What follows belongs to an exercise in optimizing a design on an open flow for small area, a short achievable clock period and few clock cycles per item; a production flow would make more cautious choices. Where RTL was checked, it was by simulation tests only, not by an equivalence proof against the original. Not every run is shown, and edits may drop behaviour that the tests do not exercise. The RTL of runs 5 to 12 was laid out without a check of its function. Power is estimated from default activity; no workload was simulated.

==> flow/design.v <==
`timescale 100ps / 100ps
`default_nettype none
module BESDPB #(
    parameter DATA_FILE = "",
    parameter ADDRESS_BITWIDTH = 16,
    parameter DATA_BITWIDTH = 32,
    parameter COLUMN_BITWIDTH = 8,
    parameter COLUMN_COUNT = DATA_BITWIDTH / COLUMN_BITWIDTH
) (
    input wire clk,
    input wire [COLUMN_COUNT-1:0] write_enable,
    input wire [ADDRESS_BITWIDTH-1:0] address,
    output wire [DATA_BITWIDTH-1:0] data_out,
    input wire [DATA_BITWIDTH-1:0] data_in
);
  reg [DATA_BITWIDTH-1:0] data[2**ADDRESS_BITWIDTH-1:0];
  assign data_out = data[address];
  always @(posedge clk) begin
    for (int i = 0; i < COLUMN_COUNT; i++) begin
      if (write_enable[i]) begin
        data[address][(i+1)*COLUMN_BITWIDTH-1-:COLUMN_BITWIDTH] <= data_in[(i+1)*COLUMN_BITWIDTH-1-:COLUMN_BITWIDTH];
      end
    end
  end
endmodule
`default_nettype wire
`timescale 100ps / 100ps
`default_nettype none
module Cache #(
    parameter LINE_IX_BITWIDTH = 4,
    parameter RAM_DEPTH_BITWIDTH = 21,
    parameter COMMAND_DELAY_INTERVAL = 13,
    parameter RAM_ADDRESSING_MODE = 0
) (
    input wire clk,
    input wire rst_n,
    input wire enable,
    input wire [31:0] address,
    output reg [31:0] data_out,
    output reg data_out_ready,
    input wire [31:0] data_in,
    input wire [3:0] write_enable,
    output wire busy,
    output reg br_cmd,   
    output reg br_cmd_en,   
    output reg [RAM_DEPTH_BITWIDTH-1:0] br_addr,   
    output reg [63:0] br_wr_data,   
    output wire [7:0] br_data_mask,   
    input wire [63:0] br_rd_data,   
    input wire br_rd_data_valid   
);
  localparam ZEROS_BITWIDTH = 2;   
  localparam COLUMN_IX_BITWIDTH = 3;   
  localparam COLUMN_COUNT = 2 ** COLUMN_IX_BITWIDTH;
  localparam LINE_COUNT = 2 ** LINE_IX_BITWIDTH;
  localparam TAG_BITWIDTH = 32 - LINE_IX_BITWIDTH - COLUMN_IX_BITWIDTH - ZEROS_BITWIDTH;
  localparam LINE_VALID_BIT = TAG_BITWIDTH;
  localparam LINE_DIRTY_BIT = TAG_BITWIDTH + 1;
  localparam LINE_TO_RAM_ADDRESS_LEFT_SHIFT = COLUMN_IX_BITWIDTH + ZEROS_BITWIDTH - RAM_ADDRESSING_MODE;
  wire [COLUMN_IX_BITWIDTH-1:0] column_ix = address[
    COLUMN_IX_BITWIDTH+ZEROS_BITWIDTH-1
    -:COLUMN_IX_BITWIDTH
  ];
  wire [LINE_IX_BITWIDTH-1:0] line_ix =  address[
    LINE_IX_BITWIDTH+COLUMN_IX_BITWIDTH+ZEROS_BITWIDTH-1
    -:LINE_IX_BITWIDTH
  ];
  wire [TAG_BITWIDTH-1:0] address_tag = address[
    TAG_BITWIDTH+LINE_IX_BITWIDTH+COLUMN_IX_BITWIDTH+ZEROS_BITWIDTH-1
    -:TAG_BITWIDTH
  ];
  wire [RAM_DEPTH_BITWIDTH-1:0] burst_line_address = {
    address[31:COLUMN_IX_BITWIDTH+ZEROS_BITWIDTH], {LINE_TO_RAM_ADDRESS_LEFT_SHIFT{1'b0}}
  };
  reg burst_is_reading;   
  reg [31:0] burst_data_in[COLUMN_COUNT];
  reg [3:0] burst_write_enable[COLUMN_COUNT];
  reg [3:0] burst_tag_write_enable;
  reg burst_is_writing;   
  wire [31:0] cached_tag_and_flags;
  reg [3:0] tag_write_enable;   
  reg [31:0] tag_data_in;   
  assign br_data_mask = 0;   
  BESDPB #(
      .ADDRESS_BITWIDTH(LINE_IX_BITWIDTH)
  ) tag (
      .clk(clk),
      .write_enable(tag_write_enable),
      .address(line_ix),
      .data_in(tag_data_in),
      .data_out(cached_tag_and_flags)
  );
  reg [LINE_COUNT-1:0] line_valid_flags;
  reg [LINE_COUNT-1:0] line_dirty_flags;
  wire line_valid = line_valid_flags[line_ix];
  wire line_dirty = line_dirty_flags[line_ix];
  always_ff @(posedge clk, negedge rst_n) begin
    if (!rst_n) begin
      line_valid_flags <= 0;
      line_dirty_flags <= 0;
    end else if (tag_write_enable[0]) begin
      line_valid_flags[line_ix] <= tag_data_in[LINE_VALID_BIT];
      line_dirty_flags[line_ix] <= tag_data_in[LINE_DIRTY_BIT];
    end
  end
  wire [TAG_BITWIDTH-1:0] cached_tag = cached_tag_and_flags[TAG_BITWIDTH-1:0];
  wire [RAM_DEPTH_BITWIDTH-1:0] cached_line_address = {
    {cached_tag, line_ix}, {LINE_TO_RAM_ADDRESS_LEFT_SHIFT{1'b0}}
  };
  wire cache_line_hit = line_valid && address_tag == cached_tag;
  reg [5:0] command_delay_interval_counter;
  assign busy = !cache_line_hit || command_delay_interval_counter != 0;
  assign data_out = column_data_out[column_ix];
  assign data_out_ready = write_enable ? 0 : cache_line_hit;
  reg [31:0] column_data_in[COLUMN_COUNT];
  reg [3:0] column_write_enable[COLUMN_COUNT];
  wire [31:0] column_data_out[COLUMN_COUNT];
  generate
    for (genvar i = 0; i < COLUMN_COUNT; i++) begin : column
      BESDPB #(
          .ADDRESS_BITWIDTH(LINE_IX_BITWIDTH)
      ) column (
          .clk(clk),
          .write_enable(column_write_enable[i]),
          .address(line_ix),
          .data_in(burst_is_reading ? burst_data_in[i] : column_data_in[i]),
          .data_out(column_data_out[i])
      );
    end
  endgenerate
  always_comb begin
    for (int i = 0; i < COLUMN_COUNT; i++) begin
      column_write_enable[i] = 0;
      column_data_in[i] = 0;
    end
    tag_write_enable = 0;
    tag_data_in = 0;
    if (burst_is_reading) begin
      for (int i = 0; i < COLUMN_COUNT; i++) begin
        column_write_enable[i] = burst_write_enable[i];
      end
      tag_write_enable = burst_tag_write_enable;
      tag_data_in = {1'b0, 1'b1, address_tag};
    end else if (burst_is_writing) begin
    end else if (write_enable) begin
      if (cache_line_hit) begin
        tag_write_enable = 4'b1111;
        tag_data_in = {1'b1, 1'b1, address_tag};
        column_write_enable[column_ix] = write_enable;
        column_data_in[column_ix] = data_in;
      end else begin   
      end
    end else begin
    end
  end
  reg [10:0] state;
  localparam STATE_IDLE = 11'b000_0000_0001;
  localparam STATE_READ_WAIT_FOR_DATA_READY = 11'b000_0000_0010;
  localparam STATE_READ_1 = 11'b000_0000_0100;
  localparam STATE_READ_2 = 11'b000_0000_1000;
  localparam STATE_READ_3 = 11'b000_0001_0000;
  localparam STATE_READ_UPDATE_TAG = 11'b000_0010_0000;
  localparam STATE_READ_FINISH = 11'b000_0100_0000;
  localparam STATE_WRITE_1 = 11'b000_1000_0000;
  localparam STATE_WRITE_2 = 11'b001_0000_0000;
  localparam STATE_WRITE_3 = 11'b010_0000_0000;
  localparam STATE_WRITE_FINISH = 11'b100_0000_0000;
  always_ff @(posedge clk, negedge rst_n) begin
    if (!rst_n) begin
      burst_tag_write_enable <= 0;
      for (int i = 0; i < COLUMN_COUNT; i++) begin
        burst_write_enable[i] <= 0;
      end
      burst_is_reading <= 0;
      burst_is_writing <= 0;
      command_delay_interval_counter <= 0;
      br_cmd_en <= 0;
      state <= STATE_IDLE;
    end else begin
      if (command_delay_interval_counter != 0) begin
        command_delay_interval_counter <= command_delay_interval_counter - 1;
      end
      case (state)
        STATE_IDLE: begin
          if (enable && !cache_line_hit && command_delay_interval_counter == 0) begin
            if (line_dirty) begin
              br_cmd <= 1;   
              br_addr <= cached_line_address;
              br_wr_data[31:0] <= column_data_out[0];
              br_wr_data[63:32] <= column_data_out[1];
              br_cmd_en <= 1;
              command_delay_interval_counter <= COMMAND_DELAY_INTERVAL;
              burst_is_writing <= 1;
              state <= STATE_WRITE_1;
            end else begin   
              br_cmd <= 0;   
              br_addr <= burst_line_address;
              br_cmd_en <= 1;
              command_delay_interval_counter <= COMMAND_DELAY_INTERVAL;
              burst_is_reading <= 1;
              state <= STATE_READ_WAIT_FOR_DATA_READY;
            end
          end
        end
        STATE_READ_WAIT_FOR_DATA_READY: begin
          br_cmd_en <= 0;
          if (br_rd_data_valid) begin
            burst_write_enable[0] <= 4'b1111;
            burst_data_in[0] <= br_rd_data[31:0];
            burst_write_enable[1] <= 4'b1111;
            burst_data_in[1] <= br_rd_data[63:32];
            state <= STATE_READ_1;
          end else begin   
          end
        end
        STATE_READ_1: begin
          burst_write_enable[0] <= 0;
          burst_write_enable[1] <= 0;
          burst_write_enable[2] <= 4'b1111;
          burst_data_in[2] <= br_rd_data[31:0];
          burst_write_enable[3] <= 4'b1111;
          burst_data_in[3] <= br_rd_data[63:32];
          state <= STATE_READ_2;
        end
        STATE_READ_2: begin
          burst_write_enable[2] <= 0;
          burst_write_enable[3] <= 0;
          burst_write_enable[4] <= 4'b1111;
          burst_data_in[4] <= br_rd_data[31:0];
          burst_write_enable[5] <= 4'b1111;
          burst_data_in[5] <= br_rd_data[63:32];
          state <= STATE_READ_3;
        end
        STATE_READ_3: begin
          burst_write_enable[4] <= 0;
          burst_write_enable[5] <= 0;
          burst_write_enable[6] <= 4'b1111;
          burst_data_in[6] <= br_rd_data[31:0];
          burst_write_enable[7] <= 4'b1111;
          burst_data_in[7] <= br_rd_data[63:32];
          state <= STATE_READ_UPDATE_TAG;
        end
        STATE_READ_UPDATE_TAG: begin
          burst_write_enable[6] <= 0;
          burst_write_enable[7] <= 0;
          burst_tag_write_enable <= 4'b1111;
          state <= STATE_READ_FINISH;
        end
        STATE_READ_FINISH: begin
          burst_is_reading <= 0;
          burst_tag_write_enable <= 0;
          state <= STATE_IDLE;
        end
        STATE_WRITE_1: begin
          br_cmd_en <= 0;   
          br_wr_data[31:0] <= column_data_out[2];
          br_wr_data[63:32] <= column_data_out[3];
          state <= STATE_WRITE_2;
        end
        STATE_WRITE_2: begin
          br_wr_data[31:0] <= column_data_out[4];
          br_wr_data[63:32] <= column_data_out[5];
          state <= STATE_WRITE_3;
        end
        STATE_WRITE_3: begin
          br_wr_data[31:0] <= column_data_out[6];
          br_wr_data[63:32] <= column_data_out[7];
          state <= STATE_WRITE_FINISH;
        end
        STATE_WRITE_FINISH: begin
          if (command_delay_interval_counter == 0) begin
            br_cmd <= 0;   
            br_addr <= burst_line_address;
            br_cmd_en <= 1;
            command_delay_interval_counter <= COMMAND_DELAY_INTERVAL;
            burst_is_writing <= 0;
            burst_is_reading <= 1;
            state <= STATE_READ_WAIT_FOR_DATA_READY;
          end else begin
          end
        end
      endcase
    end
  end
endmodule
`default_nettype wire
==> flow/run.sh <==
#!/bin/bash
# synth_recipe.tcl (not shown) runs the flow's synth.tcl, then flattens the netlist and writes it again
# the make line also repeats each setting of config.mk as NAME=value (left out here)
make -C /OpenROAD-flow-scripts/flow DESIGN_CONFIG=/design/flow/config.mk WORK_HOME=/design/flow/orfs CLKGATE_MAP_FILE= SYNTH_SCRIPT=/design/flow/synth_recipe.tcl finish
==> flow/config.mk <==
export PLATFORM = sky130hd
export DESIGN_NAME = Cache
export DESIGN_NICKNAME = Cache
export VERILOG_FILES = /design/flow/design.v
export SDC_FILE = /design/flow/constraint.sdc
export NUM_CORES = 4
export LEC_CHECK = 0
export CAP_MARGIN = 20
export CORE_MARGIN = 2
export CORE_UTILIZATION = 40
export SLEW_MARGIN = 20
==> flow/constraint.sdc <==
create_clock -name core_clock -period 10.0 [get_ports {clk}]
set_input_delay 2.0000 -clock core_clock [delete_from_list [all_inputs] [get_ports {clk}]]
set_output_delay 2.0000 -clock core_clock [all_outputs]
set_load 0.01 [all_outputs]
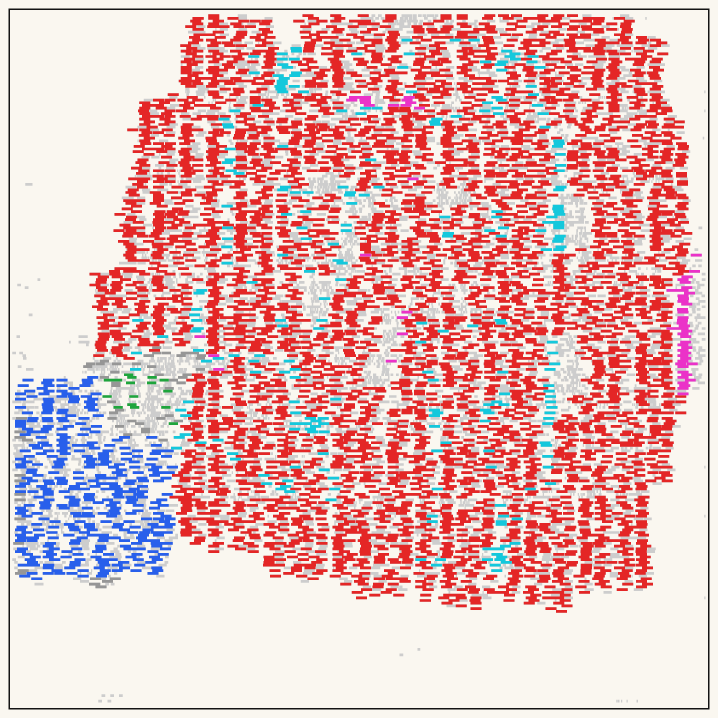
(run_1/ff_map.png)
Scale: 1 px per um. Other sequential cells in the stronger gray, the rest of the logic in the fainter gray.
Key: burst_data_in = cyan [flops 256]; br_wr_data = magenta [flops 64]; line_dirty_flags = green [flops 16, where west]; tag.data = blue [flops 368]; column.column.data = red [flops 4,096, where widely spread]
Another 58 sequential cells are not colored.

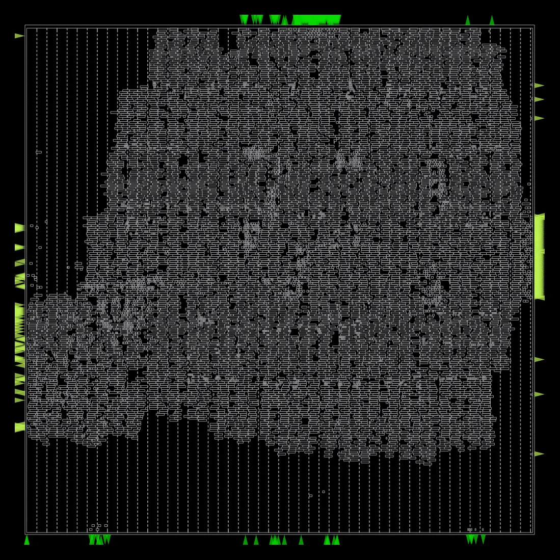
(run_1/placed.png)
post-route insts no fill: 16,500
n_taps: 6,400
core area: 479,000 um2
Final Util: 0.456
fraction of area in registers: 0.667

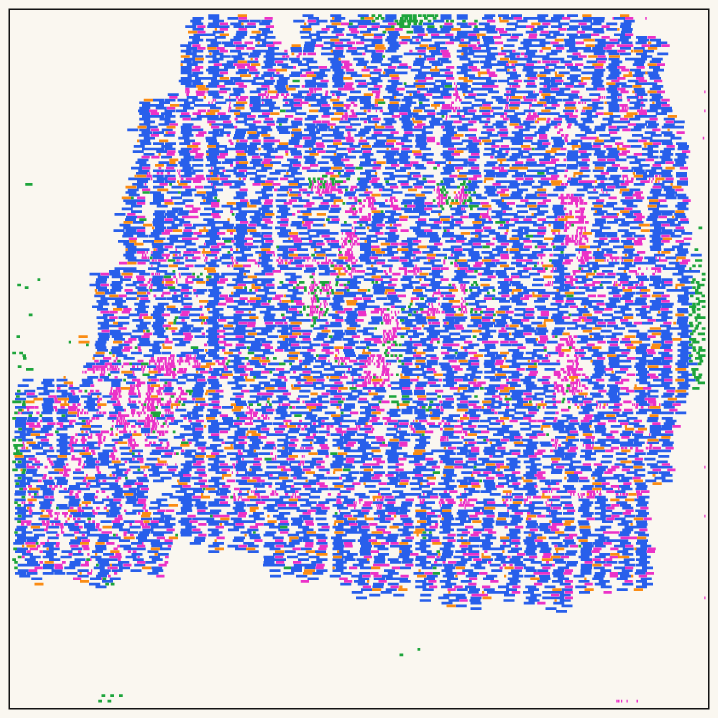
(run_1/class_map.png)
Scale: 1 px per um.
Key: clock drivers and dummy loads = orange [cells 854, share of their area 7.1%]; registers = blue [cells 4,858, share of their area 69%]; remaining buffers and delay cells = green [cells 550, share of their area 2.5%]; remaining logic cells = magenta [cells 3,715, share of their area 21%]

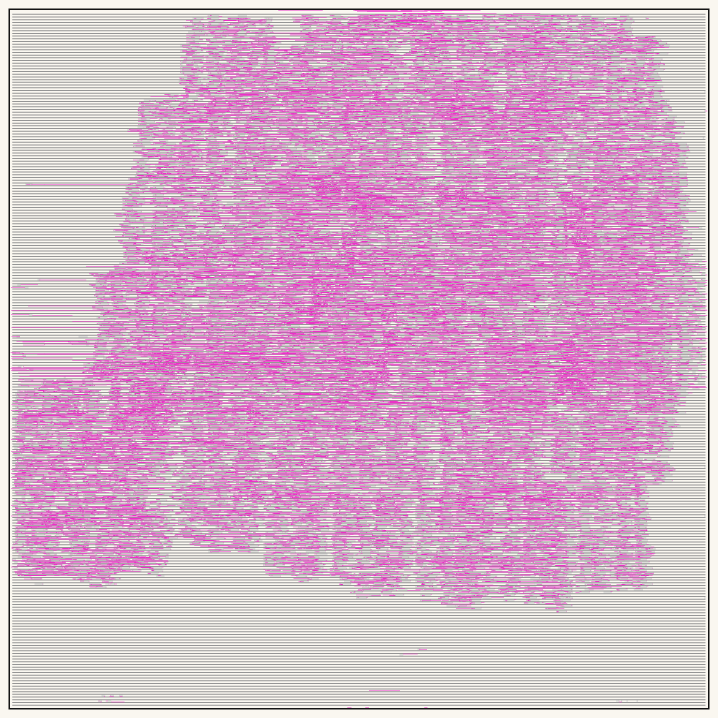
(run_1/m1.png)
Scale: 1 px per um. Supply wires on this layer in gray.
The longest straight run is 142 um. The layer holds 38% of the routed length. The layer carries 216 mm of wire. The wires run mostly horizontal. 9,523 nets have wire on it.

==> out/metrics.cfg, run 1 <==
[run_status]
run_status=no timing/DRC/antenna violations

[critical_path]
end_kind=primary output
rr_startpoint=tag.data[14][3]
crit_path_start=address[5]
r2r_setup_slack_ns=4.60
critPathLaunchType=input port
reg2reg_depth=11
crit_end=data_out[4]
crit_fanout=92
crit_required_ns=8.00
crit_type=input port to primary output
r2r_end=column[1].column.data[3][17]
crit_arrival_ns=6.37

[yosys]
muxShareOfSynthArea=0.163
ys_seq_area_frac=0.756
post-synth-top-count-cell=edfxtp_1
synthCells=9215
ys_seq_elements=4858
synth.distinct_cells=70
yosys.area.top_type=edfxtp_1
synth_warnings=14
syn_area_um2=193000
netlist_top_cells_count=edfxtp_1 (4,801), mux4_2 (1,339), nand2_1 (609)
synth_edf_count=4801
ys_top_cells_by_area=edfxtp_1 (75%), mux4_2 (16%), a22o_1 (1.6%)
synth_xor_area_frac=0.00155
synthArstFlopShare=0.0117
postSynthAreaPerCell_um2=20.9
synthSimpleGateAreaFrac=0.0273
synth_top_family_by_area=multiplexers
synth_fa_ha_area_frac=0.000520
synth_compound_area_frac=0.0353
synth_ff_type=edfxtp_1
yosys.area.top_type_share=0.748

[job]
cap_violations=0

[cts]
cts_buffer_depth=4
cts.sinks=4858
cts_tree=built
clkTransAtPathRegs_ns=0.06
cts_buffers=469
clock_latency_ns=1.04
cts_setup_buffers=0
clockRootBuffer=clkbuf_16
ctsResizeCount=0
hold_buffers=0
htreeDepth=5

[global_route]
grt_util_met2=0.351
grt-ovfl-total=0
grt_pass1_wl_um=783000
antenna_found_initial=120
grt_pass1_vias=96800
grt_use_met3=0.0633
gr-usage-met1=0.312
gr-usage-all-layers=0.230
grt_most_used_layer=met2
grt_max_degree=145

[place]
gp_congestion=0.900
io_buffers=249
place_area_um2=203000
dp_hpwl_um=375000

[route]
wl_per_cell_um=34.8
firstDrtPassIters=8
drt-total-wl_um=573000
drtIter0Drc=15100
drc=0
vias=99100
ant_nets=0
viasPerCell=6.02

[timing]
tightest_slew_ns=1.23
min_period_over_period=0.837
finalSetupViolations=0
fin_tns_setup_ns=0
max_freq_mhz=120
drv_slew=0
fin_skew_ns=0.0901
period_minus_slack_ns=8.37
hold_viol=0
slew_headroom=0.176
grt_setup_unrepaired=false

[layout]
nets=9738
seqCellArea_um2=146000
drive_gt1_frac=0.243
fillers=39600
syn2layout_area_growth_pct=13.3
multi_input_area_um2=44200
finish.instance_area_um2=218000

[worst_hold_path]
min_to=line_valid_flags[4]
hold_path_depth=1
min_path_type=flop to flop
min-delay-start=line_valid_flags[4]

[power]
p_leak_nw=68.5
power.total_mw=47.2
ir_worst_vdd_v=0.000158
p_per_area_nw_per_um2=216

[die]
ioPinCount=265
start_util=0.402
die_x_um=698
rows=254
die_h_um=698
die_area_um2=487000

Testbench counts for the RTL of run 1, summed over its fixed seeds: cycles 202,092, transactions 16,000.
[run 1: area by class of cell]
cell class | count | area share
diodes | 78 | 0.000894
clock buffers | 573 | 0.0561
clock inverters | 281 | 0.0126
inverters | 19 | 0.000332
multi-input cells | 3696 | 0.202
flip-flops and latches | 4858 | 0.667
well taps | 6400 | 0.0367
repair buffers | 550 | 0.0240
[run 1: metal layers]
layer | wire length (um) | up-vias
met5 | 262 | -
met4 | 27100 | 38
met3 | 67500 | 1111
met2 | 262000 | 5969
met1 | 216000 | 52800
li1 | - | 39200
[run 1: cell usage in the layout, fill, tap and decap left out, types with 35 or more instances in the layout]
master	n
clkinv_2	89
mux4_2	1339
a21oi_1	46
o21ai_0	67
dfrtp_1	55
o21ai_1	153
buf_4	262
clkdlybuf4s50_1	240
buf_12	35
nor2b_1	37
edfxtp_1	4801
nor2_1	478
a221o_1	77
mux2i_1	96
nand2_1	609
bufinv_16	47
clkinv_1	109
clkbuf_1	97
diode_2	78
a22oi_1	61
a22o_1	345
clkbuf_16	474
[run 1: where the power goes]
group          leakage, nW  switching [mW]  internal (mW)  total [mW]
Clock                 7.34            7.64           9.90        17.5
Sequential            44.3           0.194           24.1        24.3
Combinational         16.8            3.91           1.45        5.36
Total                 68.5            11.7           35.5        47.2
[run 1: state kept, by name (all words and copies together) (netlist names)]
name,flops
br_addr,16
br_cmd,1
br_cmd_en,1
br_wr_data,64
burst_data_in,256
burst_is_reading,1
burst_is_writing,1
burst_tag_write_enable,1
burst_write_enable,4
column.column.data,4096
command_delay_interval_counter,6
line_dirty_flags,16
line_valid_flags,16
state,11
tag.data,368
[run 1: worst max-delay path: stages]
cell and delay (ns):
buf_16 0.45, buf_12 0.54, mux4_2 0.64, mux4_2 0.58, a221o_1 0.38, a221oi_2 0.19
o22ai_1 0.18, buf_4 0.28, clkdlybuf4s50_1 0.50
[run 1: metrics by stage]
stage	std cells	utilization	setup WS (ns)	hold slack, ns
after floorplan	9227	-	2.81	0.423
after global placement	15500	0.424	1.57	0.436
after detailed placement	15500	0.424	1.57	0.444
after CTS	16400	0.455	1.57	0.458
after global routing	16400	0.456	1.45	0.477
final	16500	0.456	1.63	0.460
==> run_1/closeup.png <==
Window x 324 to 374, y 324 to 374 um. Cells in gray, sequential cells in the stronger gray; small squares are vias.
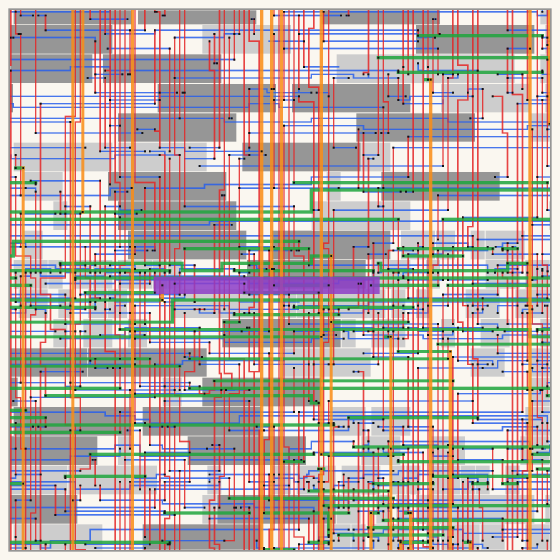

==> run 2: changes to the inputs <==
==> flow/design.v (replaced) <==
`timescale 100ps / 100ps
`default_nettype none
module BESDPB #(
    parameter DATA_FILE = "",
    parameter ADDRESS_BITWIDTH = 16,
    parameter DATA_BITWIDTH = 32,
    parameter COLUMN_BITWIDTH = 8,
    parameter COLUMN_COUNT = DATA_BITWIDTH / COLUMN_BITWIDTH
) (
    input wire clk,
    input wire [COLUMN_COUNT-1:0] write_enable,
    input wire [ADDRESS_BITWIDTH-1:0] address,
    output wire [DATA_BITWIDTH-1:0] data_out,
    input wire [DATA_BITWIDTH-1:0] data_in
);
  reg [DATA_BITWIDTH-1:0] data[2**ADDRESS_BITWIDTH-1:0];
  assign data_out = data[address];
  always @(posedge clk) begin
    for (int i = 0; i < COLUMN_COUNT; i++) begin
      if (write_enable[i]) begin
        data[address][(i+1)*COLUMN_BITWIDTH-1-:COLUMN_BITWIDTH] <= data_in[(i+1)*COLUMN_BITWIDTH-1-:COLUMN_BITWIDTH];
      end
    end
  end
endmodule
`default_nettype wire
`default_nettype none
module Cache (
    input wire clk,
    input wire rst_n,
    input wire enable,
    input wire [31:0] address,
    output wire [31:0] data_out,
    output wire data_out_ready,
    input wire [31:0] data_in,
    input wire [3:0] write_enable,
    output wire busy,
    output wire br_cmd,
    output reg br_cmd_en,
    output wire [20:0] br_addr,
    output wire [63:0] br_wr_data,
    output wire [7:0] br_data_mask,
    input wire [63:0] br_rd_data,
    input wire br_rd_data_valid
);
  localparam COMMAND_DELAY_INTERVAL = 4'd13;
  reg [63:0] s0, s1, s2, s3;   
  reg [1:0] pos;   
  reg [15:0] tag;   
  reg valid;   
  reg dirty;   
  reg fill;   
  reg ack;   
  reg col;   
  reg [3:0] cmd_cnt;   
  wire [15:0] a_tag = address[20:5];
  wire [1:0] a_beat = address[4:3];
  wire is_wr = |write_enable;
  wire req = enable && !ack;
  wire tag_hit = valid && tag == a_tag;
  wire [1:0] next_s3 = pos + 2'd1;
  wire [1:0] next_in = pos + 2'd2;
  wire next_ok = !fill || br_rd_data_valid;
  wire last_beat = fill && br_rd_data_valid && pos == 2'd2;
  wire [63:0] ring_in = fill ? br_rd_data : s0;
  wire [63:0] s3_d;
  generate
    for (genvar b = 0; b < 8; b++) begin : merge
      wire sel = ack && write_enable[b%4] && (address[2] == (b / 4));
      assign s3_d[b*8+:8] = sel ? data_in[(b%4)*8+:8] : ring_in[b*8+:8];
    end
  endgenerate
  always_ff @(posedge clk) begin
    s0 <= s1;
    s1 <= s2;
    s2 <= s3;
    s3 <= s3_d;
    col <= address[2];
  end
  wire wb_go = req && !tag_hit && valid && dirty && !fill && cmd_cnt == 0 && pos == 2'd2;
  wire rd_go = req && !tag_hit && !(valid && dirty) && !fill && cmd_cnt == 0;
  always_ff @(posedge clk) begin
    if (rd_go) tag <= a_tag;
    if (rd_go) pos <= 2'd3;
    else if (!fill || br_rd_data_valid) pos <= pos + 2'd1;
  end
  always_ff @(posedge clk, negedge rst_n) begin
    if (!rst_n) begin
      valid <= 0;
      dirty <= 0;
      fill <= 0;
      ack <= 0;
      br_cmd_en <= 0;
      cmd_cnt <= 0;
    end else begin
      br_cmd_en <= wb_go || rd_go;
      if (wb_go || rd_go) cmd_cnt <= COMMAND_DELAY_INTERVAL;
      else if (cmd_cnt != 0) cmd_cnt <= cmd_cnt - 4'd1;
      if (wb_go) dirty <= 0;
      if (ack && is_wr) dirty <= 1;
      if (rd_go) begin
        valid <= 0;
        fill <= 1;
      end
      if (last_beat) begin
        fill <= 0;
        valid <= 1;
      end
      ack <= 0;
      if (req && (valid || fill) && tag == a_tag && next_ok)
        ack <= (is_wr ? next_in : next_s3) == a_beat;
    end
  end
  assign data_out = col ? s3[63:32] : s3[31:0];
  assign data_out_ready = ack;
  assign busy = !ack;
  assign br_cmd = !fill;
  assign br_addr = {tag, 5'b0};
  assign br_wr_data = s0;
  assign br_data_mask = 8'b0;
endmodule
`default_nettype wire
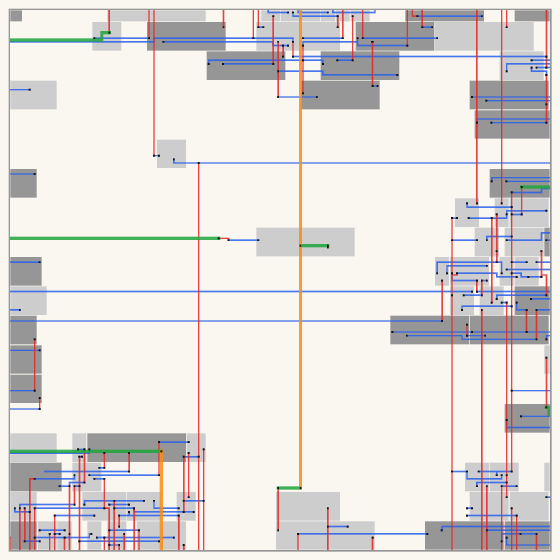
(run_2/closeup.png)
Window x 49 to 99, y 49 to 99 um. Cells in gray, sequential cells in the stronger gray; small squares are vias.
Key: M3 = green; M2 = red; M1 = blue; M4 = orange
Most frequent: dfxtp_1 (13), clkdlybuf4s50_1 (6), and3_1 (4). 51 logic cells have their middle in the window. Sequential cells in the window: 15. Netlist names of flops here include s2 (5), s3 (5), s1 (3).

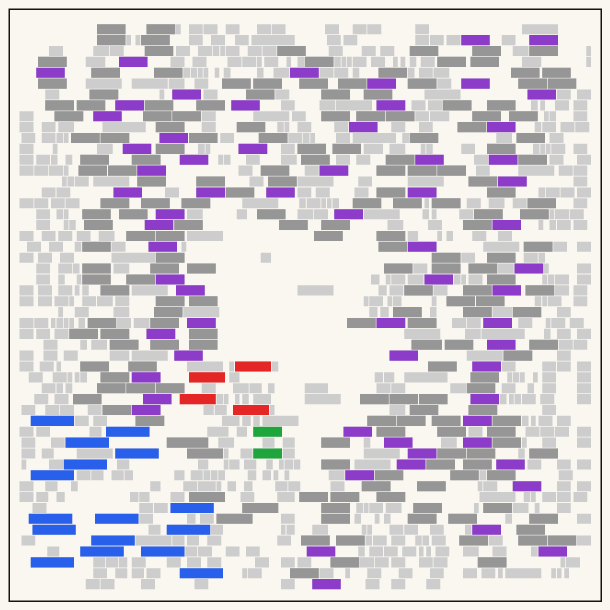
(run_2/ff_map.png)
Scale: 4 px per um. Other sequential cells in the stronger gray, the rest of the logic in the fainter gray.
Key: pos = green [flops 2]; tag = blue [flops 16, where south-west]; s1 = purple [flops 64, where widely spread]; cmd_cnt = red [flops 4]

==> out/metrics.cfg, run 2 <==
[run_status]
run_status=no timing/DRC/antenna violations

[timing]
setup_ws_ns=5.57
hold_ws_ns=0.324
slew_headroom=0.361
max_freq_mhz=226
tightest_slew_ns=0.959
fin_tns_setup_ns=0
period_minus_slack_ns=4.43
fin_skew_ns=0.00802
finalSetupViolations=0
grt_setup_unrepaired=false
hold_viol=0
drv_slew=0
min_period_over_period=0.443

[die]
die_area_um2=21800
start_util=0.408
die_h_um=148
core_area_um2=20200
ioPinCount=265
rows=52
die_x_um=148

[route]
viasPerCell=4.45
drtIter0Drc=228
firstDrtPassIters=4
ant_nets=0
drt-total-wl_um=18100
wl_per_cell_um=15.5
drc=0
vias=5194

[global_route]
grt_max_degree=38
grt_pass1_vias=5397
grt_use_met3=0.0454
grt_most_used_layer=met2
gr-usage-all-layers=0.163
grt_util_met2=0.260
grt_pass1_wl_um=28500
grt-ovfl-total=0
gr-usage-met1=0.219
antenna_found_initial=0

[cts]
cts_buffers=28
cts_tree=built
clkTransAtPathRegs_ns=0.06
cts_buffer_depth=3
htreeDepth=1
ctsResizeCount=0
clock_latency_ns=0.53
cts.sinks=284
cts_setup_buffers=0
clockRootBuffer=clkbuf_16
hold_buffers=0

[power]
p_per_area_nw_per_um2=351
ir_worst_vdd_v=0.000150
p_leak_nw=4.78
power.total_mw=4.18

[yosys]
synthCells=631
synth_warnings=1
synth_top_family_by_area=multiplexers
synthArstFlopShare=0.0317
yosys.area.top_type_share=0.629
ys_seq_area_frac=0.714
yosys.area.top_type=dfxtp_1
postSynthAreaPerCell_um2=13.1
post-synth-top-count-cell=dfxtp_1
synth.distinct_cells=38
synthSimpleGateAreaFrac=0.0528
ys_top_cells_by_area=dfxtp_1 (63%), mux2i_1 (7.9%), edfxtp_1 (5.8%)
netlist_top_cells_count=dfxtp_1 (259), mux2i_1 (65), nand2_1 (37)
syn_area_um2=8250
synth_ff_type=dfxtp_1
synth_compound_area_frac=0.0554
ys_seq_elements=284
synth_xor_area_frac=0.0223
synth_edf_count=16
synth_fa_ha_area_frac=0.00455
muxShareOfSynthArea=0.123

[worst_hold_path]
hold_path_depth=0
min-delay-start=s1[28]
min_path_type=flop to flop
min_to=s0[28]

[layout]
final_cell_mix=dfxtp_1 (258), clkdlybuf4s50_1 (238), mux2i_1 (65)
layout_commonest_cell=dfxtp_1
syn2layout_area_growth_pct=44.4
drive_gt1_frac=0.103
nets=1014
finish.instance_area_um2=11900

[critical_path]
end_kind=primary output
crit_type=flop to primary output
critPathLaunchType=flop
r2r_setup_slack_ns=7.52
crit_arrival_ns=2.43
crit_fanout=32
rr_startpoint=cmd_cnt[0]
crit_required_ns=8.00
reg2reg_depth=6
r2r_end=tag[1]

[place]
dp_hpwl_um=12900
dp_slack_ns=6.06
place_area_um2=10800
gp_congestion=0.800
io_buffers=238

[job]
cap_violations=0

Testbench counts for the RTL of run 2, summed over its fixed seeds: cycles 252,433, transactions 16,000.
run 2: metrics by stage:
step | util | instances
after floorplan | - | 643
after detailed placement | 0.536 | 1115
after global routing | 0.588 | 1167
after CTS | 0.588 | 1167
after global placement | 0.536 | 1115
final | 0.589 | 1168
run 2: routing by layer:
metal  part of all wire  vias to the layer above
met5                  0                        -
met4              0.016                        0
met3              0.076                       24
met2               0.45                      184
met1               0.46                     2374
li1                   -                     2612
run 2: cell type report:
class                   count  area (um2)
fillers                  1633        8320
flip-flops and latches    284        5900
repair buffers            241        2400
multi-input cells         313        2180
clock buffers              37         816
well taps                 270         338
clock inverters            15         249
inverters                   7        26.3
diodes                      1        2.50
run 2: worst max-delay path by stage:
stage,to,start,cells past startpoint,slack (ns)
detailed placement,data_out[8],col,2,6.06
global placement,data_out[14],col,2,6.03
finish,data_out[14],col,2,5.57
CTS,data_out[8],col,2,5.49
floorplan,tag[0],enable,4,5.78
global route,data_out[8],col,2,5.44
run 2: kinds of logic (layout without fill, tap and decap cells):
| kind of cell | after synthesis | after routing |
|---|---|---|
| xor+xnor | 21 | 21 |
| other cells | 1 | 14 |
| compound gates | 82 | 82 |
| flops | 284 | 284 |
| mux | 97 | 97 |
| simple gates | 97 | 97 |
| buf+inv | 46 | 300 |
| fa+ha+maj | 3 | 3 |
run 2: critical path, cell delays in order (launching register included):
cell             delay [ns]
dfxtp_2                0.96
mux2_2                 0.41
clkdlybuf4s50_1        0.52
run 2: where the power goes:
part / switching [mW] / leakage (nW) / total, mW / internal (mW)
clock: 0.425 / 0.519 / 1.16 / 0.731
combinational: 0.405 / 1.82 / 1.03 / 0.630
sequential: 0.261 / 2.44 / 1.99 / 1.73
total: 1.09 / 4.78 / 4.18 / 3.09
==> run_2/m1.png <==
Scale: 4 px per um. Supply wires on this layer in gray.
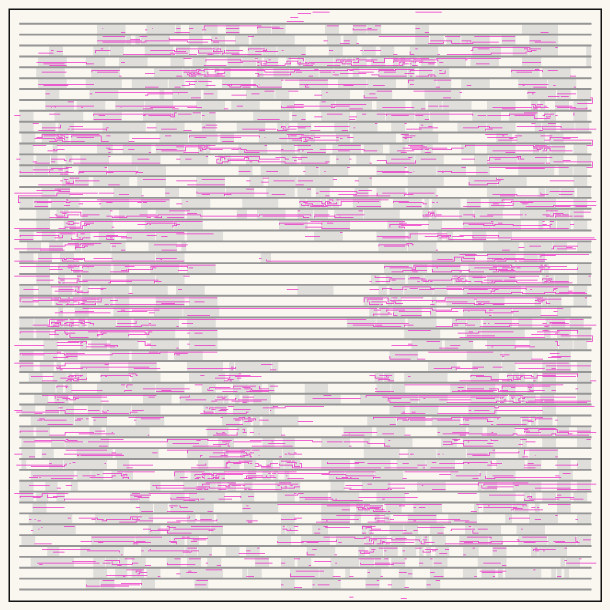

==> run 3: changes to the inputs <==
--- a/flow/design.v
+++ b/flow/design.v
@@ -30,12 +30,12 @@
     input wire rst_n,
     input wire enable,
     input wire [31:0] address,
-    output wire [31:0] data_out,
-    output wire data_out_ready,
+    output reg [31:0] data_out,
+    output reg data_out_ready,
     input wire [31:0] data_in,
     input wire [3:0] write_enable,
-    output wire busy,
-    output wire br_cmd,
+    output reg busy,
+    output reg br_cmd,
     output reg br_cmd_en,
     output wire [20:0] br_addr,
     output wire [63:0] br_wr_data,
@@ -51,7 +51,6 @@
   reg dirty;   
   reg fill;   
   reg ack;   
-  reg col;   
   reg [3:0] cmd_cnt;   
   wire [15:0] a_tag = address[20:5];
   wire [1:0] a_beat = address[4:3];
@@ -70,26 +69,31 @@
       assign s3_d[b*8+:8] = sel ? data_in[(b%4)*8+:8] : ring_in[b*8+:8];
     end
   endgenerate
+  wire wb_go = req && !tag_hit && valid && dirty && !fill && cmd_cnt == 0 && pos == 2'd3;
+  wire rd_go = req && !tag_hit && !(valid && dirty) && !fill && cmd_cnt == 0;
   always_ff @(posedge clk) begin
     s0 <= s1;
     s1 <= s2;
     s2 <= s3;
     s3 <= s3_d;
-    col <= address[2];
+    data_out <= address[2] ? ring_in[63:32] : ring_in[31:0];
+    br_cmd <= wb_go;
   end
-  wire wb_go = req && !tag_hit && valid && dirty && !fill && cmd_cnt == 0 && pos == 2'd2;
-  wire rd_go = req && !tag_hit && !(valid && dirty) && !fill && cmd_cnt == 0;
   always_ff @(posedge clk) begin
     if (rd_go) tag <= a_tag;
     if (rd_go) pos <= 2'd3;
     else if (!fill || br_rd_data_valid) pos <= pos + 2'd1;
   end
+  wire ack_d = req && (valid || fill) && tag == a_tag && next_ok &&
+      (is_wr ? next_in : next_s3) == a_beat;
   always_ff @(posedge clk, negedge rst_n) begin
     if (!rst_n) begin
       valid <= 0;
       dirty <= 0;
       fill <= 0;
       ack <= 0;
+      data_out_ready <= 0;
+      busy <= 1;
       br_cmd_en <= 0;
       cmd_cnt <= 0;
     end else begin
@@ -106,17 +110,13 @@
         fill <= 0;
         valid <= 1;
       end
-      ack <= 0;
-      if (req && (valid || fill) && tag == a_tag && next_ok)
-        ack <= (is_wr ? next_in : next_s3) == a_beat;
+      ack <= ack_d;
+      data_out_ready <= ack_d;
+      busy <= !ack_d;
     end
   end
-  assign data_out = col ? s3[63:32] : s3[31:0];
-  assign data_out_ready = ack;
-  assign busy = !ack;
-  assign br_cmd = !fill;
   assign br_addr = {tag, 5'b0};
-  assign br_wr_data = s0;
+  assign br_wr_data = s3;
   assign br_data_mask = 8'b0;
 endmodule
 `default_nettype wire
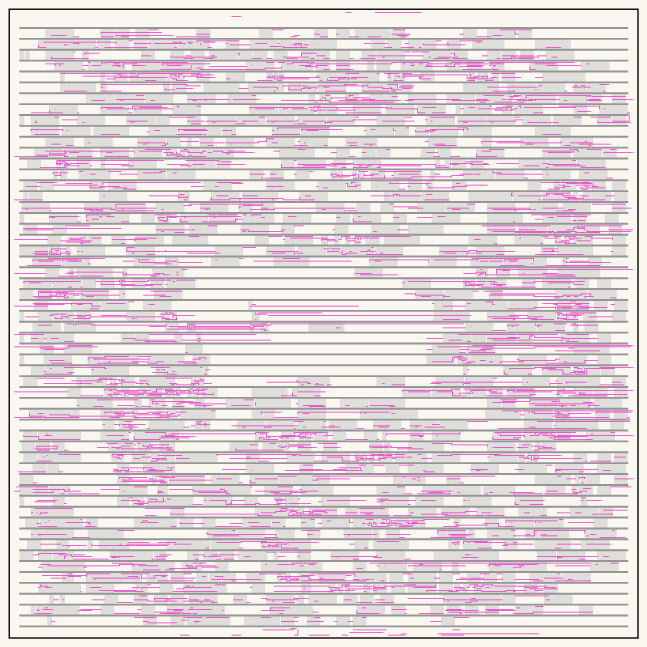
(run_3/m1.png)
Scale: 4 px per um. Supply wires on this layer in gray.
The wires run mostly horizontal. The longest straight run is 55.2 um. 953 nets have wire on it. The layer carries 8,760 um of wire. The layer holds 43% of the routed length.

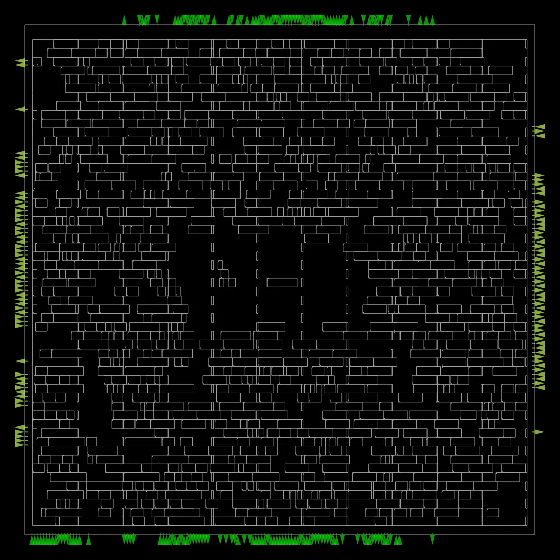
(run_3/placed.png)
row cnt: 55
fraction of area in registers: 0.501
post-route insts no fill: 1,251
core area: 22,800 um2
Fillers: 1,857

==> out/metrics.cfg, run 3 <==
[global_route]
antenna_found_initial=0
grt_pass1_vias=5987
grt-ovfl-total=0
grt_pass1_wl_um=32200
grt_max_degree=53
gr-usage-all-layers=0.167

[timing]
max_freq_mhz=275
tightest_slew_ns=0.941
fin_tns_setup_ns=0
period_minus_slack_ns=3.64
grt_setup_unrepaired=false
hold_viol=0
slew_headroom=0.372
setup_ws_ns=6.36
min_period_over_period=0.364
fin_skew_ns=0.0114
drv_slew=0
finalSetupViolations=0

[worst_hold_path]
min-delay-start=s2[15]
min_to=s1[15]
min_path_type=flop to flop
hold_path_depth=0

[die]
ioPinCount=265
die_area_um2=24600
start_util=0.410
die_x_um=157
die_h_um=157

[power]
p_leak_nw=5.24
p_per_area_nw_per_um2=353
ir_worst_vdd_v=0.000159
power.total_mw=4.63

[layout]
final_cell_mix=dfxtp_1 (291), clkdlybuf4s50_1 (237), mux2i_1 (65)
syn2layout_area_growth_pct=40.3
nets=1055
antennaDiodeCount=0
layout_commonest_cell=dfxtp_1
drive_gt1_frac=0.102

[cts]
ctsResizeCount=0
hold_buffers=0
cts.sinks=317
clockRootBuffer=clkbuf_16
cts_buffers=34
cts_setup_buffers=0
cts_tree=built
cts_buffer_depth=3
clock_latency_ns=0.49
htreeDepth=2
clkTransAtPathRegs_ns=0.06

[route]
drtIter0Drc=201
wl_per_cell_um=16.4
vias=5727
drc=0
drt-total-wl_um=20600
viasPerCell=4.58
firstDrtPassIters=4
ant_nets=0

[place]
dp_slack_ns=5.84
gp_congestion=0.774
dp_hpwl_um=14200
io_buffers=238

[yosys]
synth.distinct_cells=42
post-synth-top-count-cell=dfxtp_1
postSynthAreaPerCell_um2=14.0
yosys.area.top_type=dfxtp_1
netlist_top_cells_count=dfxtp_1 (291), mux2i_1 (65), nand2_1 (38)
synthCells=669
synth_ff_type=dfxtp_1
ys_top_cells_by_area=dfxtp_1 (62%), mux4_2 (7.7%), mux2i_1 (7.0%)
synthArstFlopShare=0.0315
ys_seq_area_frac=0.702
synth_edf_count=16
ys_seq_elements=317
yosys.area.top_type_share=0.624
syn_area_um2=9340
synth_warnings=1

[critical_path]
critPathLaunchType=input port
crit_type=input port to flop
rr_startpoint=fill
crit_arrival_ns=3.87
reg2reg_depth=4
crit_required_ns=10.23
crit_fanout=16
r2r_end=tag[10]
r2r_setup_slack_ns=7.03
end_kind=flop

[job]
cap_violations=0

[run_status]
run_status=no timing/DRC/antenna violations

Testbench counts for the RTL of run 3, summed over its fixed seeds: cycles 246,125, transactions 16,000.
-- run 3: final cells by class --
cell class / instances / area (um2)
inverter: 6 / 22.5
timing repair buffer: 241 / 2400
clock inverter: 12 / 164
tap: 313 / 392
sequential: 317 / 6560
clock buffer: 47 / 981
fill: 1857 / 9670
multi-input combinational: 315 / 2580
-- run 3: worst max-delay path, cell delays in order --
cell and delay, ns:
clkdlybuf4s50_1 0.49, xnor2_1 0.12, nand4_1 0.17, nor4_4 0.75, o31ai_2 0.09, buf_4 0.23
-- run 3: cell families after synthesis --
| logic type | share of synthesized area |
|---|---|
| flops | 0.702 |
| mux | 0.147 |
| xor+xnor | 0.0197 |
| buf+inv | 0.0275 |
| other cells | 0.000401 |
| compound gates | 0.0505 |
| simple gates | 0.0477 |
| fa+ha+maj | 0.00536 |
-- run 3: worst max path at each step --
| stage | from | endpoint | slack (ns) | cells past startpoint |
|---|---|---|---|---|
| after floorplan | enable | tag[0] | 5.77 | 4 |
| after global placement | address[15] | tag[15] | 5.59 | 6 |
| after detailed placement | address[15] | tag[10] | 5.84 | 6 |
| after CTS | data_out_ready | data_out_ready | 6.35 | 1 |
| after global routing | address[20] | tag[10] | 6.23 | 6 |
| final | address[15] | tag[10] | 6.36 | 6 |
-- run 3: layer usage --
layer | vias up | global-route usage | routed length [um]
met5 | - | 0 | 0
met4 | 0 | 0.0546 | 418
met3 | 41 | 0.0438 | 1310
met2 | 178 | 0.286 | 10100
met1 | 2726 | 0.204 | 8760
li1 | 2782 | - | -
-- run 3: report_power, final --
part | internal (mW) | switching (mW)
Sequential | 1.93 | 0.292
Combinational | 0.718 | 0.423
Clock | 0.788 | 0.474
Total | 3.44 | 1.19
-- run 3: metrics by stage --
step            util  instances  instance area [um2]  hold slack [ns]
5_1_grt        0.575       1251                13100            0.321
2_1_floorplan      -        681                 9390            0.310
4_1_cts        0.575       1251                13100            0.315
6_report       0.575       1251                13100            0.316
3_5_place_dp   0.525       1192                12000            0.312
3_3_place_gp   0.525       1192                12000            0.310
==> run_3/ff_map.png <==
Scale: 4 px per um. Other sequential cells in the stronger gray, the rest of the logic in the fainter gray.
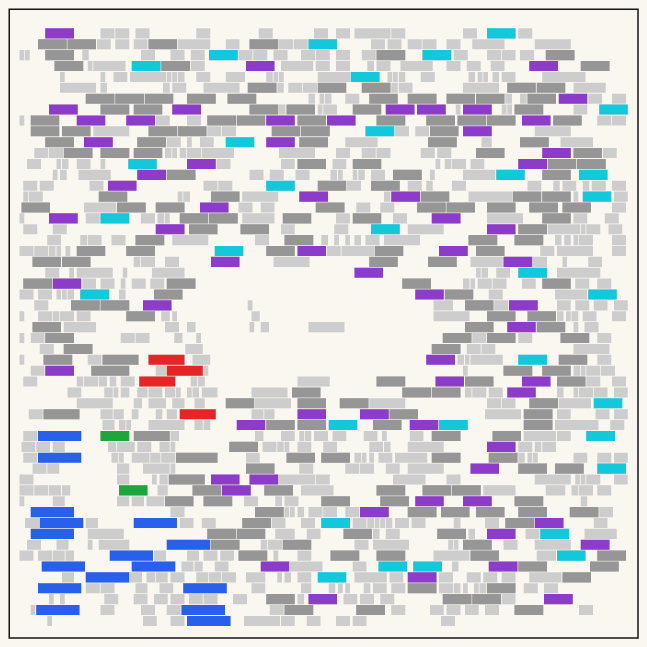

==> run 4: changes to the inputs <==
==> flow/flow/run.sh (new file) <==
#!/bin/bash
# Standard layout, with plain buffers (instead of the default delay buffers) on the ports.
set -euo pipefail
export BUFFER_PORTS_ARGS="-buffer_cell sky130_fd_sc_hd__buf_2"
bash standard.sh finish > standard_flow.log 2>&1
==> flow/standard.sh (new file) <==
#!/bin/bash
# synth_recipe.tcl (not shown) runs the flow's synth.tcl, then flattens the netlist and writes it again
# the make line also repeats each setting of config.mk as NAME=value (left out here)
make -C /OpenROAD-flow-scripts/flow DESIGN_CONFIG=/design/flow/config.mk WORK_HOME=/design/flow/orfs CLKGATE_MAP_FILE= SYNTH_SCRIPT=/design/flow/synth_recipe.tcl "${@:-finish}"
removed: flow/run.sh
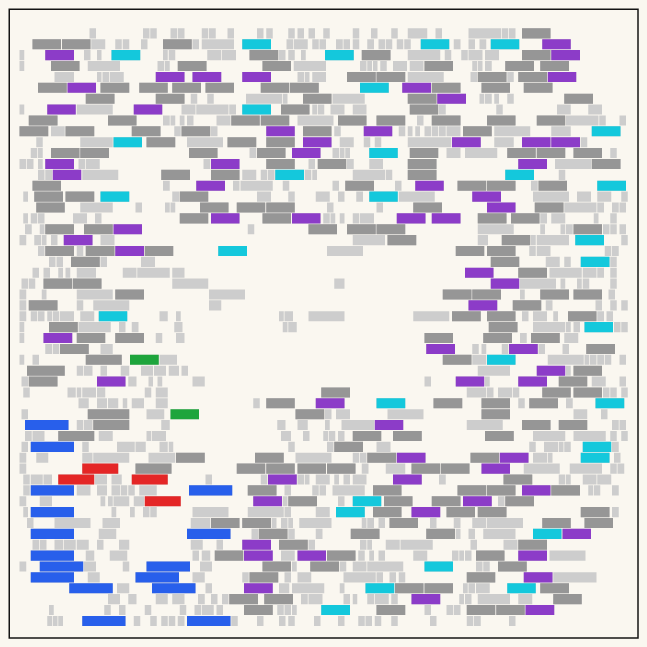
(run_4/ff_map.png)
Scale: 4 px per um. Other sequential cells in the stronger gray, the rest of the logic in the fainter gray.
Key: tag = blue [flops 16, where south-west]; cmd_cnt = red [flops 4, where south-west]; pos = green [flops 2]; s1 = purple [flops 64, where widely spread]; data_out = cyan [flops 32, where widely spread]
Another 199 sequential cells are not colored.

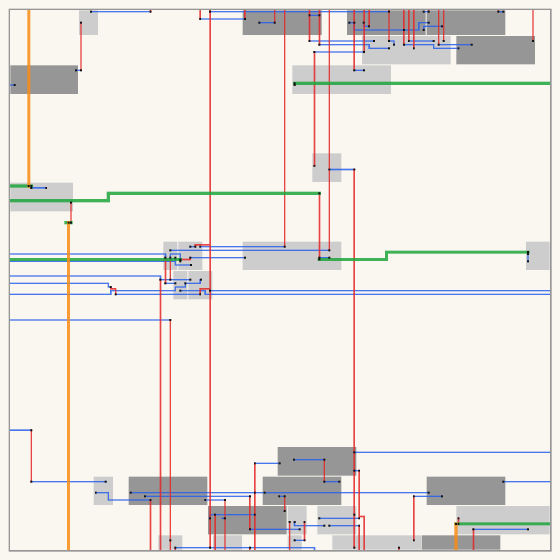
(run_4/closeup.png)
Window x 53 to 103, y 53 to 103 um. Cells in gray, sequential cells in the stronger gray; small squares are vias.
Key: M4 = orange; M2 = red; M3 = green; M1 = blue
Most frequent: dfxtp_1 (11), clkbuf_16 (4). 29 logic cells have their middle in the window. Sequential cells in the window: 11. Netlist names of flops here include s2 (3), data_out (2), s0 (2).

==> out/metrics.cfg, run 4 <==
[cts]
cts.sinks=317
cts_buffer_depth=3
clkTransAtPathRegs_ns=0.06
cts_buffers=31
hold_buffers=0
clockRootBuffer=clkbuf_16
cts_setup_buffers=0
cts_tree=built
htreeDepth=1
ctsResizeCount=0

[critical_path]
crit_path_start=data_out_ready
crit_fanout=9
slowest_delay_ns=0.53
crit_slowest_cell=dfrtp_1
rr_startpoint=fill
cp_top_family=flip-flops
end_kind=primary output
crit_type=flop to primary output
critPathLaunchType=flop
worst-path-buf-inv=1
crit_arrival_ns=1.27
cp_cell_sequence=buf_2
crit_required_ns=8.00

[timing]
hold_viol=0
grt_setup_unrepaired=false
period_minus_slack_ns=3.27
finalSetupViolations=0
drv_slew=0
hold_ws_ns=0.315
slew_headroom=0.415
fin_tns_setup_ns=0
min_period_over_period=0.327
fin_skew_ns=0.0117
tightest_slew_ns=0.877
max_freq_mhz=306
setup_ws_ns=6.73

[route]
drc=0
drt-total-wl_um=18900
firstDrtPassIters=4
vias=5577
wl_per_cell_um=15.1
drtIter0Drc=206
viasPerCell=4.45
ant_nets=0

[layout]
stdcell_count=1252
syn2layout_area_growth_pct=26.5
fin_util=0.519
final_cell_mix=dfxtp_1 (291), buf_2 (238), mux2i_1 (65)
finish.instance_area_um2=11800
drive_gt1_frac=0.356
fillers=2010
nets=1053
layout_commonest_cell=dfxtp_1

[power]
ir_worst_vdd_v=0.000165
p_per_area_nw_per_um2=360
p_leak_nw=5.18
power.total_mw=4.26

[yosys]
synth_edf_count=16
synth.distinct_cells=42
postSynthAreaPerCell_um2=14.0
syn_area_um2=9340
netlist_top_cells_count=dfxtp_1 (291), mux2i_1 (65), nand2_1 (38)
ys_seq_area_frac=0.702
ys_seq_elements=317
yosys.area.top_type_share=0.624
ys_top_cells_by_area=dfxtp_1 (62%), mux4_2 (7.7%), mux2i_1 (7.0%)
yosys.area.top_type=dfxtp_1
synthArstFlopShare=0.0315
synth_ff_type=dfxtp_1
synth_warnings=1
post-synth-top-count-cell=dfxtp_1

[worst_hold_path]
min-delay-start=s1[57]
min_path_type=flop to flop

[place]
io_buffers=238
dp.cells=1193
dp_hpwl_um=13100
gp_congestion=0.776
dp_slack_ns=6.32
place_area_um2=10800

[die]
die_x_um=157
start_util=0.410
die_area_um2=24600
ioPinCount=265
rows=55

[global_route]
grt_pass1_vias=5439
grt_max_degree=53
antenna_found_initial=3
grt-ovfl-total=0

[job]
cap_violations=0

[run_status]
run_status=no timing/DRC/antenna violations

-- run 4: cell counts after synthesis --
Identical to the previous run, type by type.
-- run 4: power by group --
| part | internal (mW) | leakage (nW) | total, mW | switching (mW) |
|---|---|---|---|---|
| sequential | 1.93 | 2.72 | 2.20 | 0.275 |
| combinational | 0.491 | 1.95 | 0.902 | 0.410 |
| clock | 0.681 | 0.514 | 1.15 | 0.470 |
| total | 3.10 | 5.18 | 4.26 | 1.16 |
-- run 4: kinds of logic after synthesis --
kind of cell | share of synthesized area
XOR/XNOR | 0.0197
buffers and inverters | 0.0275
AO/OA/AOI/OAI | 0.0505
flip-flops | 0.702
AND/OR/NAND/NOR | 0.0477
adder cells (fa/ha/maj) | 0.00536
multiplexers | 0.147
other | 0.000401
-- run 4: final cells by class --
class	instances	area [um2]	share of cell area
flip-flops and latches	317	6560	0.555
multi-input cells	315	2580	0.218
repair buffers	242	1220	0.103
clock buffers	43	901	0.0762
well taps	313	392	0.0331
clock inverters	14	139	0.0118
inverters	6	22.5	0.00191
diodes	2	5.00	0.000424
-- run 4: final timing paths --
check / end / slack (ns) / depth (start not counted)
worst max-delay path: data_out_ready / 6.73 / 1
worst min-delay path: s0[57] / 0.31 / 0
worst max register to register: data_out[19] / 7.39 / 2
worst min register to register: s0[57] / 0.31 / 0
max in group asynchronous: busy / 8.43 / 1
min in group asynchronous: dirty / 1.32 / 1
-- run 4: per-layer routing --
metal / GRT usage / part of all wire / up-vias
li1: - / - / 2786
met1: 0.196 / 0.45 / 2584
met2: 0.242 / 0.47 / 169
met3: 0.0321 / 0.054 / 38
met4: 0.0568 / 0.030 / 0
met5: 0 / 0 / -
==> run_4/class_map.png <==
Scale: 3 px per um.
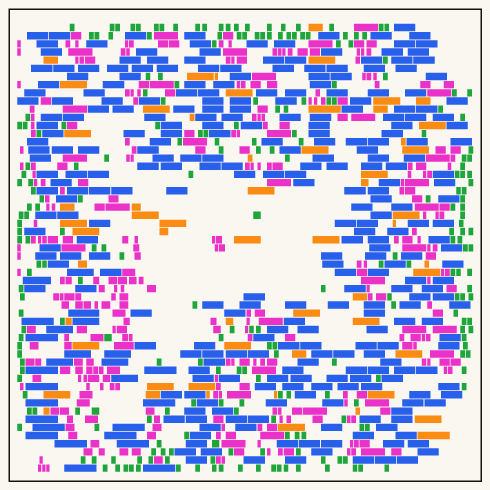

==> run 5: changes to the inputs <==
--- a/flow/design.v
+++ b/flow/design.v
@@ -76,7 +76,7 @@
     s1 <= s2;
     s2 <= s3;
     s3 <= s3_d;
-    data_out <= address[2] ? ring_in[63:32] : ring_in[31:0];
+    data_out <= address[2] ? s3_d[63:32] : s3_d[31:0];
     br_cmd <= wb_go;
   end
   always_ff @(posedge clk) begin
==> flow/flow/run.sh (replaced) <==
#!/bin/bash
# Standard layout, with plain buffers (instead of the default delay buffers) on the ports.
set -euo pipefail
export BUFFER_PORTS_ARGS="-buffer_cell sky130_fd_sc_hd__buf_1"
bash standard.sh finish > standard_flow.log 2>&1
--- a/flow/config.mk
+++ b/flow/config.mk
@@ -8,4 +8,5 @@
 export CAP_MARGIN = 20
 export CORE_MARGIN = 2
 export CORE_UTILIZATION = 40
+export CTS_BUF_LIST = sky130_fd_sc_hd__clkbuf_4
 export SLEW_MARGIN = 20
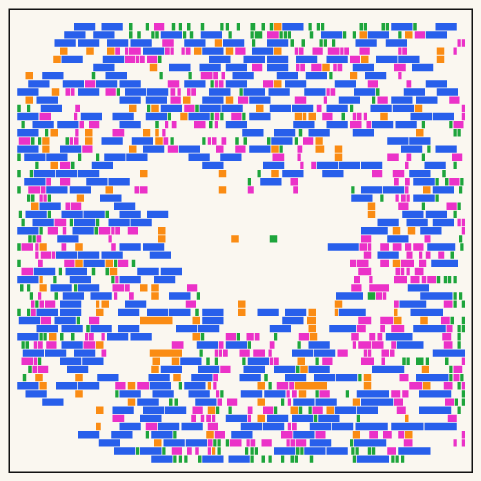
(run_5/class_map.png)
Scale: 3 px per um.
Key: remaining logic cells = magenta [cells 320, share of their area 21%]; clock drivers and dummy loads = orange [cells 128, share of their area 9.3%]; registers = blue [cells 317, share of their area 61%]; remaining buffers and delay cells = green [cells 242, share of their area 8.6%]

==> out/metrics.cfg, run 5 <==
[timing]
finalSetupViolations=0
min_period_over_period=0.348
grt_setup_unrepaired=false
period_minus_slack_ns=3.48
slew_headroom=0.370
tightest_slew_ns=0.936
hold_viol=0
drv_slew=0
max_freq_mhz=287
fin_tns_setup_ns=0
fin_skew_ns=0.0495
setup_ws_ns=6.52

[yosys]
synth_warnings=1
ys_top_cells_by_area=dfxtp_1 (65%), mux2i_1 (7.2%), edfxtp_1 (5.4%)
ys_seq_elements=317
synthCells=662
postSynthAreaPerCell_um2=13.6
netlist_top_cells_count=dfxtp_1 (291), a21oi_1 (66), mux2i_1 (65), nor2_1 (65), mux2_2 (32)
syn_area_um2=8980
post-synth-top-count-cell=dfxtp_1
synth_ff_type=dfxtp_1
yosys.area.top_type=dfxtp_1
yosys.area.top_type_share=0.649
synth_edf_count=16
ys_seq_area_frac=0.730
synthArstFlopShare=0.0315
synth.distinct_cells=41

[place]
io_buffers=238
dp_hpwl_um=12700
gp_congestion=0.758
place_area_um2=10100
dp_slack_ns=5.94

[layout]
final_cell_mix=dfxtp_1 (291), buf_1 (237), clkbuf_4 (112)
drive_gt1_frac=0.166
fin_util=0.505
finish.instance_area_um2=11100
layout_commonest_cell=dfxtp_1
syn2layout_area_growth_pct=23.5
nets=1100

[cts]
cts.sinks=317
cts_buffers=79
htreeDepth=3
cts_setup_buffers=0
cts_buffer_depth=3
clkTransAtPathRegs_ns=0.07
clock_latency_ns=0.65
cts_tree=built
clockRootBuffer=clkbuf_4
hold_buffers=0
ctsResizeCount=0

[route]
vias=5689
ant_nets=0
drt-total-wl_um=18700
drtIter0Drc=148
firstDrtPassIters=4
wl_per_cell_um=14.5
viasPerCell=4.41
drc=0

[critical_path]
cp_cell_sequence=buf_1
crit_type=flop to primary output
crit_fanout=11
crit_required_ns=8.00
worst-path-buf-inv=1
cp_top_family=flip-flops
critPathLaunchType=flop
slowest_delay_ns=0.66
crit_arrival_ns=1.48
end_kind=primary output
crit_slowest_cell=dfrtp_1
rr_startpoint=cmd_cnt[0]
crit_path_start=data_out_ready

[worst_hold_path]
min-delay-start=s2[29]
min_path_type=flop to flop

[global_route]
grt_max_degree=41
antenna_found_initial=1
grt-ovfl-total=0
gr-usage-all-layers=0.157
grt_pass1_vias=5748
grt_pass1_wl_um=29200

[die]
ioPinCount=265
die_h_um=154
start_util=0.409
rows=54
die_area_um2=23700
core_area_um2=22000
die_x_um=154

[run_status]
run_status=no timing/DRC/antenna violations

[job]
cap_violations=0

[power]
power.total_mw=4.01
ir_worst_vdd_v=0.000158
p_per_area_nw_per_um2=362
p_leak_nw=4.59

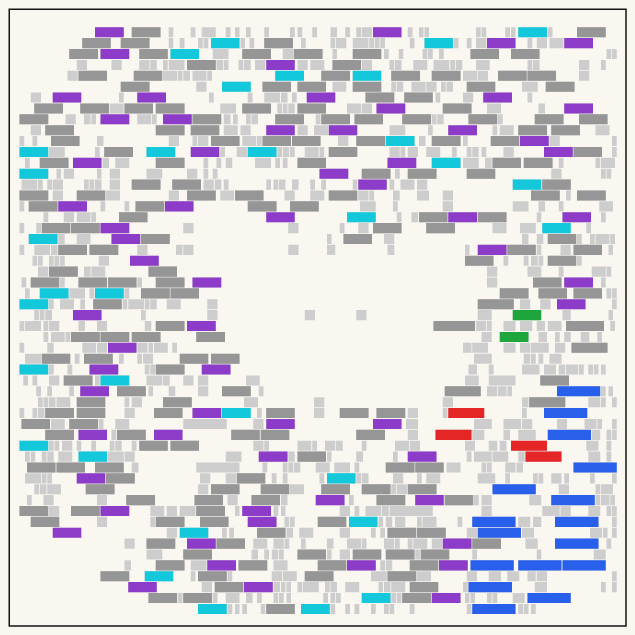
(run_5/ff_map.png)
Scale: 4 px per um. Other sequential cells in the stronger gray, the rest of the logic in the fainter gray.
Key: data_out = cyan [flops 32, where widely spread]; cmd_cnt = red [flops 4]; tag = blue [flops 16, where south-east]; pos = green [flops 2]; s1 = purple [flops 64, where widely spread]

[run 5: changes by cell type in the layout (fill, tap and decap cells not counted), moves of 31 or more]
| cell | delta |
|---|---|
| buf_2 | -238 |
| clkbuf_16 | -31 |
| buf_1 | +237 |
| mux4_2 | -32 |
| a21oi_1 | +32 |
| nand2_1 | -35 |
| mux2_2 | +32 |
| o21ai_0 | -32 |
| clkbuf_4 | +112 |
| nor2_1 | +32 |
[run 5: logic make-up (layout without fill, tap and decap cells)]
kind of cell             after synthesis  in the layout  share of synthesized area
AND/OR/NAND/NOR                       97             97                     0.0500
adder cells (fa/ha/maj)                4              4                    0.00558
AO/OA/AOI/OAI                         82             82                     0.0537
multiplexers                          97             97                      0.113
buffers and inverters                 43            376                     0.0268
XOR/XNOR                              21             21                     0.0205
flip-flops                           317            317                      0.730
other                                  1             15                   0.000418
[run 5: metal layers]
metal | routed length [um] | global-route usage | vias to the layer above
met2 | 8730 | 0.254 | 191
met5 | 0 | 0 | -
met1 | 8070 | 0.185 | 2609
met3 | 1480 | 0.0631 | 29
li1 | - | - | 2860
met4 | 374 | 0.0725 | 0
[run 5: worst paths after layout]
check,slack (ns),end,depth (start not counted)
setup / recovery,6.52,data_out_ready,1
hold / removal,0.32,s1[29],0
setup reg to reg,7.58,tag[2],6
hold reg to reg,0.32,s1[29],0
max in group asynchronous,8.20,fill,1
min in group asynchronous,1.35,fill,1
[run 5: layout make-up]
type / instances / area [um2]
repair buffers: 242 / 925
multi-input cells: 314 / 2230
clock buffers: 112 / 841
flip-flops and latches: 317 / 6560
fillers: 2045 / 10900
diodes: 2 / 5.00
inverters: 6 / 22.5
well taps: 280 / 350
clock inverters: 16 / 154
[run 5: power by group]
group	internal [mW]	switching (mW)	total [mW]
clock	0.590	0.469	1.06
sequential	1.93	0.228	2.16
combinational	0.358	0.438	0.796
[run 5: metrics by stage]
stage / hold slack (ns) / instances
floorplan: 0.310 / 674
global placement: 0.310 / 1159
detailed placement: 0.312 / 1159
CTS: 0.311 / 1287
global route: 0.320 / 1289
finish: 0.316 / 1289
==> run_5/placed.png <==
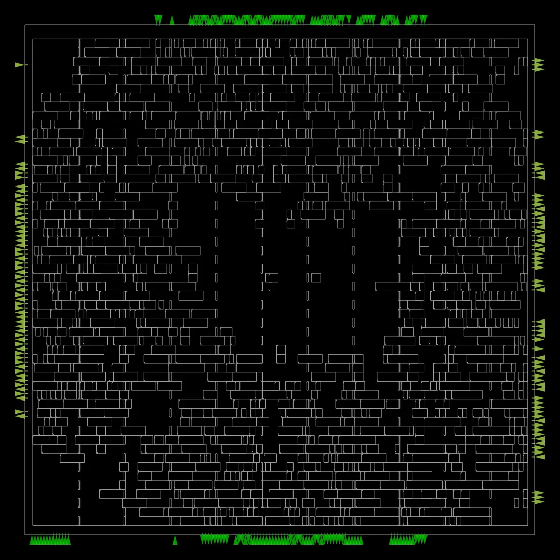

==> run 6: changes to the inputs <==
--- a/flow/config.mk
+++ b/flow/config.mk
@@ -8,5 +8,4 @@
 export CAP_MARGIN = 20
 export CORE_MARGIN = 2
 export CORE_UTILIZATION = 40
-export CTS_BUF_LIST = sky130_fd_sc_hd__clkbuf_4
 export SLEW_MARGIN = 20
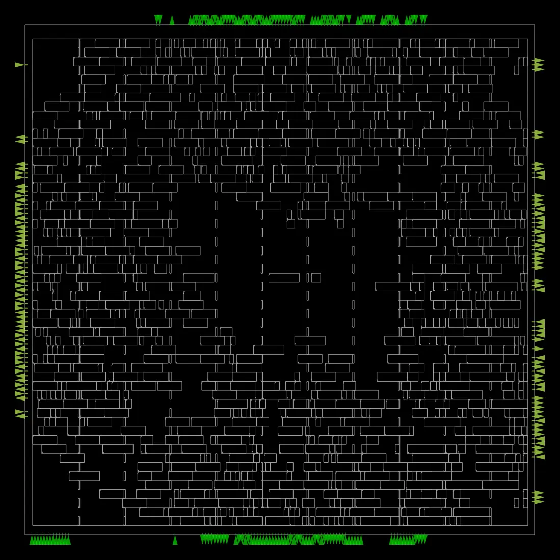
(run_6/placed.png)
Fillers: 2,011
n_taps: 280
fraction of area in registers: 0.595

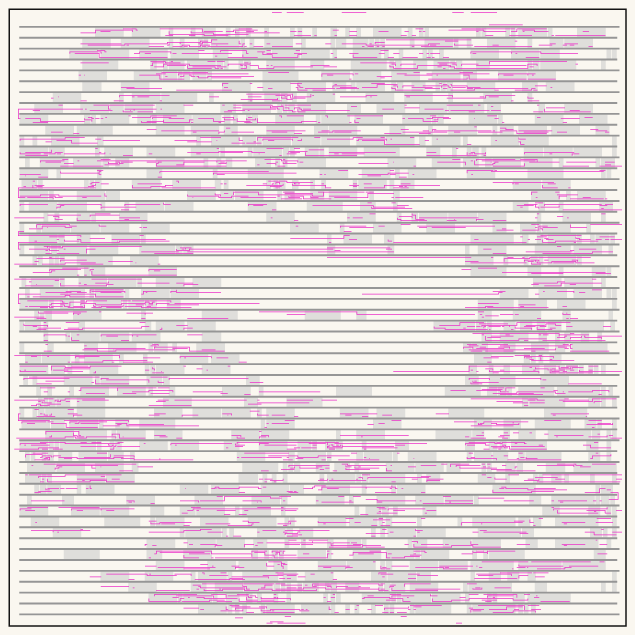
(run_6/m1.png)
Scale: 4 px per um. Supply wires on this layer in gray.
916 nets have wire on it. The layer carries 8,160 um of wire. The wires run mostly horizontal.

==> out/metrics.cfg, run 6 <==
[timing]
finalSetupViolations=0
hold_viol=0
setup_ws_ns=6.48
max_freq_mhz=284
min_period_over_period=0.352
fin_skew_ns=0.0125
hold_ws_ns=0.321
grt_setup_unrepaired=false
fin_tns_setup_ns=0
slew_headroom=0.371
drv_slew=0
tightest_slew_ns=0.935
period_minus_slack_ns=3.52

[yosys]
synth_warnings=1
synth_edf_count=16
postSynthAreaPerCell_um2=13.6
post-synth-top-count-cell=dfxtp_1
yosys.area.top_type=dfxtp_1
synthArstFlopShare=0.0315
netlist_top_cells_count=dfxtp_1 (291), a21oi_1 (66), mux2i_1 (65), nor2_1 (65), mux2_2 (32)
syn_area_um2=8980
synth.distinct_cells=41
ys_seq_elements=317
ys_top_cells_by_area=dfxtp_1 (65%), mux2i_1 (7.2%), edfxtp_1 (5.4%)
synth_ff_type=dfxtp_1
synthCells=662
ys_seq_area_frac=0.730
yosys.area.top_type_share=0.649

[critical_path]
critPathLaunchType=input port
crit_slowest_cell=nand3_1
slowest_delay_ns=0.67
cp_cell_sequence=clkbuf_2, buf_4, nand3_1, nor2_1, a21oi_1, mux2_2
crit_type=input port to flop
crit_fanout=40
crit_required_ns=10.42
end_kind=flop
crit_arrival_ns=3.93

[power]
ir_worst_vdd_v=0.000193
comb_power_share=0.198
p_switching_mw=1.11
internal-power_mw=2.92
p_clk_frac=0.266
seqPwrFrac=0.536
power.total_mw=4.03
swShare=0.275
p_leak_nw=4.46
p_per_area_nw_per_um2=365

[die]
start_util=0.409
die_x_um=154
die_h_um=154
ioPinCount=265
core_area_um2=22000
rows=54
die_area_um2=23700

[route]
drt-total-wl_um=18400
ant_nets=0
top_layer=met4
drtIter0Drc=154
route.met3.wl_um=1250
viasPerCell=4.47
wl_per_cell_um=15.2
vias=5402
firstDrtPassIters=4
drc=0
wl_met2_um=8620
m1WireLength_um=8160

[cts]
cts.sinks=317
cts_tree=built
hold_buffers=0
cts_setup_buffers=0
clockRootBuffer=clkbuf_16
clock_latency_ns=0.54
cts_buffers=31
htreeDepth=1
clkTransAtPathRegs_ns=0.06
cts_buffer_depth=3
ctsResizeCount=0

[global_route]
grt_max_degree=41
grt_pass1_wl_um=28700
antenna_found_initial=0
grt-ovfl-total=0
grt_pass1_vias=5369
gr-usage-all-layers=0.152

[place]
dp_hpwl_um=12700
dp.cells=1159
io_buffers=238
gp_congestion=0.758
dp_slack_ns=5.94

[layout]
multi_input_area_um2=2230
syn2layout_area_growth_pct=22.8
seqCellArea_um2=6560
stdcell_count=1209
drive_gt1_frac=0.0938
final_cell_mix=dfxtp_1 (291), buf_1 (237), a21oi_1 (66)
layout_commonest_cell=dfxtp_1
nets=1052

[job]
cap_violations=0

[worst_hold_path]
min_path_type=flop to flop

[run_status]
run_status=no timing/DRC/antenna violations

==> run 6: cell counts after synthesis <==
Identical to the previous run, type by type.
==> run 6: worst max-delay path: cells and delay by family <==
kind            cells  cell delay, ns
compound gates      1            0.08
buf+inv             2            0.55
mux                 1            0.30
simple gates        2            0.92
==> run 6: layer usage <==
| layer | track usage | up-vias |
|---|---|---|
| met1 | 0.193 | 2494 |
| met3 | 0.0428 | 34 |
| met5 | 0 | - |
| li1 | - | 2718 |
| met2 | 0.254 | 156 |
| met4 | 0.0467 | 0 |
==> run 6: power groups by stage <==
stage	Combinational, mW	Clock [mW]	Sequential, mW
final	0.799	1.07	2.16
after global placement	0.805	0	2.17
after CTS	0.814	1.10	2.17
after floorplan	0.451	0	2.21
after detailed placement	0.809	0	2.18
after global routing	0.886	1.15	2.23
==> run 6: kinds of logic (layout without fill, tap and decap cells) <==
family	Yosys count	in the layout	synth area share
AND/OR/NAND/NOR	97	97	0.0500
other	1	14	0.000418
buffers and inverters	43	297	0.0268
multiplexers	97	97	0.113
adder cells (fa/ha/maj)	4	4	0.00558
XOR/XNOR	21	21	0.0205
flip-flops	317	317	0.730
AO/OA/AOI/OAI	82	82	0.0537
==> run 6: through the flow <==
stage          utilization  area [um2]
3_5_place_dp         0.459       10100
3_3_place_gp         0.459       10100
5_1_grt              0.502       11000
4_1_cts              0.502       11000
6_report             0.502       11000
2_1_floorplan            -        9020
==> run 6: final cells by class <==
type                       count  share of cell area
antenna                        1            0.000227
clock buffer                  46              0.0809
clock inverter                 3             0.00397
inverter                       6             0.00204
multi-input combinational    314               0.202
sequential                   317               0.595
tap                          280              0.0318
timing repair buffer         242              0.0839
==> run 6: path summary, 6_finish.rpt <==
path,from,to,slack (ns),depth (start not counted)
worst min-delay path,s1[58],s0[58],0.32,0
worst max-delay path,address[2],data_out[23],6.48,6
worst min register to register,s1[58],s0[58],0.32,0
min in group asynchronous,rst_n,valid,1.45,1
worst max register to register,cmd_cnt[0],tag[4],7.57,6
max in group asynchronous,rst_n,fill,8.10,1
==> run_6/closeup.png <==
Window x 52 to 102, y 52 to 102 um. Cells in gray, sequential cells in the stronger gray; small squares are vias.
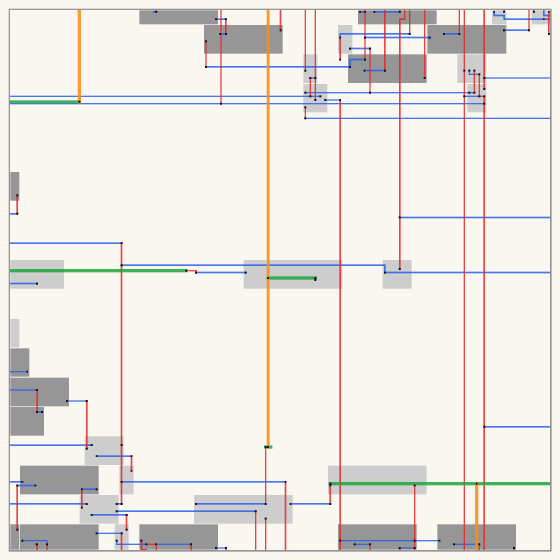

==> run 7: changes to the inputs <==
--- a/flow/config.mk
+++ b/flow/config.mk
@@ -8,4 +8,6 @@
 export CAP_MARGIN = 20
 export CORE_MARGIN = 2
 export CORE_UTILIZATION = 40
+export CTS_BUF_LIST = sky130_fd_sc_hd__clkbuf_8
+export CTS_CLUSTER_SIZE = 30
 export SLEW_MARGIN = 20
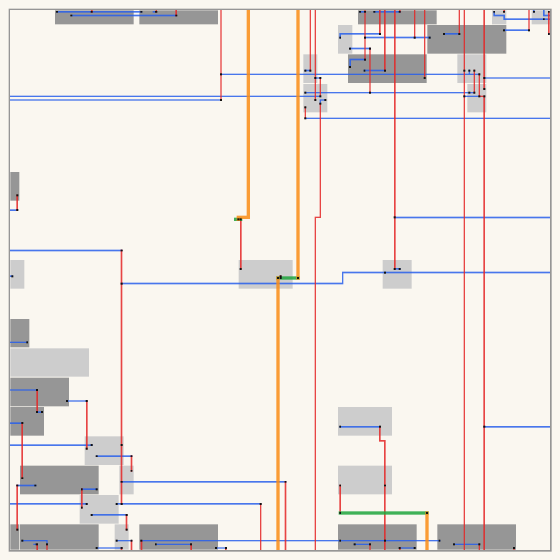
(run_7/closeup.png)
Window x 52 to 102, y 52 to 102 um. Cells in gray, sequential cells in the stronger gray; small squares are vias.
Key: M1 = blue; M4 = orange; M3 = green; M2 = red
22 logic cells have their middle in the window. Sequential cells in the window: 8. Most frequent: dfxtp_1 (8), buf_1 (4), clkbuf_8 (3). Netlist names of flops here include s0 (5).

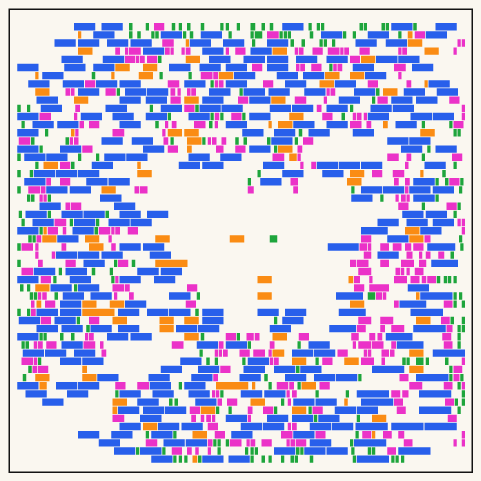
(run_7/class_map.png)
Scale: 3 px per um.
Key: remaining buffers and delay cells = green [cells 242, share of their area 8.5%]; clock drivers and dummy loads = orange [cells 92, share of their area 10%]; registers = blue [cells 317, share of their area 61%]; remaining logic cells = magenta [cells 320, share of their area 21%]

==> out/metrics.cfg, run 7 <==
[run_status]
run_status=no timing/DRC/antenna violations

[yosys]
synth_warnings=1
yosys.area.top_type=dfxtp_1
synth_edf_count=16
synth_fa_ha_area_frac=0.00557
ys_seq_area_frac=0.730
synthCells=662
netlist_top_cells_count=dfxtp_1 (291), a21oi_1 (66), mux2i_1 (65), nor2_1 (65), mux2_2 (32)
postSynthAreaPerCell_um2=13.6
synthArstFlopShare=0.0315
synth_top_family_by_area=multiplexers
synthSimpleGateAreaFrac=0.0500
ys_top_cells_by_area=dfxtp_1 (65%), mux2i_1 (7.2%), edfxtp_1 (5.4%)
syn_area_um2=8980
synth_ff_type=dfxtp_1
synth_compound_area_frac=0.0537
muxShareOfSynthArea=0.113
synth_xor_area_frac=0.0205

[timing]
finalSetupViolations=0
drv_slew=0
slew_headroom=0.370
min_period_over_period=0.348
max_freq_mhz=287
tightest_slew_ns=0.937
fin_tns_setup_ns=0
hold_viol=0
grt_setup_unrepaired=false
period_minus_slack_ns=3.48

[critical_path]
r2r_setup_slack_ns=7.57
r2r_end=tag[5]
crit_fanout=40
reg2reg_depth=6
crit_arrival_ns=3.91
crit_type=input port to flop
end_kind=flop
critPathLaunchType=input port
rr_startpoint=cmd_cnt[0]

[worst_hold_path]
min_to=s0[59]
min-delay-start=s1[59]
hold_path_depth=0
min_path_type=flop to flop

[place]
dp.cells=1159
gp_congestion=0.758
io_buffers=238
dp_hpwl_um=12700
place_area_um2=10100

[route]
wl_per_cell_um=14.8
ant_nets=0
vias=5533
drt-total-wl_um=18600
drc=0
drtIter0Drc=147
firstDrtPassIters=4

[cts]
cts_buffers=50
cts_buffer_depth=3
cts_tree=built
cts_setup_buffers=0
clockRootBuffer=clkbuf_8
clkTransAtPathRegs_ns=0.06
hold_buffers=0
cts.sinks=317
clock_latency_ns=0.55
ctsResizeCount=0
htreeDepth=2

[power]
p_per_area_nw_per_um2=366
power.total_mw=4.09
p_leak_nw=4.61
ir_worst_vdd_v=0.000159

[global_route]
gr-usage-met1=0.190
grt_util_met2=0.255
grt_use_met3=0.0527
grt_most_used_layer=met2
grt_max_degree=41
grt_pass1_vias=5573
grt_pass1_wl_um=28900
gr-usage-all-layers=0.155
antenna_found_initial=0
grt-ovfl-total=0

[layout]
syn2layout_area_growth_pct=24.5
final_cell_mix=dfxtp_1 (291), buf_1 (237), a21oi_1 (66)
seqCellArea_um2=6560
finish.instance_area_um2=11200
nets=1071
fin_util=0.509
antennaDiodeCount=0
fillers=1998
stdcell_count=1251
multi_input_area_um2=2230
drive_gt1_frac=0.129
layout_commonest_cell=dfxtp_1

[die]
die_x_um=154
die_area_um2=23700
ioPinCount=265
start_util=0.409
die_h_um=154
rows=54
core_area_um2=22000

[job]
cap_violations=0

## run 7: cell counts after synthesis
Identical to the previous run, type by type.
## run 7: worst max-delay path by stage
stage,slack [ns],to,cells past startpoint,start
3_3_place_gp,5.95,data_out[18],6,address[2]
4_1_cts,6.52,data_out[18],6,address[2]
5_1_grt,6.36,data_out[21],6,address[2]
6_report,6.52,data_out[18],6,address[2]
3_5_place_dp,5.94,data_out[16],6,address[2]
2_1_floorplan,5.77,tag[0],4,enable
## run 7: cells by family (layout without fill, tap and decap cells)
family          count (synthesis)  in the layout
compound gates                 82             82
simple gates                   97             97
other cells                     1             13
mux                            97             97
flops                         317            317
fa+ha+maj                       4              4
buf+inv                        43            340
xor+xnor                       21             21
## run 7: layer usage
metal / vias up / wire, um / share of wire
met2: 178 / 8660 / 0.47
met4: 0 / 386 / 0.021
met1: 2546 / 8220 / 0.44
met5: - / 0 / 0
met3: 35 / 1290 / 0.070
li1: 2774 / - / -
## run 7: layout make-up
cell class | count | share of cell area
clock inverters | 28 | 0.0187
inverters | 6 | 0.00201
repair buffers | 242 | 0.0827
multi-input cells | 314 | 0.199
flip-flops and latches | 317 | 0.587
well taps | 280 | 0.0313
clock buffers | 64 | 0.0788
## run 7: where the power goes
part           switching [mW]  internal [mW]  total [mW]
combinational           0.440          0.358       0.798
clock                   0.477          0.656        1.13
sequential              0.230           1.93        2.16
total                    1.15           2.94        4.09
## run 7: through the flow
stage / hold slack, ns / setup WS [ns]
2_1_floorplan: 0.310 / 5.77
3_3_place_gp: 0.310 / 5.95
3_5_place_dp: 0.312 / 5.94
4_1_cts: 0.318 / 6.52
5_1_grt: 0.326 / 6.36
6_report: 0.320 / 6.52
## run 7: critical path: stages
cell	delay, ns
clkbuf_2	0.07
buf_4	0.48
nand3_1	0.66
nor2_1	0.25
a21oi_1	0.08
mux2_2	0.30
==> run_7/ff_map.png <==
Scale: 4 px per um. Other sequential cells in the stronger gray, the rest of the logic in the fainter gray.
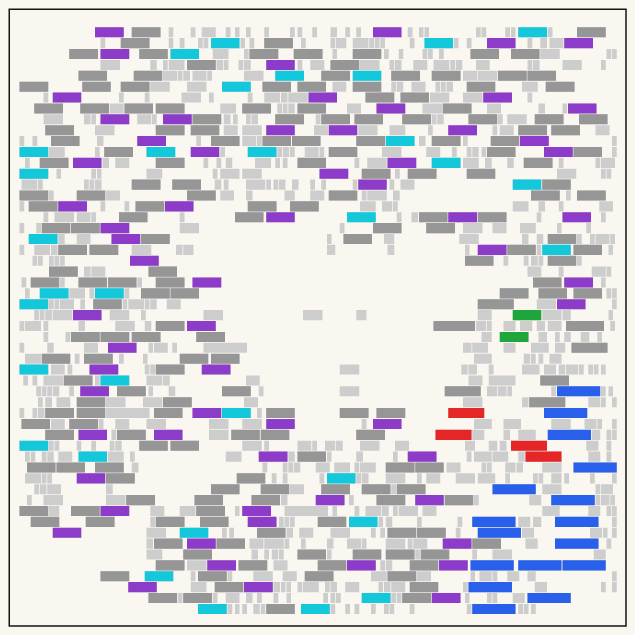

==> run 8: changes to the inputs <==
==> flow/flow/run.sh (replaced) <==
#!/bin/bash
# Standard layout, with plain buffers (instead of the default delay buffers) on the ports
# and the given repair targets.
set -euo pipefail
export BUFFER_PORTS_ARGS="-buffer_cell sky130_fd_sc_hd__buf_1"
bash standard.sh SETUP_SLACK_MARGIN=7 finish > standard_flow.log 2>&1
--- a/flow/config.mk
+++ b/flow/config.mk
@@ -8,6 +8,4 @@
 export CAP_MARGIN = 20
 export CORE_MARGIN = 2
 export CORE_UTILIZATION = 40
-export CTS_BUF_LIST = sky130_fd_sc_hd__clkbuf_8
-export CTS_CLUSTER_SIZE = 30
 export SLEW_MARGIN = 20
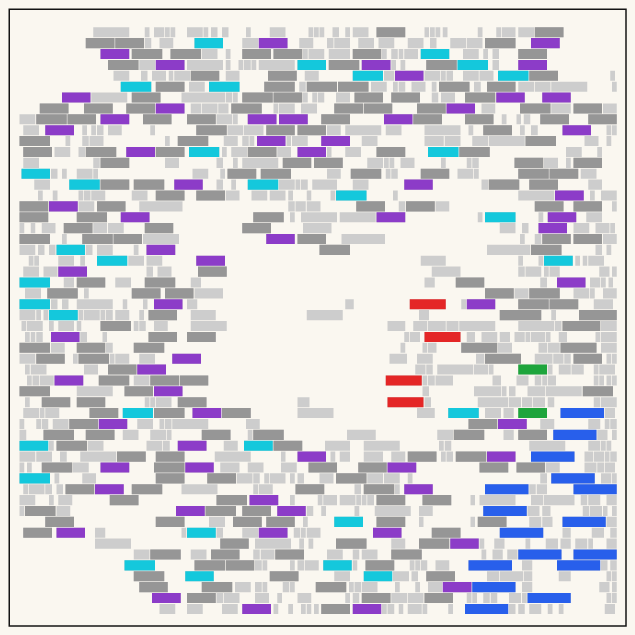
(run_8/ff_map.png)
Scale: 4 px per um. Other sequential cells in the stronger gray, the rest of the logic in the fainter gray.
Key: tag = blue [flops 16, where south-east]; s1 = purple [flops 64, where widely spread]; cmd_cnt = red [flops 4]; pos = green [flops 2]; data_out = cyan [flops 32, where widely spread]

==> out/metrics.cfg, run 8 <==
[die]
ioPinCount=265
core_area_um2=22000
die_h_um=154
start_util=0.409
die_x_um=154
die_area_um2=23700

[global_route]
grt_util_met2=0.258
gr-usage-all-layers=0.161
grt-ovfl-total=0
grt_max_degree=44
grt_pass1_vias=5613
antenna_found_initial=0
grt_most_used_layer=met2
grt_use_met3=0.0502
grt_pass1_wl_um=30200
gr-usage-met1=0.207

[yosys]
post-synth-top-count-cell=dfxtp_1
ys_seq_area_frac=0.730
yosys.area.top_type_share=0.649
synthCells=662
synthArstFlopShare=0.0315
yosys.area.top_type=dfxtp_1
ys_top_cells_by_area=dfxtp_1 (65%), mux2i_1 (7.2%), edfxtp_1 (5.4%)
synth_ff_type=dfxtp_1
postSynthAreaPerCell_um2=13.6
synth_warnings=1
syn_area_um2=8980
ys_seq_elements=317
synth_edf_count=16
synth.distinct_cells=41
netlist_top_cells_count=dfxtp_1 (291), a21oi_1 (66), mux2i_1 (65), nor2_1 (65), mux2_2 (32)

[timing]
drv_slew=0
setup_ws_ns=6.84
tightest_slew_ns=0.817
finalSetupViolations=0
hold_ws_ns=0.311
fin_skew_ns=0.0226
min_period_over_period=0.316
hold_viol=0
slew_headroom=0.455
fin_tns_setup_ns=0
grt_setup_unrepaired=true
period_minus_slack_ns=3.16
max_freq_mhz=316

[power]
power.total_mw=4.51
p_leak_nw=5.22
p_per_area_nw_per_um2=366
ir_worst_vdd_v=0.000189

[cts]
hold_buffers=0
cts_buffers=31
clkTransAtPathRegs_ns=0.06
htreeDepth=1
cts_tree=built
clock_latency_ns=0.55
cts.sinks=317
clockRootBuffer=clkbuf_16
cts_buffer_depth=3

[layout]
fillers=1781
multi_input_area_um2=2310
layout_commonest_cell=dfxtp_1
drive_gt1_frac=0.342
nets=1083
syn2layout_area_growth_pct=37.2
antennaDiodeCount=0
final_cell_mix=dfxtp_1 (208), buf_1 (124), buf_6 (87)
seqCellArea_um2=6670

[place]
io_buffers=238
gp_congestion=0.788
dp_hpwl_um=13000
dp_slack_ns=5.92

[critical_path]
slowest_delay_ns=0.53
crit_arrival_ns=1.16
crit_fanout=1
crit_required_ns=8.00
crit_type=flop to primary output
cp_cell_sequence=buf_6
rr_startpoint=cmd_cnt[1]
end_kind=primary output
crit_slowest_cell=dfstp_2
worst-path-buf-inv=1
cp_top_family=flip-flops
crit_path_start=busy
critPathLaunchType=flop

[route]
wl_per_cell_um=15.7
ant_nets=0
vias=5586
drtIter0Drc=158
firstDrtPassIters=6
drt-total-wl_um=19500
viasPerCell=4.48
drc=0

[job]
cap_violations=0

[worst_hold_path]
min_path_type=flop to flop
min-delay-start=s1[52]

[run_status]
run_status=no timing/DRC/antenna violations

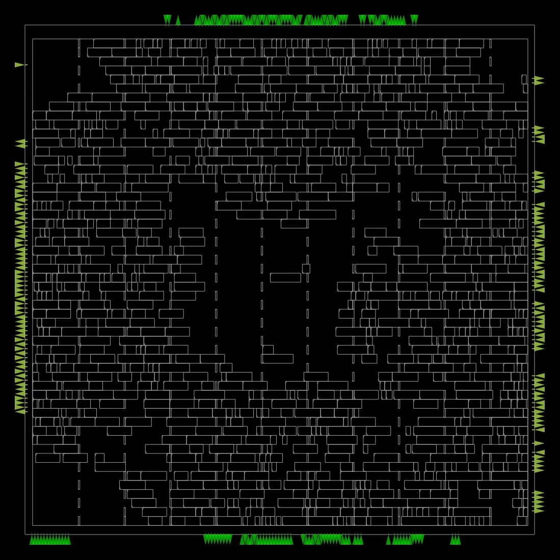
(run_8/placed.png)
row cnt: 54
fraction of area in registers: 0.541
Final Util: 0.561
Seq cells: 317
post-route insts no fill: 1,246

[run 8: cells by family after synthesis]
group           Yosys count  synth area share
compound gates           82            0.0537
mux                      97             0.113
xor+xnor                 21            0.0205
fa+ha+maj                 4           0.00558
simple gates             97            0.0500
flops                   317             0.730
other cells               1          0.000418
buf+inv                  43            0.0268
[run 8: layout make-up]
type	instances	share of cell area
Sequential cell	317	0.541
Multi-Input combinational cell	314	0.188
Timing Repair Buffer	273	0.154
Clock buffer	44	0.0727
Tap cell	280	0.0284
Clock inverter	12	0.0137
Inverter	6	0.00183
[run 8: per-stage QoR]
| stage | instance area (um2) | instances | utilization |
|---|---|---|---|
| CTS | 12100 | 1240 | 0.550 |
| global placement | 10100 | 1157 | 0.460 |
| finish | 12300 | 1246 | 0.561 |
| global route | 12300 | 1246 | 0.561 |
| detailed placement | 10100 | 1157 | 0.460 |
| floorplan | 9090 | 674 | - |
[run 8: what timing repair did]
action | in CTS | in global routing
setup endpoints to repair | 239 | 118
gates resized for setup | 242 | 61
pin swaps | 2 | 0
setup buffers | 27 | 6
[run 8: per-layer routing]
layer | vias up | part of all wire | wire length [um]
li1 | 2785 | - | -
met1 | 2581 | 0.45 | 8700
met2 | 185 | 0.45 | 8850
met3 | 35 | 0.078 | 1530
met4 | 0 | 0.022 | 439
met5 | - | 0 | 0
[run 8: worst paths after layout]
| check | to | slack [ns] | depth (start not counted) |
|---|---|---|---|
| worst min register to register | s0[52] | 0.31 | 0 |
| max in group asynchronous | fill | 8.11 | 1 |
| min in group asynchronous | fill | 1.44 | 1 |
| worst min-delay path | s0[52] | 0.31 | 0 |
| worst max register to register | tag[9] | 7.58 | 6 |
| worst max-delay path | busy | 6.84 | 1 |
[run 8: report_power, final]
| group | total, mW | switching, mW | internal [mW] |
|---|---|---|---|
| Combinational | 1.10 | 0.462 | 0.638 |
| Clock | 1.18 | 0.459 | 0.724 |
| Sequential | 2.23 | 0.262 | 1.97 |
| Total | 4.51 | 1.18 | 3.33 |
==> run 9: changes to the inputs <==
--- a/flow/config.mk
+++ b/flow/config.mk
@@ -5,6 +5,7 @@
 export SDC_FILE = /design/flow/constraint.sdc
 export NUM_CORES = 4
 export LEC_CHECK = 0
+export ABC_CLOCK_PERIOD_IN_PS = 2500
 export CAP_MARGIN = 20
 export CORE_MARGIN = 2
 export CORE_UTILIZATION = 40
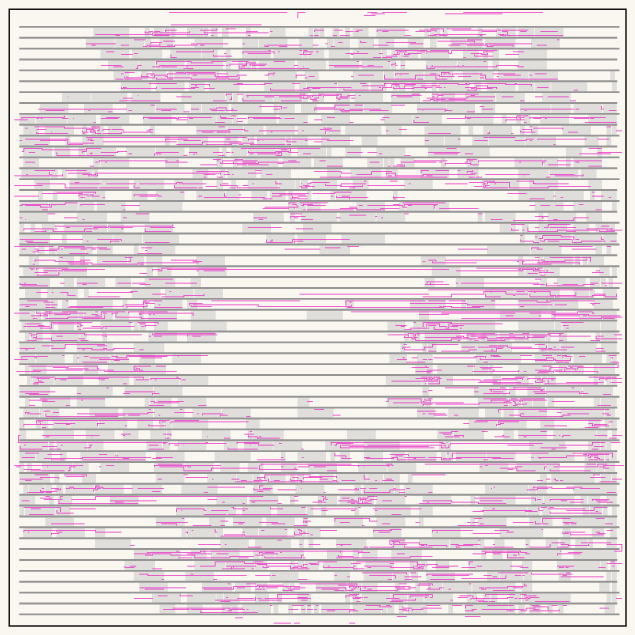
(run_9/m1.png)
Scale: 4 px per um. Supply wires on this layer in gray.
The longest straight run is 70.4 um. 934 nets have wire on it.

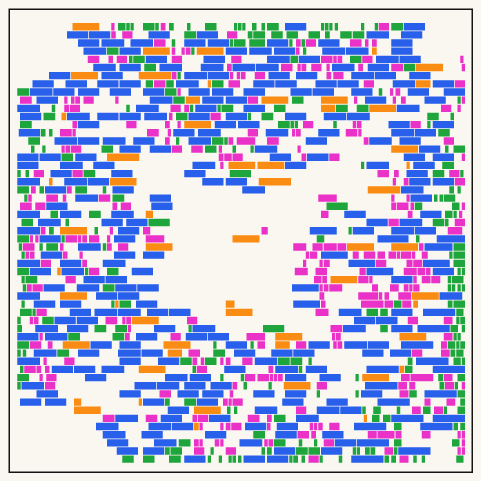
(run_9/class_map.png)
Scale: 3 px per um.
Key: clock drivers and dummy loads = orange [cells 56, share of their area 8.9%]; registers = blue [cells 317, share of their area 56%]; remaining buffers and delay cells = green [cells 273, share of their area 16%]; remaining logic cells = magenta [cells 320, share of their area 20%]

==> out/metrics.cfg, run 9 <==
[run_status]
run_status=no timing/DRC/antenna violations

[yosys]
ys_top_cells_by_area=dfxtp_1 (65%), mux2i_1 (7.2%), edfxtp_1 (5.4%)
yosys.area.top_type=dfxtp_1
synthArstFlopShare=0.0315
synthCells=662
post-synth-top-count-cell=dfxtp_1
syn_area_um2=8980
ys_seq_elements=317
synth_ff_type=dfxtp_1
synth.distinct_cells=41
ys_seq_area_frac=0.730
synth_warnings=1
synth_edf_count=16
postSynthAreaPerCell_um2=13.6
netlist_top_cells_count=dfxtp_1 (291), a21oi_1 (66), mux2i_1 (65), nor2_1 (65), mux2_2 (32)
yosys.area.top_type_share=0.649

[power]
internal-power_mw=3.33
ir_worst_vdd_v=0.000189
p_leak_nw=5.22
p_switching_mw=1.18
seqPwrFrac=0.494
comb_power_share=0.244
p_clk_frac=0.262
power.total_mw=4.51
swShare=0.262
p_per_area_nw_per_um2=366

[route]
drc=0
drt-total-wl_um=19500
firstDrtPassIters=6
drtIter0Drc=158
vias=5586
viasPerCell=4.48
ant_nets=0
wl_per_cell_um=15.7

[timing]
grt_setup_unrepaired=true
drv_slew=0
fin_skew_ns=0.0226
period_minus_slack_ns=3.16
slew_headroom=0.455
hold_viol=0
hold_ws_ns=0.311
fin_tns_setup_ns=0
max_freq_mhz=316
tightest_slew_ns=0.817
min_period_over_period=0.316
finalSetupViolations=0

[cts]
hold_buffers=0
clock_latency_ns=0.55
cts.sinks=317
cts_buffers=31
cts_tree=built
clkTransAtPathRegs_ns=0.06
cts_buffer_depth=3
clockRootBuffer=clkbuf_16
htreeDepth=1

[die]
die_area_um2=23700
ioPinCount=265
start_util=0.409
rows=54
core_area_um2=22000
die_h_um=154
die_x_um=154

[critical_path]
cp_cell_sequence=buf_6
slowest_delay_ns=0.53
crit_type=flop to primary output
critPathLaunchType=flop
end_kind=primary output
crit_arrival_ns=1.16
crit_fanout=1
crit_slowest_cell=dfstp_2
cp_top_family=flip-flops
worst-path-buf-inv=1
crit_required_ns=8.00

[global_route]
grt_max_degree=44
gr-usage-all-layers=0.161
grt-ovfl-total=0
grt_pass1_wl_um=30200
grt_pass1_vias=5613
antenna_found_initial=0

[place]
io_buffers=238
place_area_um2=10100
gp_congestion=0.788
dp_hpwl_um=13000

[layout]
nets=1083
multi_input_area_um2=2310
fillers=1781
antennaDiodeCount=0
drive_gt1_frac=0.342
layout_commonest_cell=dfxtp_1
syn2layout_area_growth_pct=37.2
seqCellArea_um2=6670
final_cell_mix=dfxtp_1 (208), buf_1 (124), buf_6 (87)
finish.instance_area_um2=12300

[job]
cap_violations=0

[worst_hold_path]
min_path_type=flop to flop

-- run 9: cell counts after synthesis --
No cell type changed its count.
-- run 9: final cells by class --
| type | instances | area share |
|---|---|---|
| Multi-Input combinational cell | 314 | 0.188 |
| Clock inverter | 12 | 0.0137 |
| Timing Repair Buffer | 273 | 0.154 |
| Clock buffer | 44 | 0.0727 |
| Tap cell | 280 | 0.0284 |
| Sequential cell | 317 | 0.541 |
| Inverter | 6 | 0.00183 |
-- run 9: stage by stage --
step | util | cells | setup WS (ns)
3_5_place_dp | 0.460 | 1157 | 5.92
6_report | 0.561 | 1246 | 6.84
3_3_place_gp | 0.460 | 1157 | 5.92
2_1_floorplan | - | 674 | 6.62
5_1_grt | 0.561 | 1246 | 6.79
4_1_cts | 0.550 | 1240 | 6.82
-- run 9: power groups by stage --
stage / sequential (mW) / combinational [mW] / clock, mW
4_1_cts: 2.22 / 1.06 / 1.21
3_3_place_gp: 2.16 / 0.816 / 0
6_report: 2.23 / 1.10 / 1.18
2_1_floorplan: 2.20 / 0.453 / 0
3_5_place_dp: 2.18 / 0.821 / 0
5_1_grt: 2.30 / 1.19 / 1.27
-- run 9: what timing repair did --
action	in CTS	in global routing
buffers inserted	27	6
hold endpoints to repair	0	0
gates resized for setup	242	61
endpoints found under the setup margin	239	118
pin swaps	2	0
-- run 9: kinds of logic after synthesis --
kind of cell,Yosys count,synth area share
DFF,317,0.730
muxes,97,0.113
and+or+nand+nor,97,0.0500
AOI/OAI and AO/OA,82,0.0537
buffers and inverters,43,0.0268
xor gates and xnor gates,21,0.0205
adders and majority gates,4,0.00558
other,1,0.000418
-- run 9: final timing paths --
check                           startpoint  endpoint  slack [ns]  depth (start not counted)
worst min register to register      s1[52]    s0[52]        0.31                          0
worst max register to register  cmd_cnt[1]    tag[9]        7.58                          6
max in group asynchronous            rst_n      fill        8.11                          1
worst min-delay path                s1[52]    s0[52]        0.31                          0
min in group asynchronous            rst_n      fill        1.44                          1
worst max-delay path                  busy      busy        6.84                          1
-- run 9: layer usage --
layer  wire length, um  track usage
met5                 0            0
met3              1530       0.0502
met2              8850        0.258
met1              8700        0.207
met4               439       0.0530
==> run_9/closeup.png <==
Window x 52 to 102, y 52 to 102 um. Cells in gray, sequential cells in the stronger gray; small squares are vias.
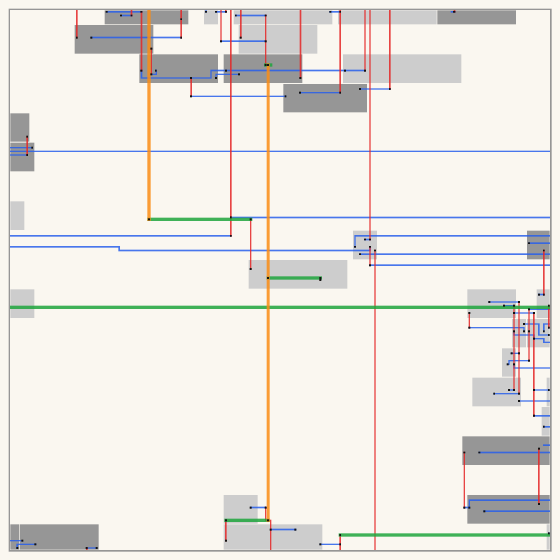

==> run 10: changes to the inputs <==
==> flow/flow/run.sh (replaced) <==
#!/bin/bash
# Standard layout, with plain buffers (instead of the default delay buffers) on the ports
# and the given repair targets.
set -euo pipefail
export BUFFER_PORTS_ARGS="-buffer_cell sky130_fd_sc_hd__buf_1"
bash standard.sh SETUP_SLACK_MARGIN=7.5 finish > standard_flow.log 2>&1
--- a/flow/config.mk
+++ b/flow/config.mk
@@ -5,7 +5,6 @@
 export SDC_FILE = /design/flow/constraint.sdc
 export NUM_CORES = 4
 export LEC_CHECK = 0
-export ABC_CLOCK_PERIOD_IN_PS = 2500
 export CAP_MARGIN = 20
 export CORE_MARGIN = 2
 export CORE_UTILIZATION = 40
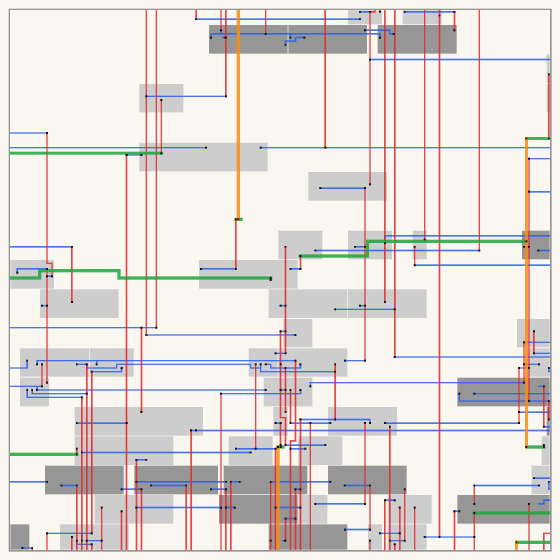
(run_10/closeup.png)
Window x 52 to 102, y 52 to 102 um. Cells in gray, sequential cells in the stronger gray; small squares are vias.
Key: M3 = green; M4 = orange; M2 = red; M1 = blue
Sequential cells in the window: 11. Netlist names of flops here include s1 (3), s0 (2), s2 (2). Most frequent: buf_6 (7), dfxtp_1 (7), buf_12 (5). 42 logic cells have their middle in the window.

==> out/metrics.cfg, run 10 <==
[timing]
grt_setup_unrepaired=true
fin_tns_setup_ns=0
max_freq_mhz=322
slew_headroom=0.336
tightest_slew_ns=0.996
min_period_over_period=0.311
drv_slew=0
setup_ws_ns=6.89
fin_skew_ns=0.00886
period_minus_slack_ns=3.11
finalSetupViolations=0
hold_viol=0

[cts]
clkTransAtPathRegs_ns=0.06
cts_buffer_depth=3
cts_tree=built
htreeDepth=2
cts_buffers=34
clockRootBuffer=clkbuf_16
clock_latency_ns=0.50
cts.sinks=317

[critical_path]
crit_type=flop to primary output
cp_cell_sequence=buf_6
crit_arrival_ns=1.11
crit_slowest_cell=dfstp_2
end_kind=primary output
crit_fanout=1
reg2reg_depth=7
critPathLaunchType=flop
cp_top_family=flip-flops
slowest_delay_ns=0.52
cp_num_cells=1
worst-path-buf-inv=1
crit_required_ns=8.00

[layout]
fin_util=0.635
final_cell_mix=dfxtp_1 (212), buf_6 (111), buf_1 (106)
drive_gt1_frac=0.488
nets=1130
syn2layout_area_growth_pct=55.2
stdcell_count=1295
layout_commonest_cell=dfxtp_1

[route]
drt-total-wl_um=22700
firstDrtPassIters=4
ant_nets=0
drtIter0Drc=200
drc=0
vias=5955
wl_per_cell_um=17.5
viasPerCell=4.60

[die]
die_area_um2=23700
die_x_um=154
ioPinCount=265
start_util=0.409
rows=54
core_area_um2=22000
die_h_um=154

[yosys]
synthCells=662
synth_edf_count=16
ys_top_cells_by_area=dfxtp_1 (65%), mux2i_1 (7.2%), edfxtp_1 (5.4%)
synth_ff_type=dfxtp_1
postSynthAreaPerCell_um2=13.6
yosys.area.top_type_share=0.649
synth.distinct_cells=41
synthArstFlopShare=0.0315
netlist_top_cells_count=dfxtp_1 (291), a21oi_1 (66), mux2i_1 (65), nor2_1 (65), mux2_2 (32)
ys_seq_area_frac=0.730
yosys.area.top_type=dfxtp_1
post-synth-top-count-cell=dfxtp_1
synth_warnings=1
syn_area_um2=8980
ys_seq_elements=317

[global_route]
grt_pass1_wl_um=33800
grt_max_degree=53
gr-usage-all-layers=0.183
grt-ovfl-total=0
antenna_found_initial=1
grt_pass1_vias=6186

[job]
cap_violations=0

[place]
dp.cells=1157
io_buffers=238
dp_hpwl_um=12700
gp_congestion=0.762
dp_slack_ns=5.81

[run_status]
run_status=no timing/DRC/antenna violations

[power]
ir_worst_vdd_v=0.000214
p_leak_nw=5.80
p_per_area_nw_per_um2=340

[worst_hold_path]
hold_path_depth=0
min_path_type=flop to flop

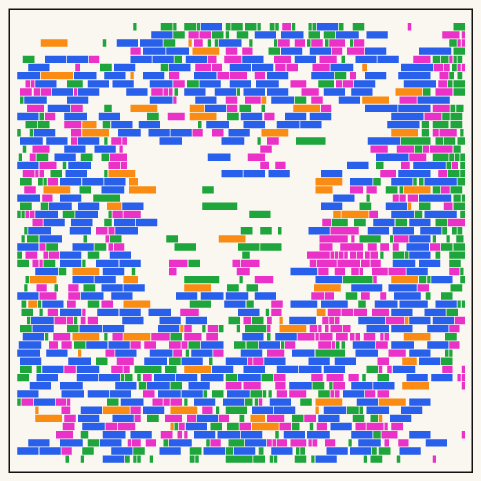
(run_10/class_map.png)
Scale: 3 px per um.
Key: remaining buffers and delay cells = green [cells 316, share of their area 19%]; clock drivers and dummy loads = orange [cells 60, share of their area 8.0%]; remaining logic cells = magenta [cells 321, share of their area 24%]; registers = blue [cells 317, share of their area 49%]

run 10: power by group:
group          internal, mW  switching [mW]  total, mW  leakage (nW)
Clock                 0.720           0.481       1.20         0.530
Combinational         0.768           0.556       1.32          2.55
Sequential             1.97           0.253       2.22          2.72
run 10: logic make-up after synthesis:
group	after synthesis	share of synthesized area
xor gates and xnor gates	21	0.0205
and+or+nand+nor	97	0.0500
adders and majority gates	4	0.00558
buffers and inverters	43	0.0268
other	1	0.000418
AOI/OAI and AO/OA	82	0.0537
muxes	97	0.113
DFF	317	0.730
run 10: through the flow:
stage / instance area (um2) / power (mW) / hold WS [ns]
floorplan: 9250 / 2.69 / 0.310
global placement: 10200 / 3.00 / 0.310
detailed placement: 10200 / 3.03 / 0.312
CTS: 13200 / 4.66 / 0.322
global route: 13900 / 4.98 / 0.329
finish: 13900 / 4.75 / 0.322
run 10: layout make-up:
cell class	count	area, um2
Multi-Input combinational cell	315	3170
Tap cell	280	350
Timing Repair Buffer	316	2640
Clock inverter	8	90.1
Antenna cell	1	2.50
Sequential cell	317	6660
Inverter	6	22.5
Clock buffer	52	1000
Fill cell	1642	8020
run 10: routing by layer:
metal / vias to the layer above / track usage / part of all wire
met5: - / 0 / 0
met4: 0 / 0.0596 / 0.023
met3: 37 / 0.0513 / 0.064
met2: 197 / 0.310 / 0.49
met1: 2831 / 0.227 / 0.42
li1: 2890 / - / -
run 10: worst paths after layout:
kind	endpoint	slack [ns]	from
hold reg to reg	s1[10]	0.32	s2[10]
setup reg to reg	tag[14]	7.62	cmd_cnt[0]
setup / recovery	busy	6.89	busy
max in group asynchronous	fill	8.13	rst_n
hold / removal	s1[10]	0.32	s2[10]
min in group asynchronous	br_cmd_en	1.46	rst_n
run 10: what timing repair did:
item / 4_1_cts / 5_1_grt
cloned: 7 / 2
pin swaps: 36 / 7
setup buffers: 52 / 16
hold buffers: 0 / 0
setup endpoints to repair: 241 / 222
resized for setup: 389 / 134
endpoints found under the hold margin: 0 / 0
==> run_10/ff_map.png <==
Scale: 4 px per um. Other sequential cells in the stronger gray, the rest of the logic in the fainter gray.
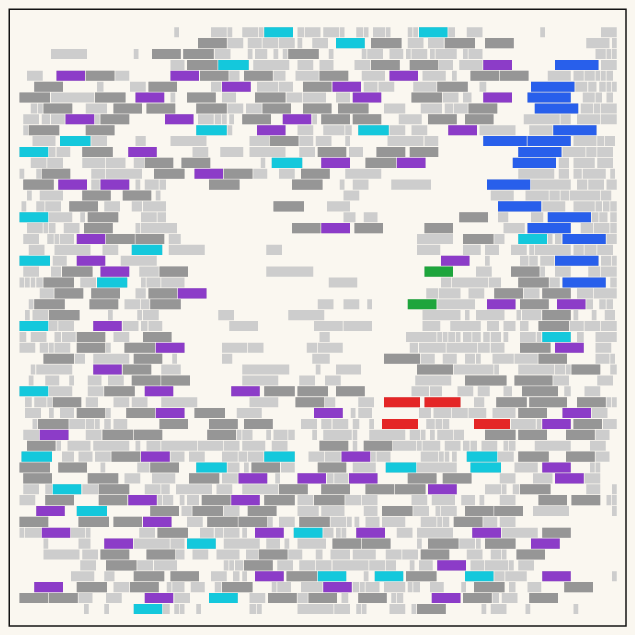

==> run 11: changes to the inputs <==
--- a/flow/design.v
+++ b/flow/design.v
@@ -51,6 +51,7 @@
   reg dirty;   
   reg fill;   
   reg ack;   
+  reg [7:0] wsel;   
   reg [3:0] cmd_cnt;   
   wire [15:0] a_tag = address[20:5];
   wire [1:0] a_beat = address[4:3];
@@ -65,8 +66,7 @@
   wire [63:0] s3_d;
   generate
     for (genvar b = 0; b < 8; b++) begin : merge
-      wire sel = ack && write_enable[b%4] && (address[2] == (b / 4));
-      assign s3_d[b*8+:8] = sel ? data_in[(b%4)*8+:8] : ring_in[b*8+:8];
+      assign s3_d[b*8+:8] = wsel[b] ? data_in[(b%4)*8+:8] : ring_in[b*8+:8];
     end
   endgenerate
   wire wb_go = req && !tag_hit && valid && dirty && !fill && cmd_cnt == 0 && pos == 2'd3;
@@ -76,7 +76,7 @@
     s1 <= s2;
     s2 <= s3;
     s3 <= s3_d;
-    data_out <= address[2] ? s3_d[63:32] : s3_d[31:0];
+    data_out <= address[2] ? ring_in[63:32] : ring_in[31:0];
     br_cmd <= wb_go;
   end
   always_ff @(posedge clk) begin
@@ -92,6 +92,7 @@
       dirty <= 0;
       fill <= 0;
       ack <= 0;
+      wsel <= 0;
       data_out_ready <= 0;
       busy <= 1;
       br_cmd_en <= 0;
@@ -111,8 +112,9 @@
         valid <= 1;
       end
       ack <= ack_d;
-      data_out_ready <= ack_d;
-      busy <= !ack_d;
+      data_out_ready <= ack_d && !is_wr;
+      busy <= !(ack_d && is_wr);
+      for (int b = 0; b < 8; b++) wsel[b] <= ack_d && write_enable[b%4] && (address[2] == (b / 4));
     end
   end
   assign br_addr = {tag, 5'b0};
==> flow/flow/run.sh (replaced) <==
#!/bin/bash
# Standard layout, with plain buffers (instead of the default delay buffers) on the ports
# and the given repair targets.
set -euo pipefail
export BUFFER_PORTS_ARGS="-buffer_cell sky130_fd_sc_hd__buf_1"
bash standard.sh  finish > standard_flow.log 2>&1
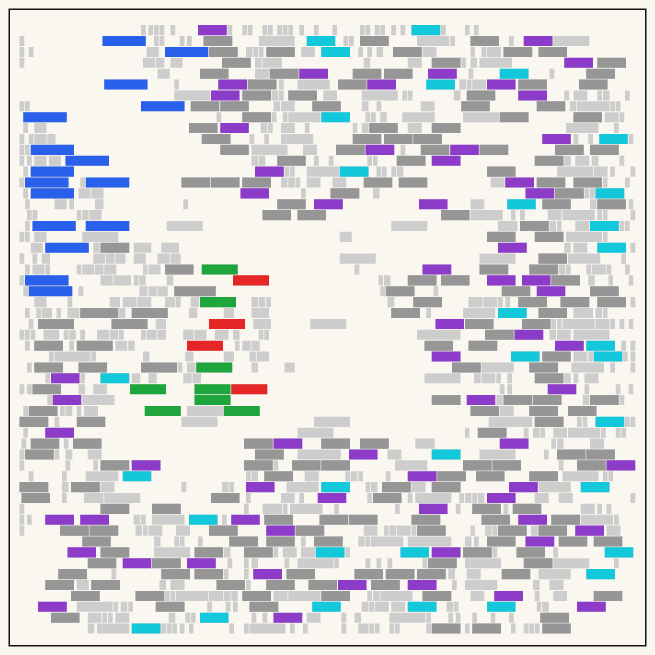
(run_11/ff_map.png)
Scale: 4 px per um. Other sequential cells in the stronger gray, the rest of the logic in the fainter gray.
Key: data_out = cyan [flops 32, where widely spread]; s1 = purple [flops 64, where widely spread]; wsel = green [flops 8]; tag = blue [flops 16]; cmd_cnt = red [flops 4]

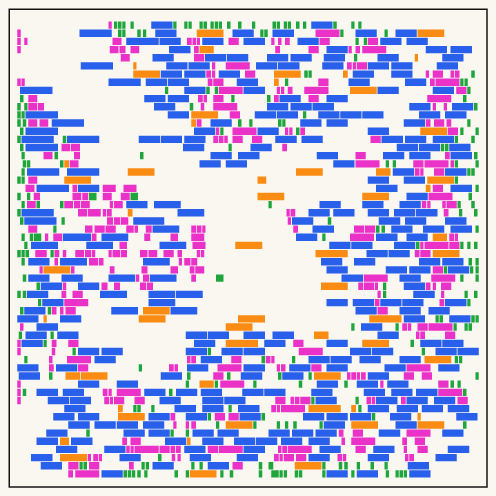
(run_11/class_map.png)
Scale: 3 px per um.
Key: remaining logic cells = magenta [cells 328, share of their area 23%]; clock drivers and dummy loads = orange [cells 57, share of their area 9.5%]; registers = blue [cells 326, share of their area 59%]; remaining buffers and delay cells = green [cells 243, share of their area 8.2%]

==> out/metrics.cfg, run 11 <==
[run_status]
run_status=no timing/DRC/antenna violations

[cts]
cts_buffers=31
hold_buffers=0
cts_tree=built
clock_latency_ns=0.55
cts.sinks=326
htreeDepth=1
clockRootBuffer=clkbuf_16
cts_setup_buffers=0
ctsResizeCount=0
cts_buffer_depth=3
clkTransAtPathRegs_ns=0.07

[layout]
stdcell_count=1273
antennaDiodeCount=0
drive_gt1_frac=0.0996
layout_commonest_cell=dfxtp_1
syn2layout_area_growth_pct=23.4
nets=1070
final_cell_mix=dfxtp_1 (291), buf_1 (237), o21ai_0 (66), nand2_1 (66), mux2i_1 (65)
fillers=2119

[yosys]
synth.distinct_cells=40
ys_top_cells_by_area=dfxtp_1 (61%), mux4_2 (7.5%), mux2i_1 (6.8%)
synthArstFlopShare=0.0583
postSynthAreaPerCell_um2=14.0
yosys.area.top_type=dfxtp_1
post-synth-top-count-cell=dfxtp_1
ys_seq_elements=326
synth_warnings=1
synth_ff_type=dfxtp_1
syn_area_um2=9580
netlist_top_cells_count=dfxtp_1 (291), nand2_1 (66), o21ai_0 (66)
yosys.area.top_type_share=0.608
synth_edf_count=16
ys_seq_area_frac=0.708
synthCells=684

[timing]
hold_ws_ns=0.322
fin_skew_ns=0.0213
fin_tns_setup_ns=0
slew_headroom=0.304
grt_setup_unrepaired=false
drv_slew=0
finalSetupViolations=0
min_period_over_period=0.338
max_freq_mhz=296
hold_viol=0
tightest_slew_ns=1.04
period_minus_slack_ns=3.38
setup_ws_ns=6.62

[place]
dp_slack_ns=6.05
dp.cells=1216
dp_hpwl_um=12900
gp_congestion=0.774
io_buffers=238

[die]
rows=56
die_x_um=159
ioPinCount=265
die_h_um=159
core_area_um2=23500
start_util=0.408
die_area_um2=25200

[power]
p_per_area_nw_per_um2=361
p_switching_mw=1.16
ir_worst_vdd_v=0.000157
seqPwrFrac=0.524
swShare=0.271
comb_power_share=0.193
internal-power_mw=3.11
power.total_mw=4.26
p_leak_nw=4.60
p_clk_frac=0.283

[critical_path]
worst-path-buf-inv=1
crit_fanout=11
slowest_delay_ns=0.57
end_kind=flop
cp_cell_sequence=buf_1, or4_4, or3_1, a211o_1, or3b_1
crit_required_ns=10.47
crit_type=input port to flop
crit_arrival_ns=3.85
critPathLaunchType=input port
crit_slowest_cell=or4_4
cp_top_family=simple AND/OR/NAND/NOR gates

[route]
wl_per_cell_um=14.8
drt-total-wl_um=18900
vias=5760
drtIter0Drc=325
viasPerCell=4.52
drc=0
firstDrtPassIters=4
ant_nets=0

[global_route]
gr-usage-all-layers=0.147
grt_max_degree=61
grt_pass1_wl_um=29900
grt_pass1_vias=5533
antenna_found_initial=0
grt-ovfl-total=0

[job]
cap_violations=0

[worst_hold_path]
min_path_type=flop to flop

[run 11: changes by cell type after synthesis, sizes merged, moves of 32 or more]
cell   change
nor2      -63
mux2      -32
mux4      +32
o21ai     +64
nand2     +63
a21oi     -63
[run 11: cells by family after synthesis]
family	count (synthesis)	synth area share
AND/OR/NAND/NOR	99	0.0474
buffers and inverters	53	0.0280
adder cells (fa/ha/maj)	4	0.00523
XOR/XNOR	21	0.0192
other	1	0.000392
AO/OA/AOI/OAI	83	0.0482
flip-flops	326	0.708
multiplexers	97	0.143
[run 11: path summary, 6_finish.rpt]
| check | start | cells past startpoint | to | slack [ns] |
|---|---|---|---|---|
| worst max-delay path | write_enable[1] | 5 | busy | 6.62 |
| worst min-delay path | s1[50] | 0 | s0[50] | 0.32 |
| worst max register to register | fill | 2 | data_out[1] | 7.37 |
| worst min register to register | s1[50] | 0 | s0[50] | 0.32 |
| max in group asynchronous | rst_n | 2 | busy | 8.34 |
| min in group asynchronous | rst_n | 2 | ack | 1.39 |
[run 11: layout make-up]
cell class | count | area, um2 | share of cell area
clock buffer | 43 | 902 | 0.0764
clock inverter | 14 | 178 | 0.0150
inverter | 11 | 41.3 | 0.00350
multi-input combinational | 317 | 2570 | 0.218
sequential | 326 | 6790 | 0.574
tap | 319 | 399 | 0.0338
timing repair buffer | 243 | 932 | 0.0789
[run 11: layer usage]
layer / share of wire / up-vias / track usage
li1: - / 2845 / -
met4: 0.029 / 0 / 0.0500
met2: 0.44 / 186 / 0.225
met1: 0.47 / 2686 / 0.205
met3: 0.060 / 43 / 0.0321
met5: 0 / - / 0
[run 11: power groups by stage]
stage                     Clock [mW]  Sequential, mW  Combinational (mW)
after floorplan                    0            2.26               0.498
after global placement             0            2.24               0.831
after detailed placement           0            2.26               0.839
after CTS                       1.24            2.24               0.842
after global routing            1.29            2.31               0.908
final                           1.21            2.23               0.824
[run 11: worst reg2reg max path, cell delays in order (launching register included)]
cell and delay, ns:
dfrtp_4 0.90, buf_4 0.91, mux4_2 0.69
[run 11: stage by stage]
stage / instance area (um2) / utilization
2_1_floorplan: 9620 / -
3_3_place_gp: 10700 / 0.457
3_5_place_dp: 10700 / 0.457
4_1_cts: 11800 / 0.503
5_1_grt: 11800 / 0.503
6_report: 11800 / 0.503
==> run_11/placed.png <==
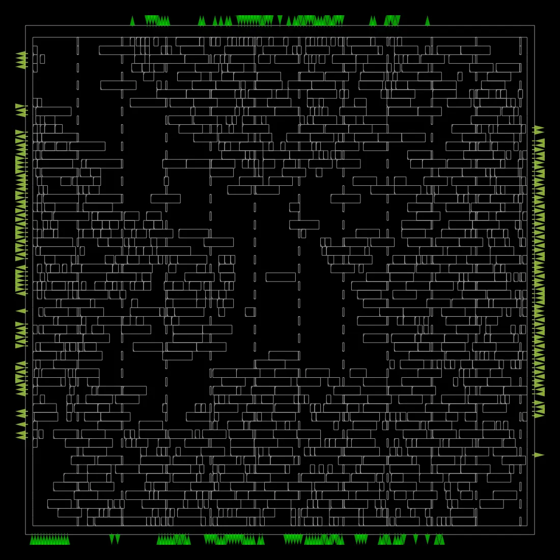

==> run 12: changes to the inputs <==
--- a/flow/config.mk
+++ b/flow/config.mk
@@ -8,4 +8,6 @@
 export CAP_MARGIN = 20
 export CORE_MARGIN = 2
 export CORE_UTILIZATION = 40
+export CTS_CLUSTER_DIAMETER = 60
+export CTS_CLUSTER_SIZE = 30
 export SLEW_MARGIN = 20
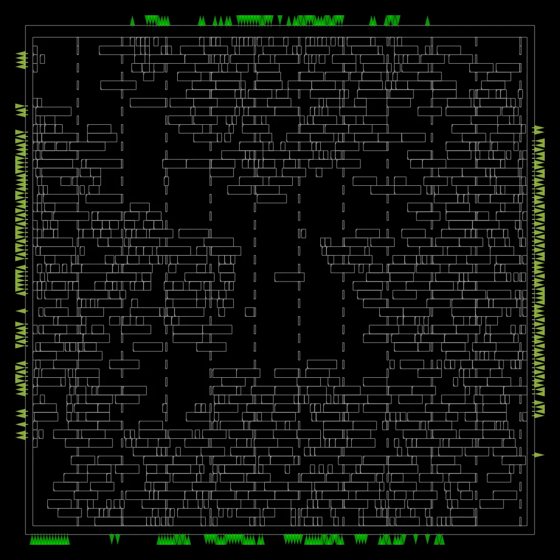
(run_12/placed.png)
fraction of area in registers: 0.592
n_taps: 319
row cnt: 56
post-route insts no fill: 1,253

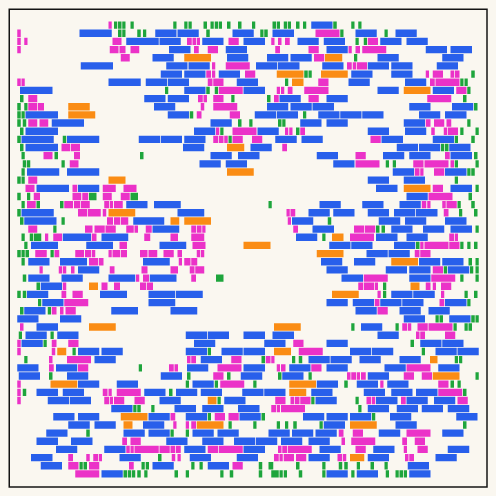
(run_12/class_map.png)
Scale: 3 px per um.
Key: remaining buffers and delay cells = green [cells 243, share of their area 8.4%]; clock drivers and dummy loads = orange [cells 37, share of their area 6.5%]; remaining logic cells = magenta [cells 328, share of their area 24%]; registers = blue [cells 326, share of their area 61%]

==> out/metrics.cfg, run 12 <==
[yosys]
synth_edf_count=16
synth_ff_type=dfxtp_1
post-synth-top-count-cell=dfxtp_1
synthArstFlopShare=0.0583
yosys.area.top_type=dfxtp_1
synth.distinct_cells=40
synth_warnings=1
ys_seq_elements=326
syn_area_um2=9580
synthCells=684
yosys.area.top_type_share=0.608
postSynthAreaPerCell_um2=14.0
ys_seq_area_frac=0.708
ys_top_cells_by_area=dfxtp_1 (61%), mux4_2 (7.5%), mux2i_1 (6.8%)
netlist_top_cells_count=dfxtp_1 (291), nand2_1 (66), o21ai_0 (66)

[cts]
hold_buffers=0
htreeDepth=1
cts_setup_buffers=0
clkTransAtPathRegs_ns=0.10
clockRootBuffer=clkbuf_16
clock_latency_ns=0.52
cts_tree=built
cts_buffer_depth=3
cts.sinks=326
ctsResizeCount=0
cts_buffers=21

[place]
dp_hpwl_um=12900
gp_congestion=0.774
dp.cells=1216
io_buffers=238

[die]
start_util=0.408
die_area_um2=25200
ioPinCount=265
die_x_um=159
core_area_um2=23500
die_h_um=159

[route]
ant_nets=0
firstDrtPassIters=4
wl_per_cell_um=14.9
drc=0
drt-total-wl_um=18700
drtIter0Drc=371
viasPerCell=4.55
vias=5696

[layout]
final_cell_mix=dfxtp_1 (291), buf_1 (237), o21ai_0 (66), nand2_1 (66), mux2i_1 (65)
drive_gt1_frac=0.0857
nets=1060
syn2layout_area_growth_pct=19.7
fillers=2145
fin_util=0.488
antennaDiodeCount=0
layout_commonest_cell=dfxtp_1

[critical_path]
critPathLaunchType=input port
slowest_delay_ns=0.57
crit_slowest_cell=or4_4
cp_cell_sequence=buf_1, or4_4, or3_1, a211o_1, or3b_1
crit_path_start=write_enable[1]
crit_required_ns=10.45
crit_type=input port to flop
rr_startpoint=fill
end_kind=flop
crit_arrival_ns=3.85
crit_fanout=11

[global_route]
grt-ovfl-total=0
gr-usage-all-layers=0.145
grt_pass1_vias=5412
antenna_found_initial=0
grt_max_degree=61
grt_pass1_wl_um=29500

[timing]
fin_skew_ns=0.0153
tightest_slew_ns=1.04
fin_tns_setup_ns=0
hold_viol=0
period_minus_slack_ns=3.40
drv_slew=0
finalSetupViolations=0
max_freq_mhz=294
slew_headroom=0.310
hold_ws_ns=0.315
min_period_over_period=0.340
grt_setup_unrepaired=false

[run_status]
run_status=no timing/DRC/antenna violations

[power]
p_leak_nw=4.41
p_switching_mw=1.16
seqPwrFrac=0.563
ir_worst_vdd_v=0.000190
p_clk_frac=0.229
comb_power_share=0.208
power.total_mw=3.96
internal-power_mw=2.80
p_per_area_nw_per_um2=346
swShare=0.294

[worst_hold_path]
min-delay-start=s2[4]
min_path_type=flop to flop

[job]
cap_violations=0

[run 12: cell counts after synthesis]
Identical to the previous run, type by type.
[run 12: metrics by stage]
stage,setup slack [ns],instance area [um2]
CTS,6.62,11500
global route,6.56,11500
detailed placement,6.05,10700
global placement,6.07,10700
floorplan,5.79,9620
finish,6.60,11500
[run 12: power groups by stage]
| stage | Sequential [mW] | Clock, mW | Combinational [mW] |
|---|---|---|---|
| 2_1_floorplan | 2.26 | 0 | 0.498 |
| 3_5_place_dp | 2.26 | 0 | 0.839 |
| 5_1_grt | 2.31 | 0.989 | 0.909 |
| 6_report | 2.23 | 0.909 | 0.825 |
| 3_3_place_gp | 2.24 | 0 | 0.831 |
| 4_1_cts | 2.24 | 0.936 | 0.843 |
[run 12: cells by family after synthesis]
kind of cell / share of synthesized area
simple gates: 0.0474
xor+xnor: 0.0192
flops: 0.708
mux: 0.143
other cells: 0.000392
compound gates: 0.0482
fa+ha+maj: 0.00523
buf+inv: 0.0280
[run 12: cell type report]
class	instances	area, um2	area share
Tap cell	319	399	0.0348
Inverter	11	41.3	0.00360
Multi-Input combinational cell	317	2570	0.225
Sequential cell	326	6790	0.592
Clock buffer	22	539	0.0471
Timing Repair Buffer	243	932	0.0814
Clock inverter	15	184	0.0161
[run 12: worst paths after layout]
check                                  to  slack (ns)  cells after the start
min in group asynchronous  data_out_ready        1.42                      2
max in group asynchronous            busy        8.32                      2
min reg2reg                         s1[4]        0.32                      0
max                                  busy        6.60                      5
max reg2reg                   data_out[1]        7.38                      2
min                                 s1[4]        0.32                      0
[run 12: per-layer routing]
metal / track usage / vias to the layer above / share of wire
li1: - / 2835 / -
met1: 0.206 / 2658 / 0.48
met2: 0.222 / 170 / 0.44
met3: 0.0311 / 33 / 0.053
met4: 0.0480 / 0 / 0.032
met5: 0 / - / 0
[run 12: critical path: cells and delay by family]
kind	cells	cell delay, ns
buffers and inverters	1	0.10
and+or+nand+nor	3	1.34
AOI/OAI and AO/OA	1	0.40

re-timing with driven ports:
The flow's constraints put no driver on any port. The routed layouts listed below were extracted and timed again, unchanged, in two steps. Step 1, drivers: a clkbuf_16 drives clk and a buf_2 each remaining input, both assumed. Step 2 moves the port delays by t, midway between the first and last clock arrival at a register: inputs arrive t later, outputs are due t later. That takes back most of the time a late clock gives input paths. a / b / c = no drivers / after step 1 / after step 2; a / b = the first two.
run | t, ns | setup WS [ns] | worst data-port slew with drivers (ns)
run 1 | 1.120 | 1.632 / 1.545 / 1.545 | 0.46
run 2 | 0.568 | 5.573 / 5.530 / 6.098 | 0.08
run 3 | 0.531 | 6.357 / 6.343 / 5.848 | 0.07
run 4 | 0.580 | 6.730 / 6.686 / 6.358 | 0.07
run 5 | 0.665 | 6.521 / 6.481 / 5.955 | 0.06
run 6 | 0.575 | 6.482 / 6.504 / 5.929 | 0.07
run 7 | 0.579 | 6.519 / 6.537 / 5.959 | 0.06
run 8 | 0.581 | 6.840 / 6.795 / 6.488 | 0.07
run 9 | 0.581 | 6.840 / 6.795 / 6.488 | 0.07
run 10 | 0.538 | 6.890 / 6.845 / 6.519 | 0.08
run 11 | 0.584 | 6.619 / 6.640 / 6.056 | 0.06
run 12 | 0.557 | 6.602 / 6.624 / 6.066 | 0.06
After both steps every run listed still meets setup and hold. The setup slack of run 5, which loses most, moves by -0.040 ns with the drivers and by -0.566 ns with both steps.
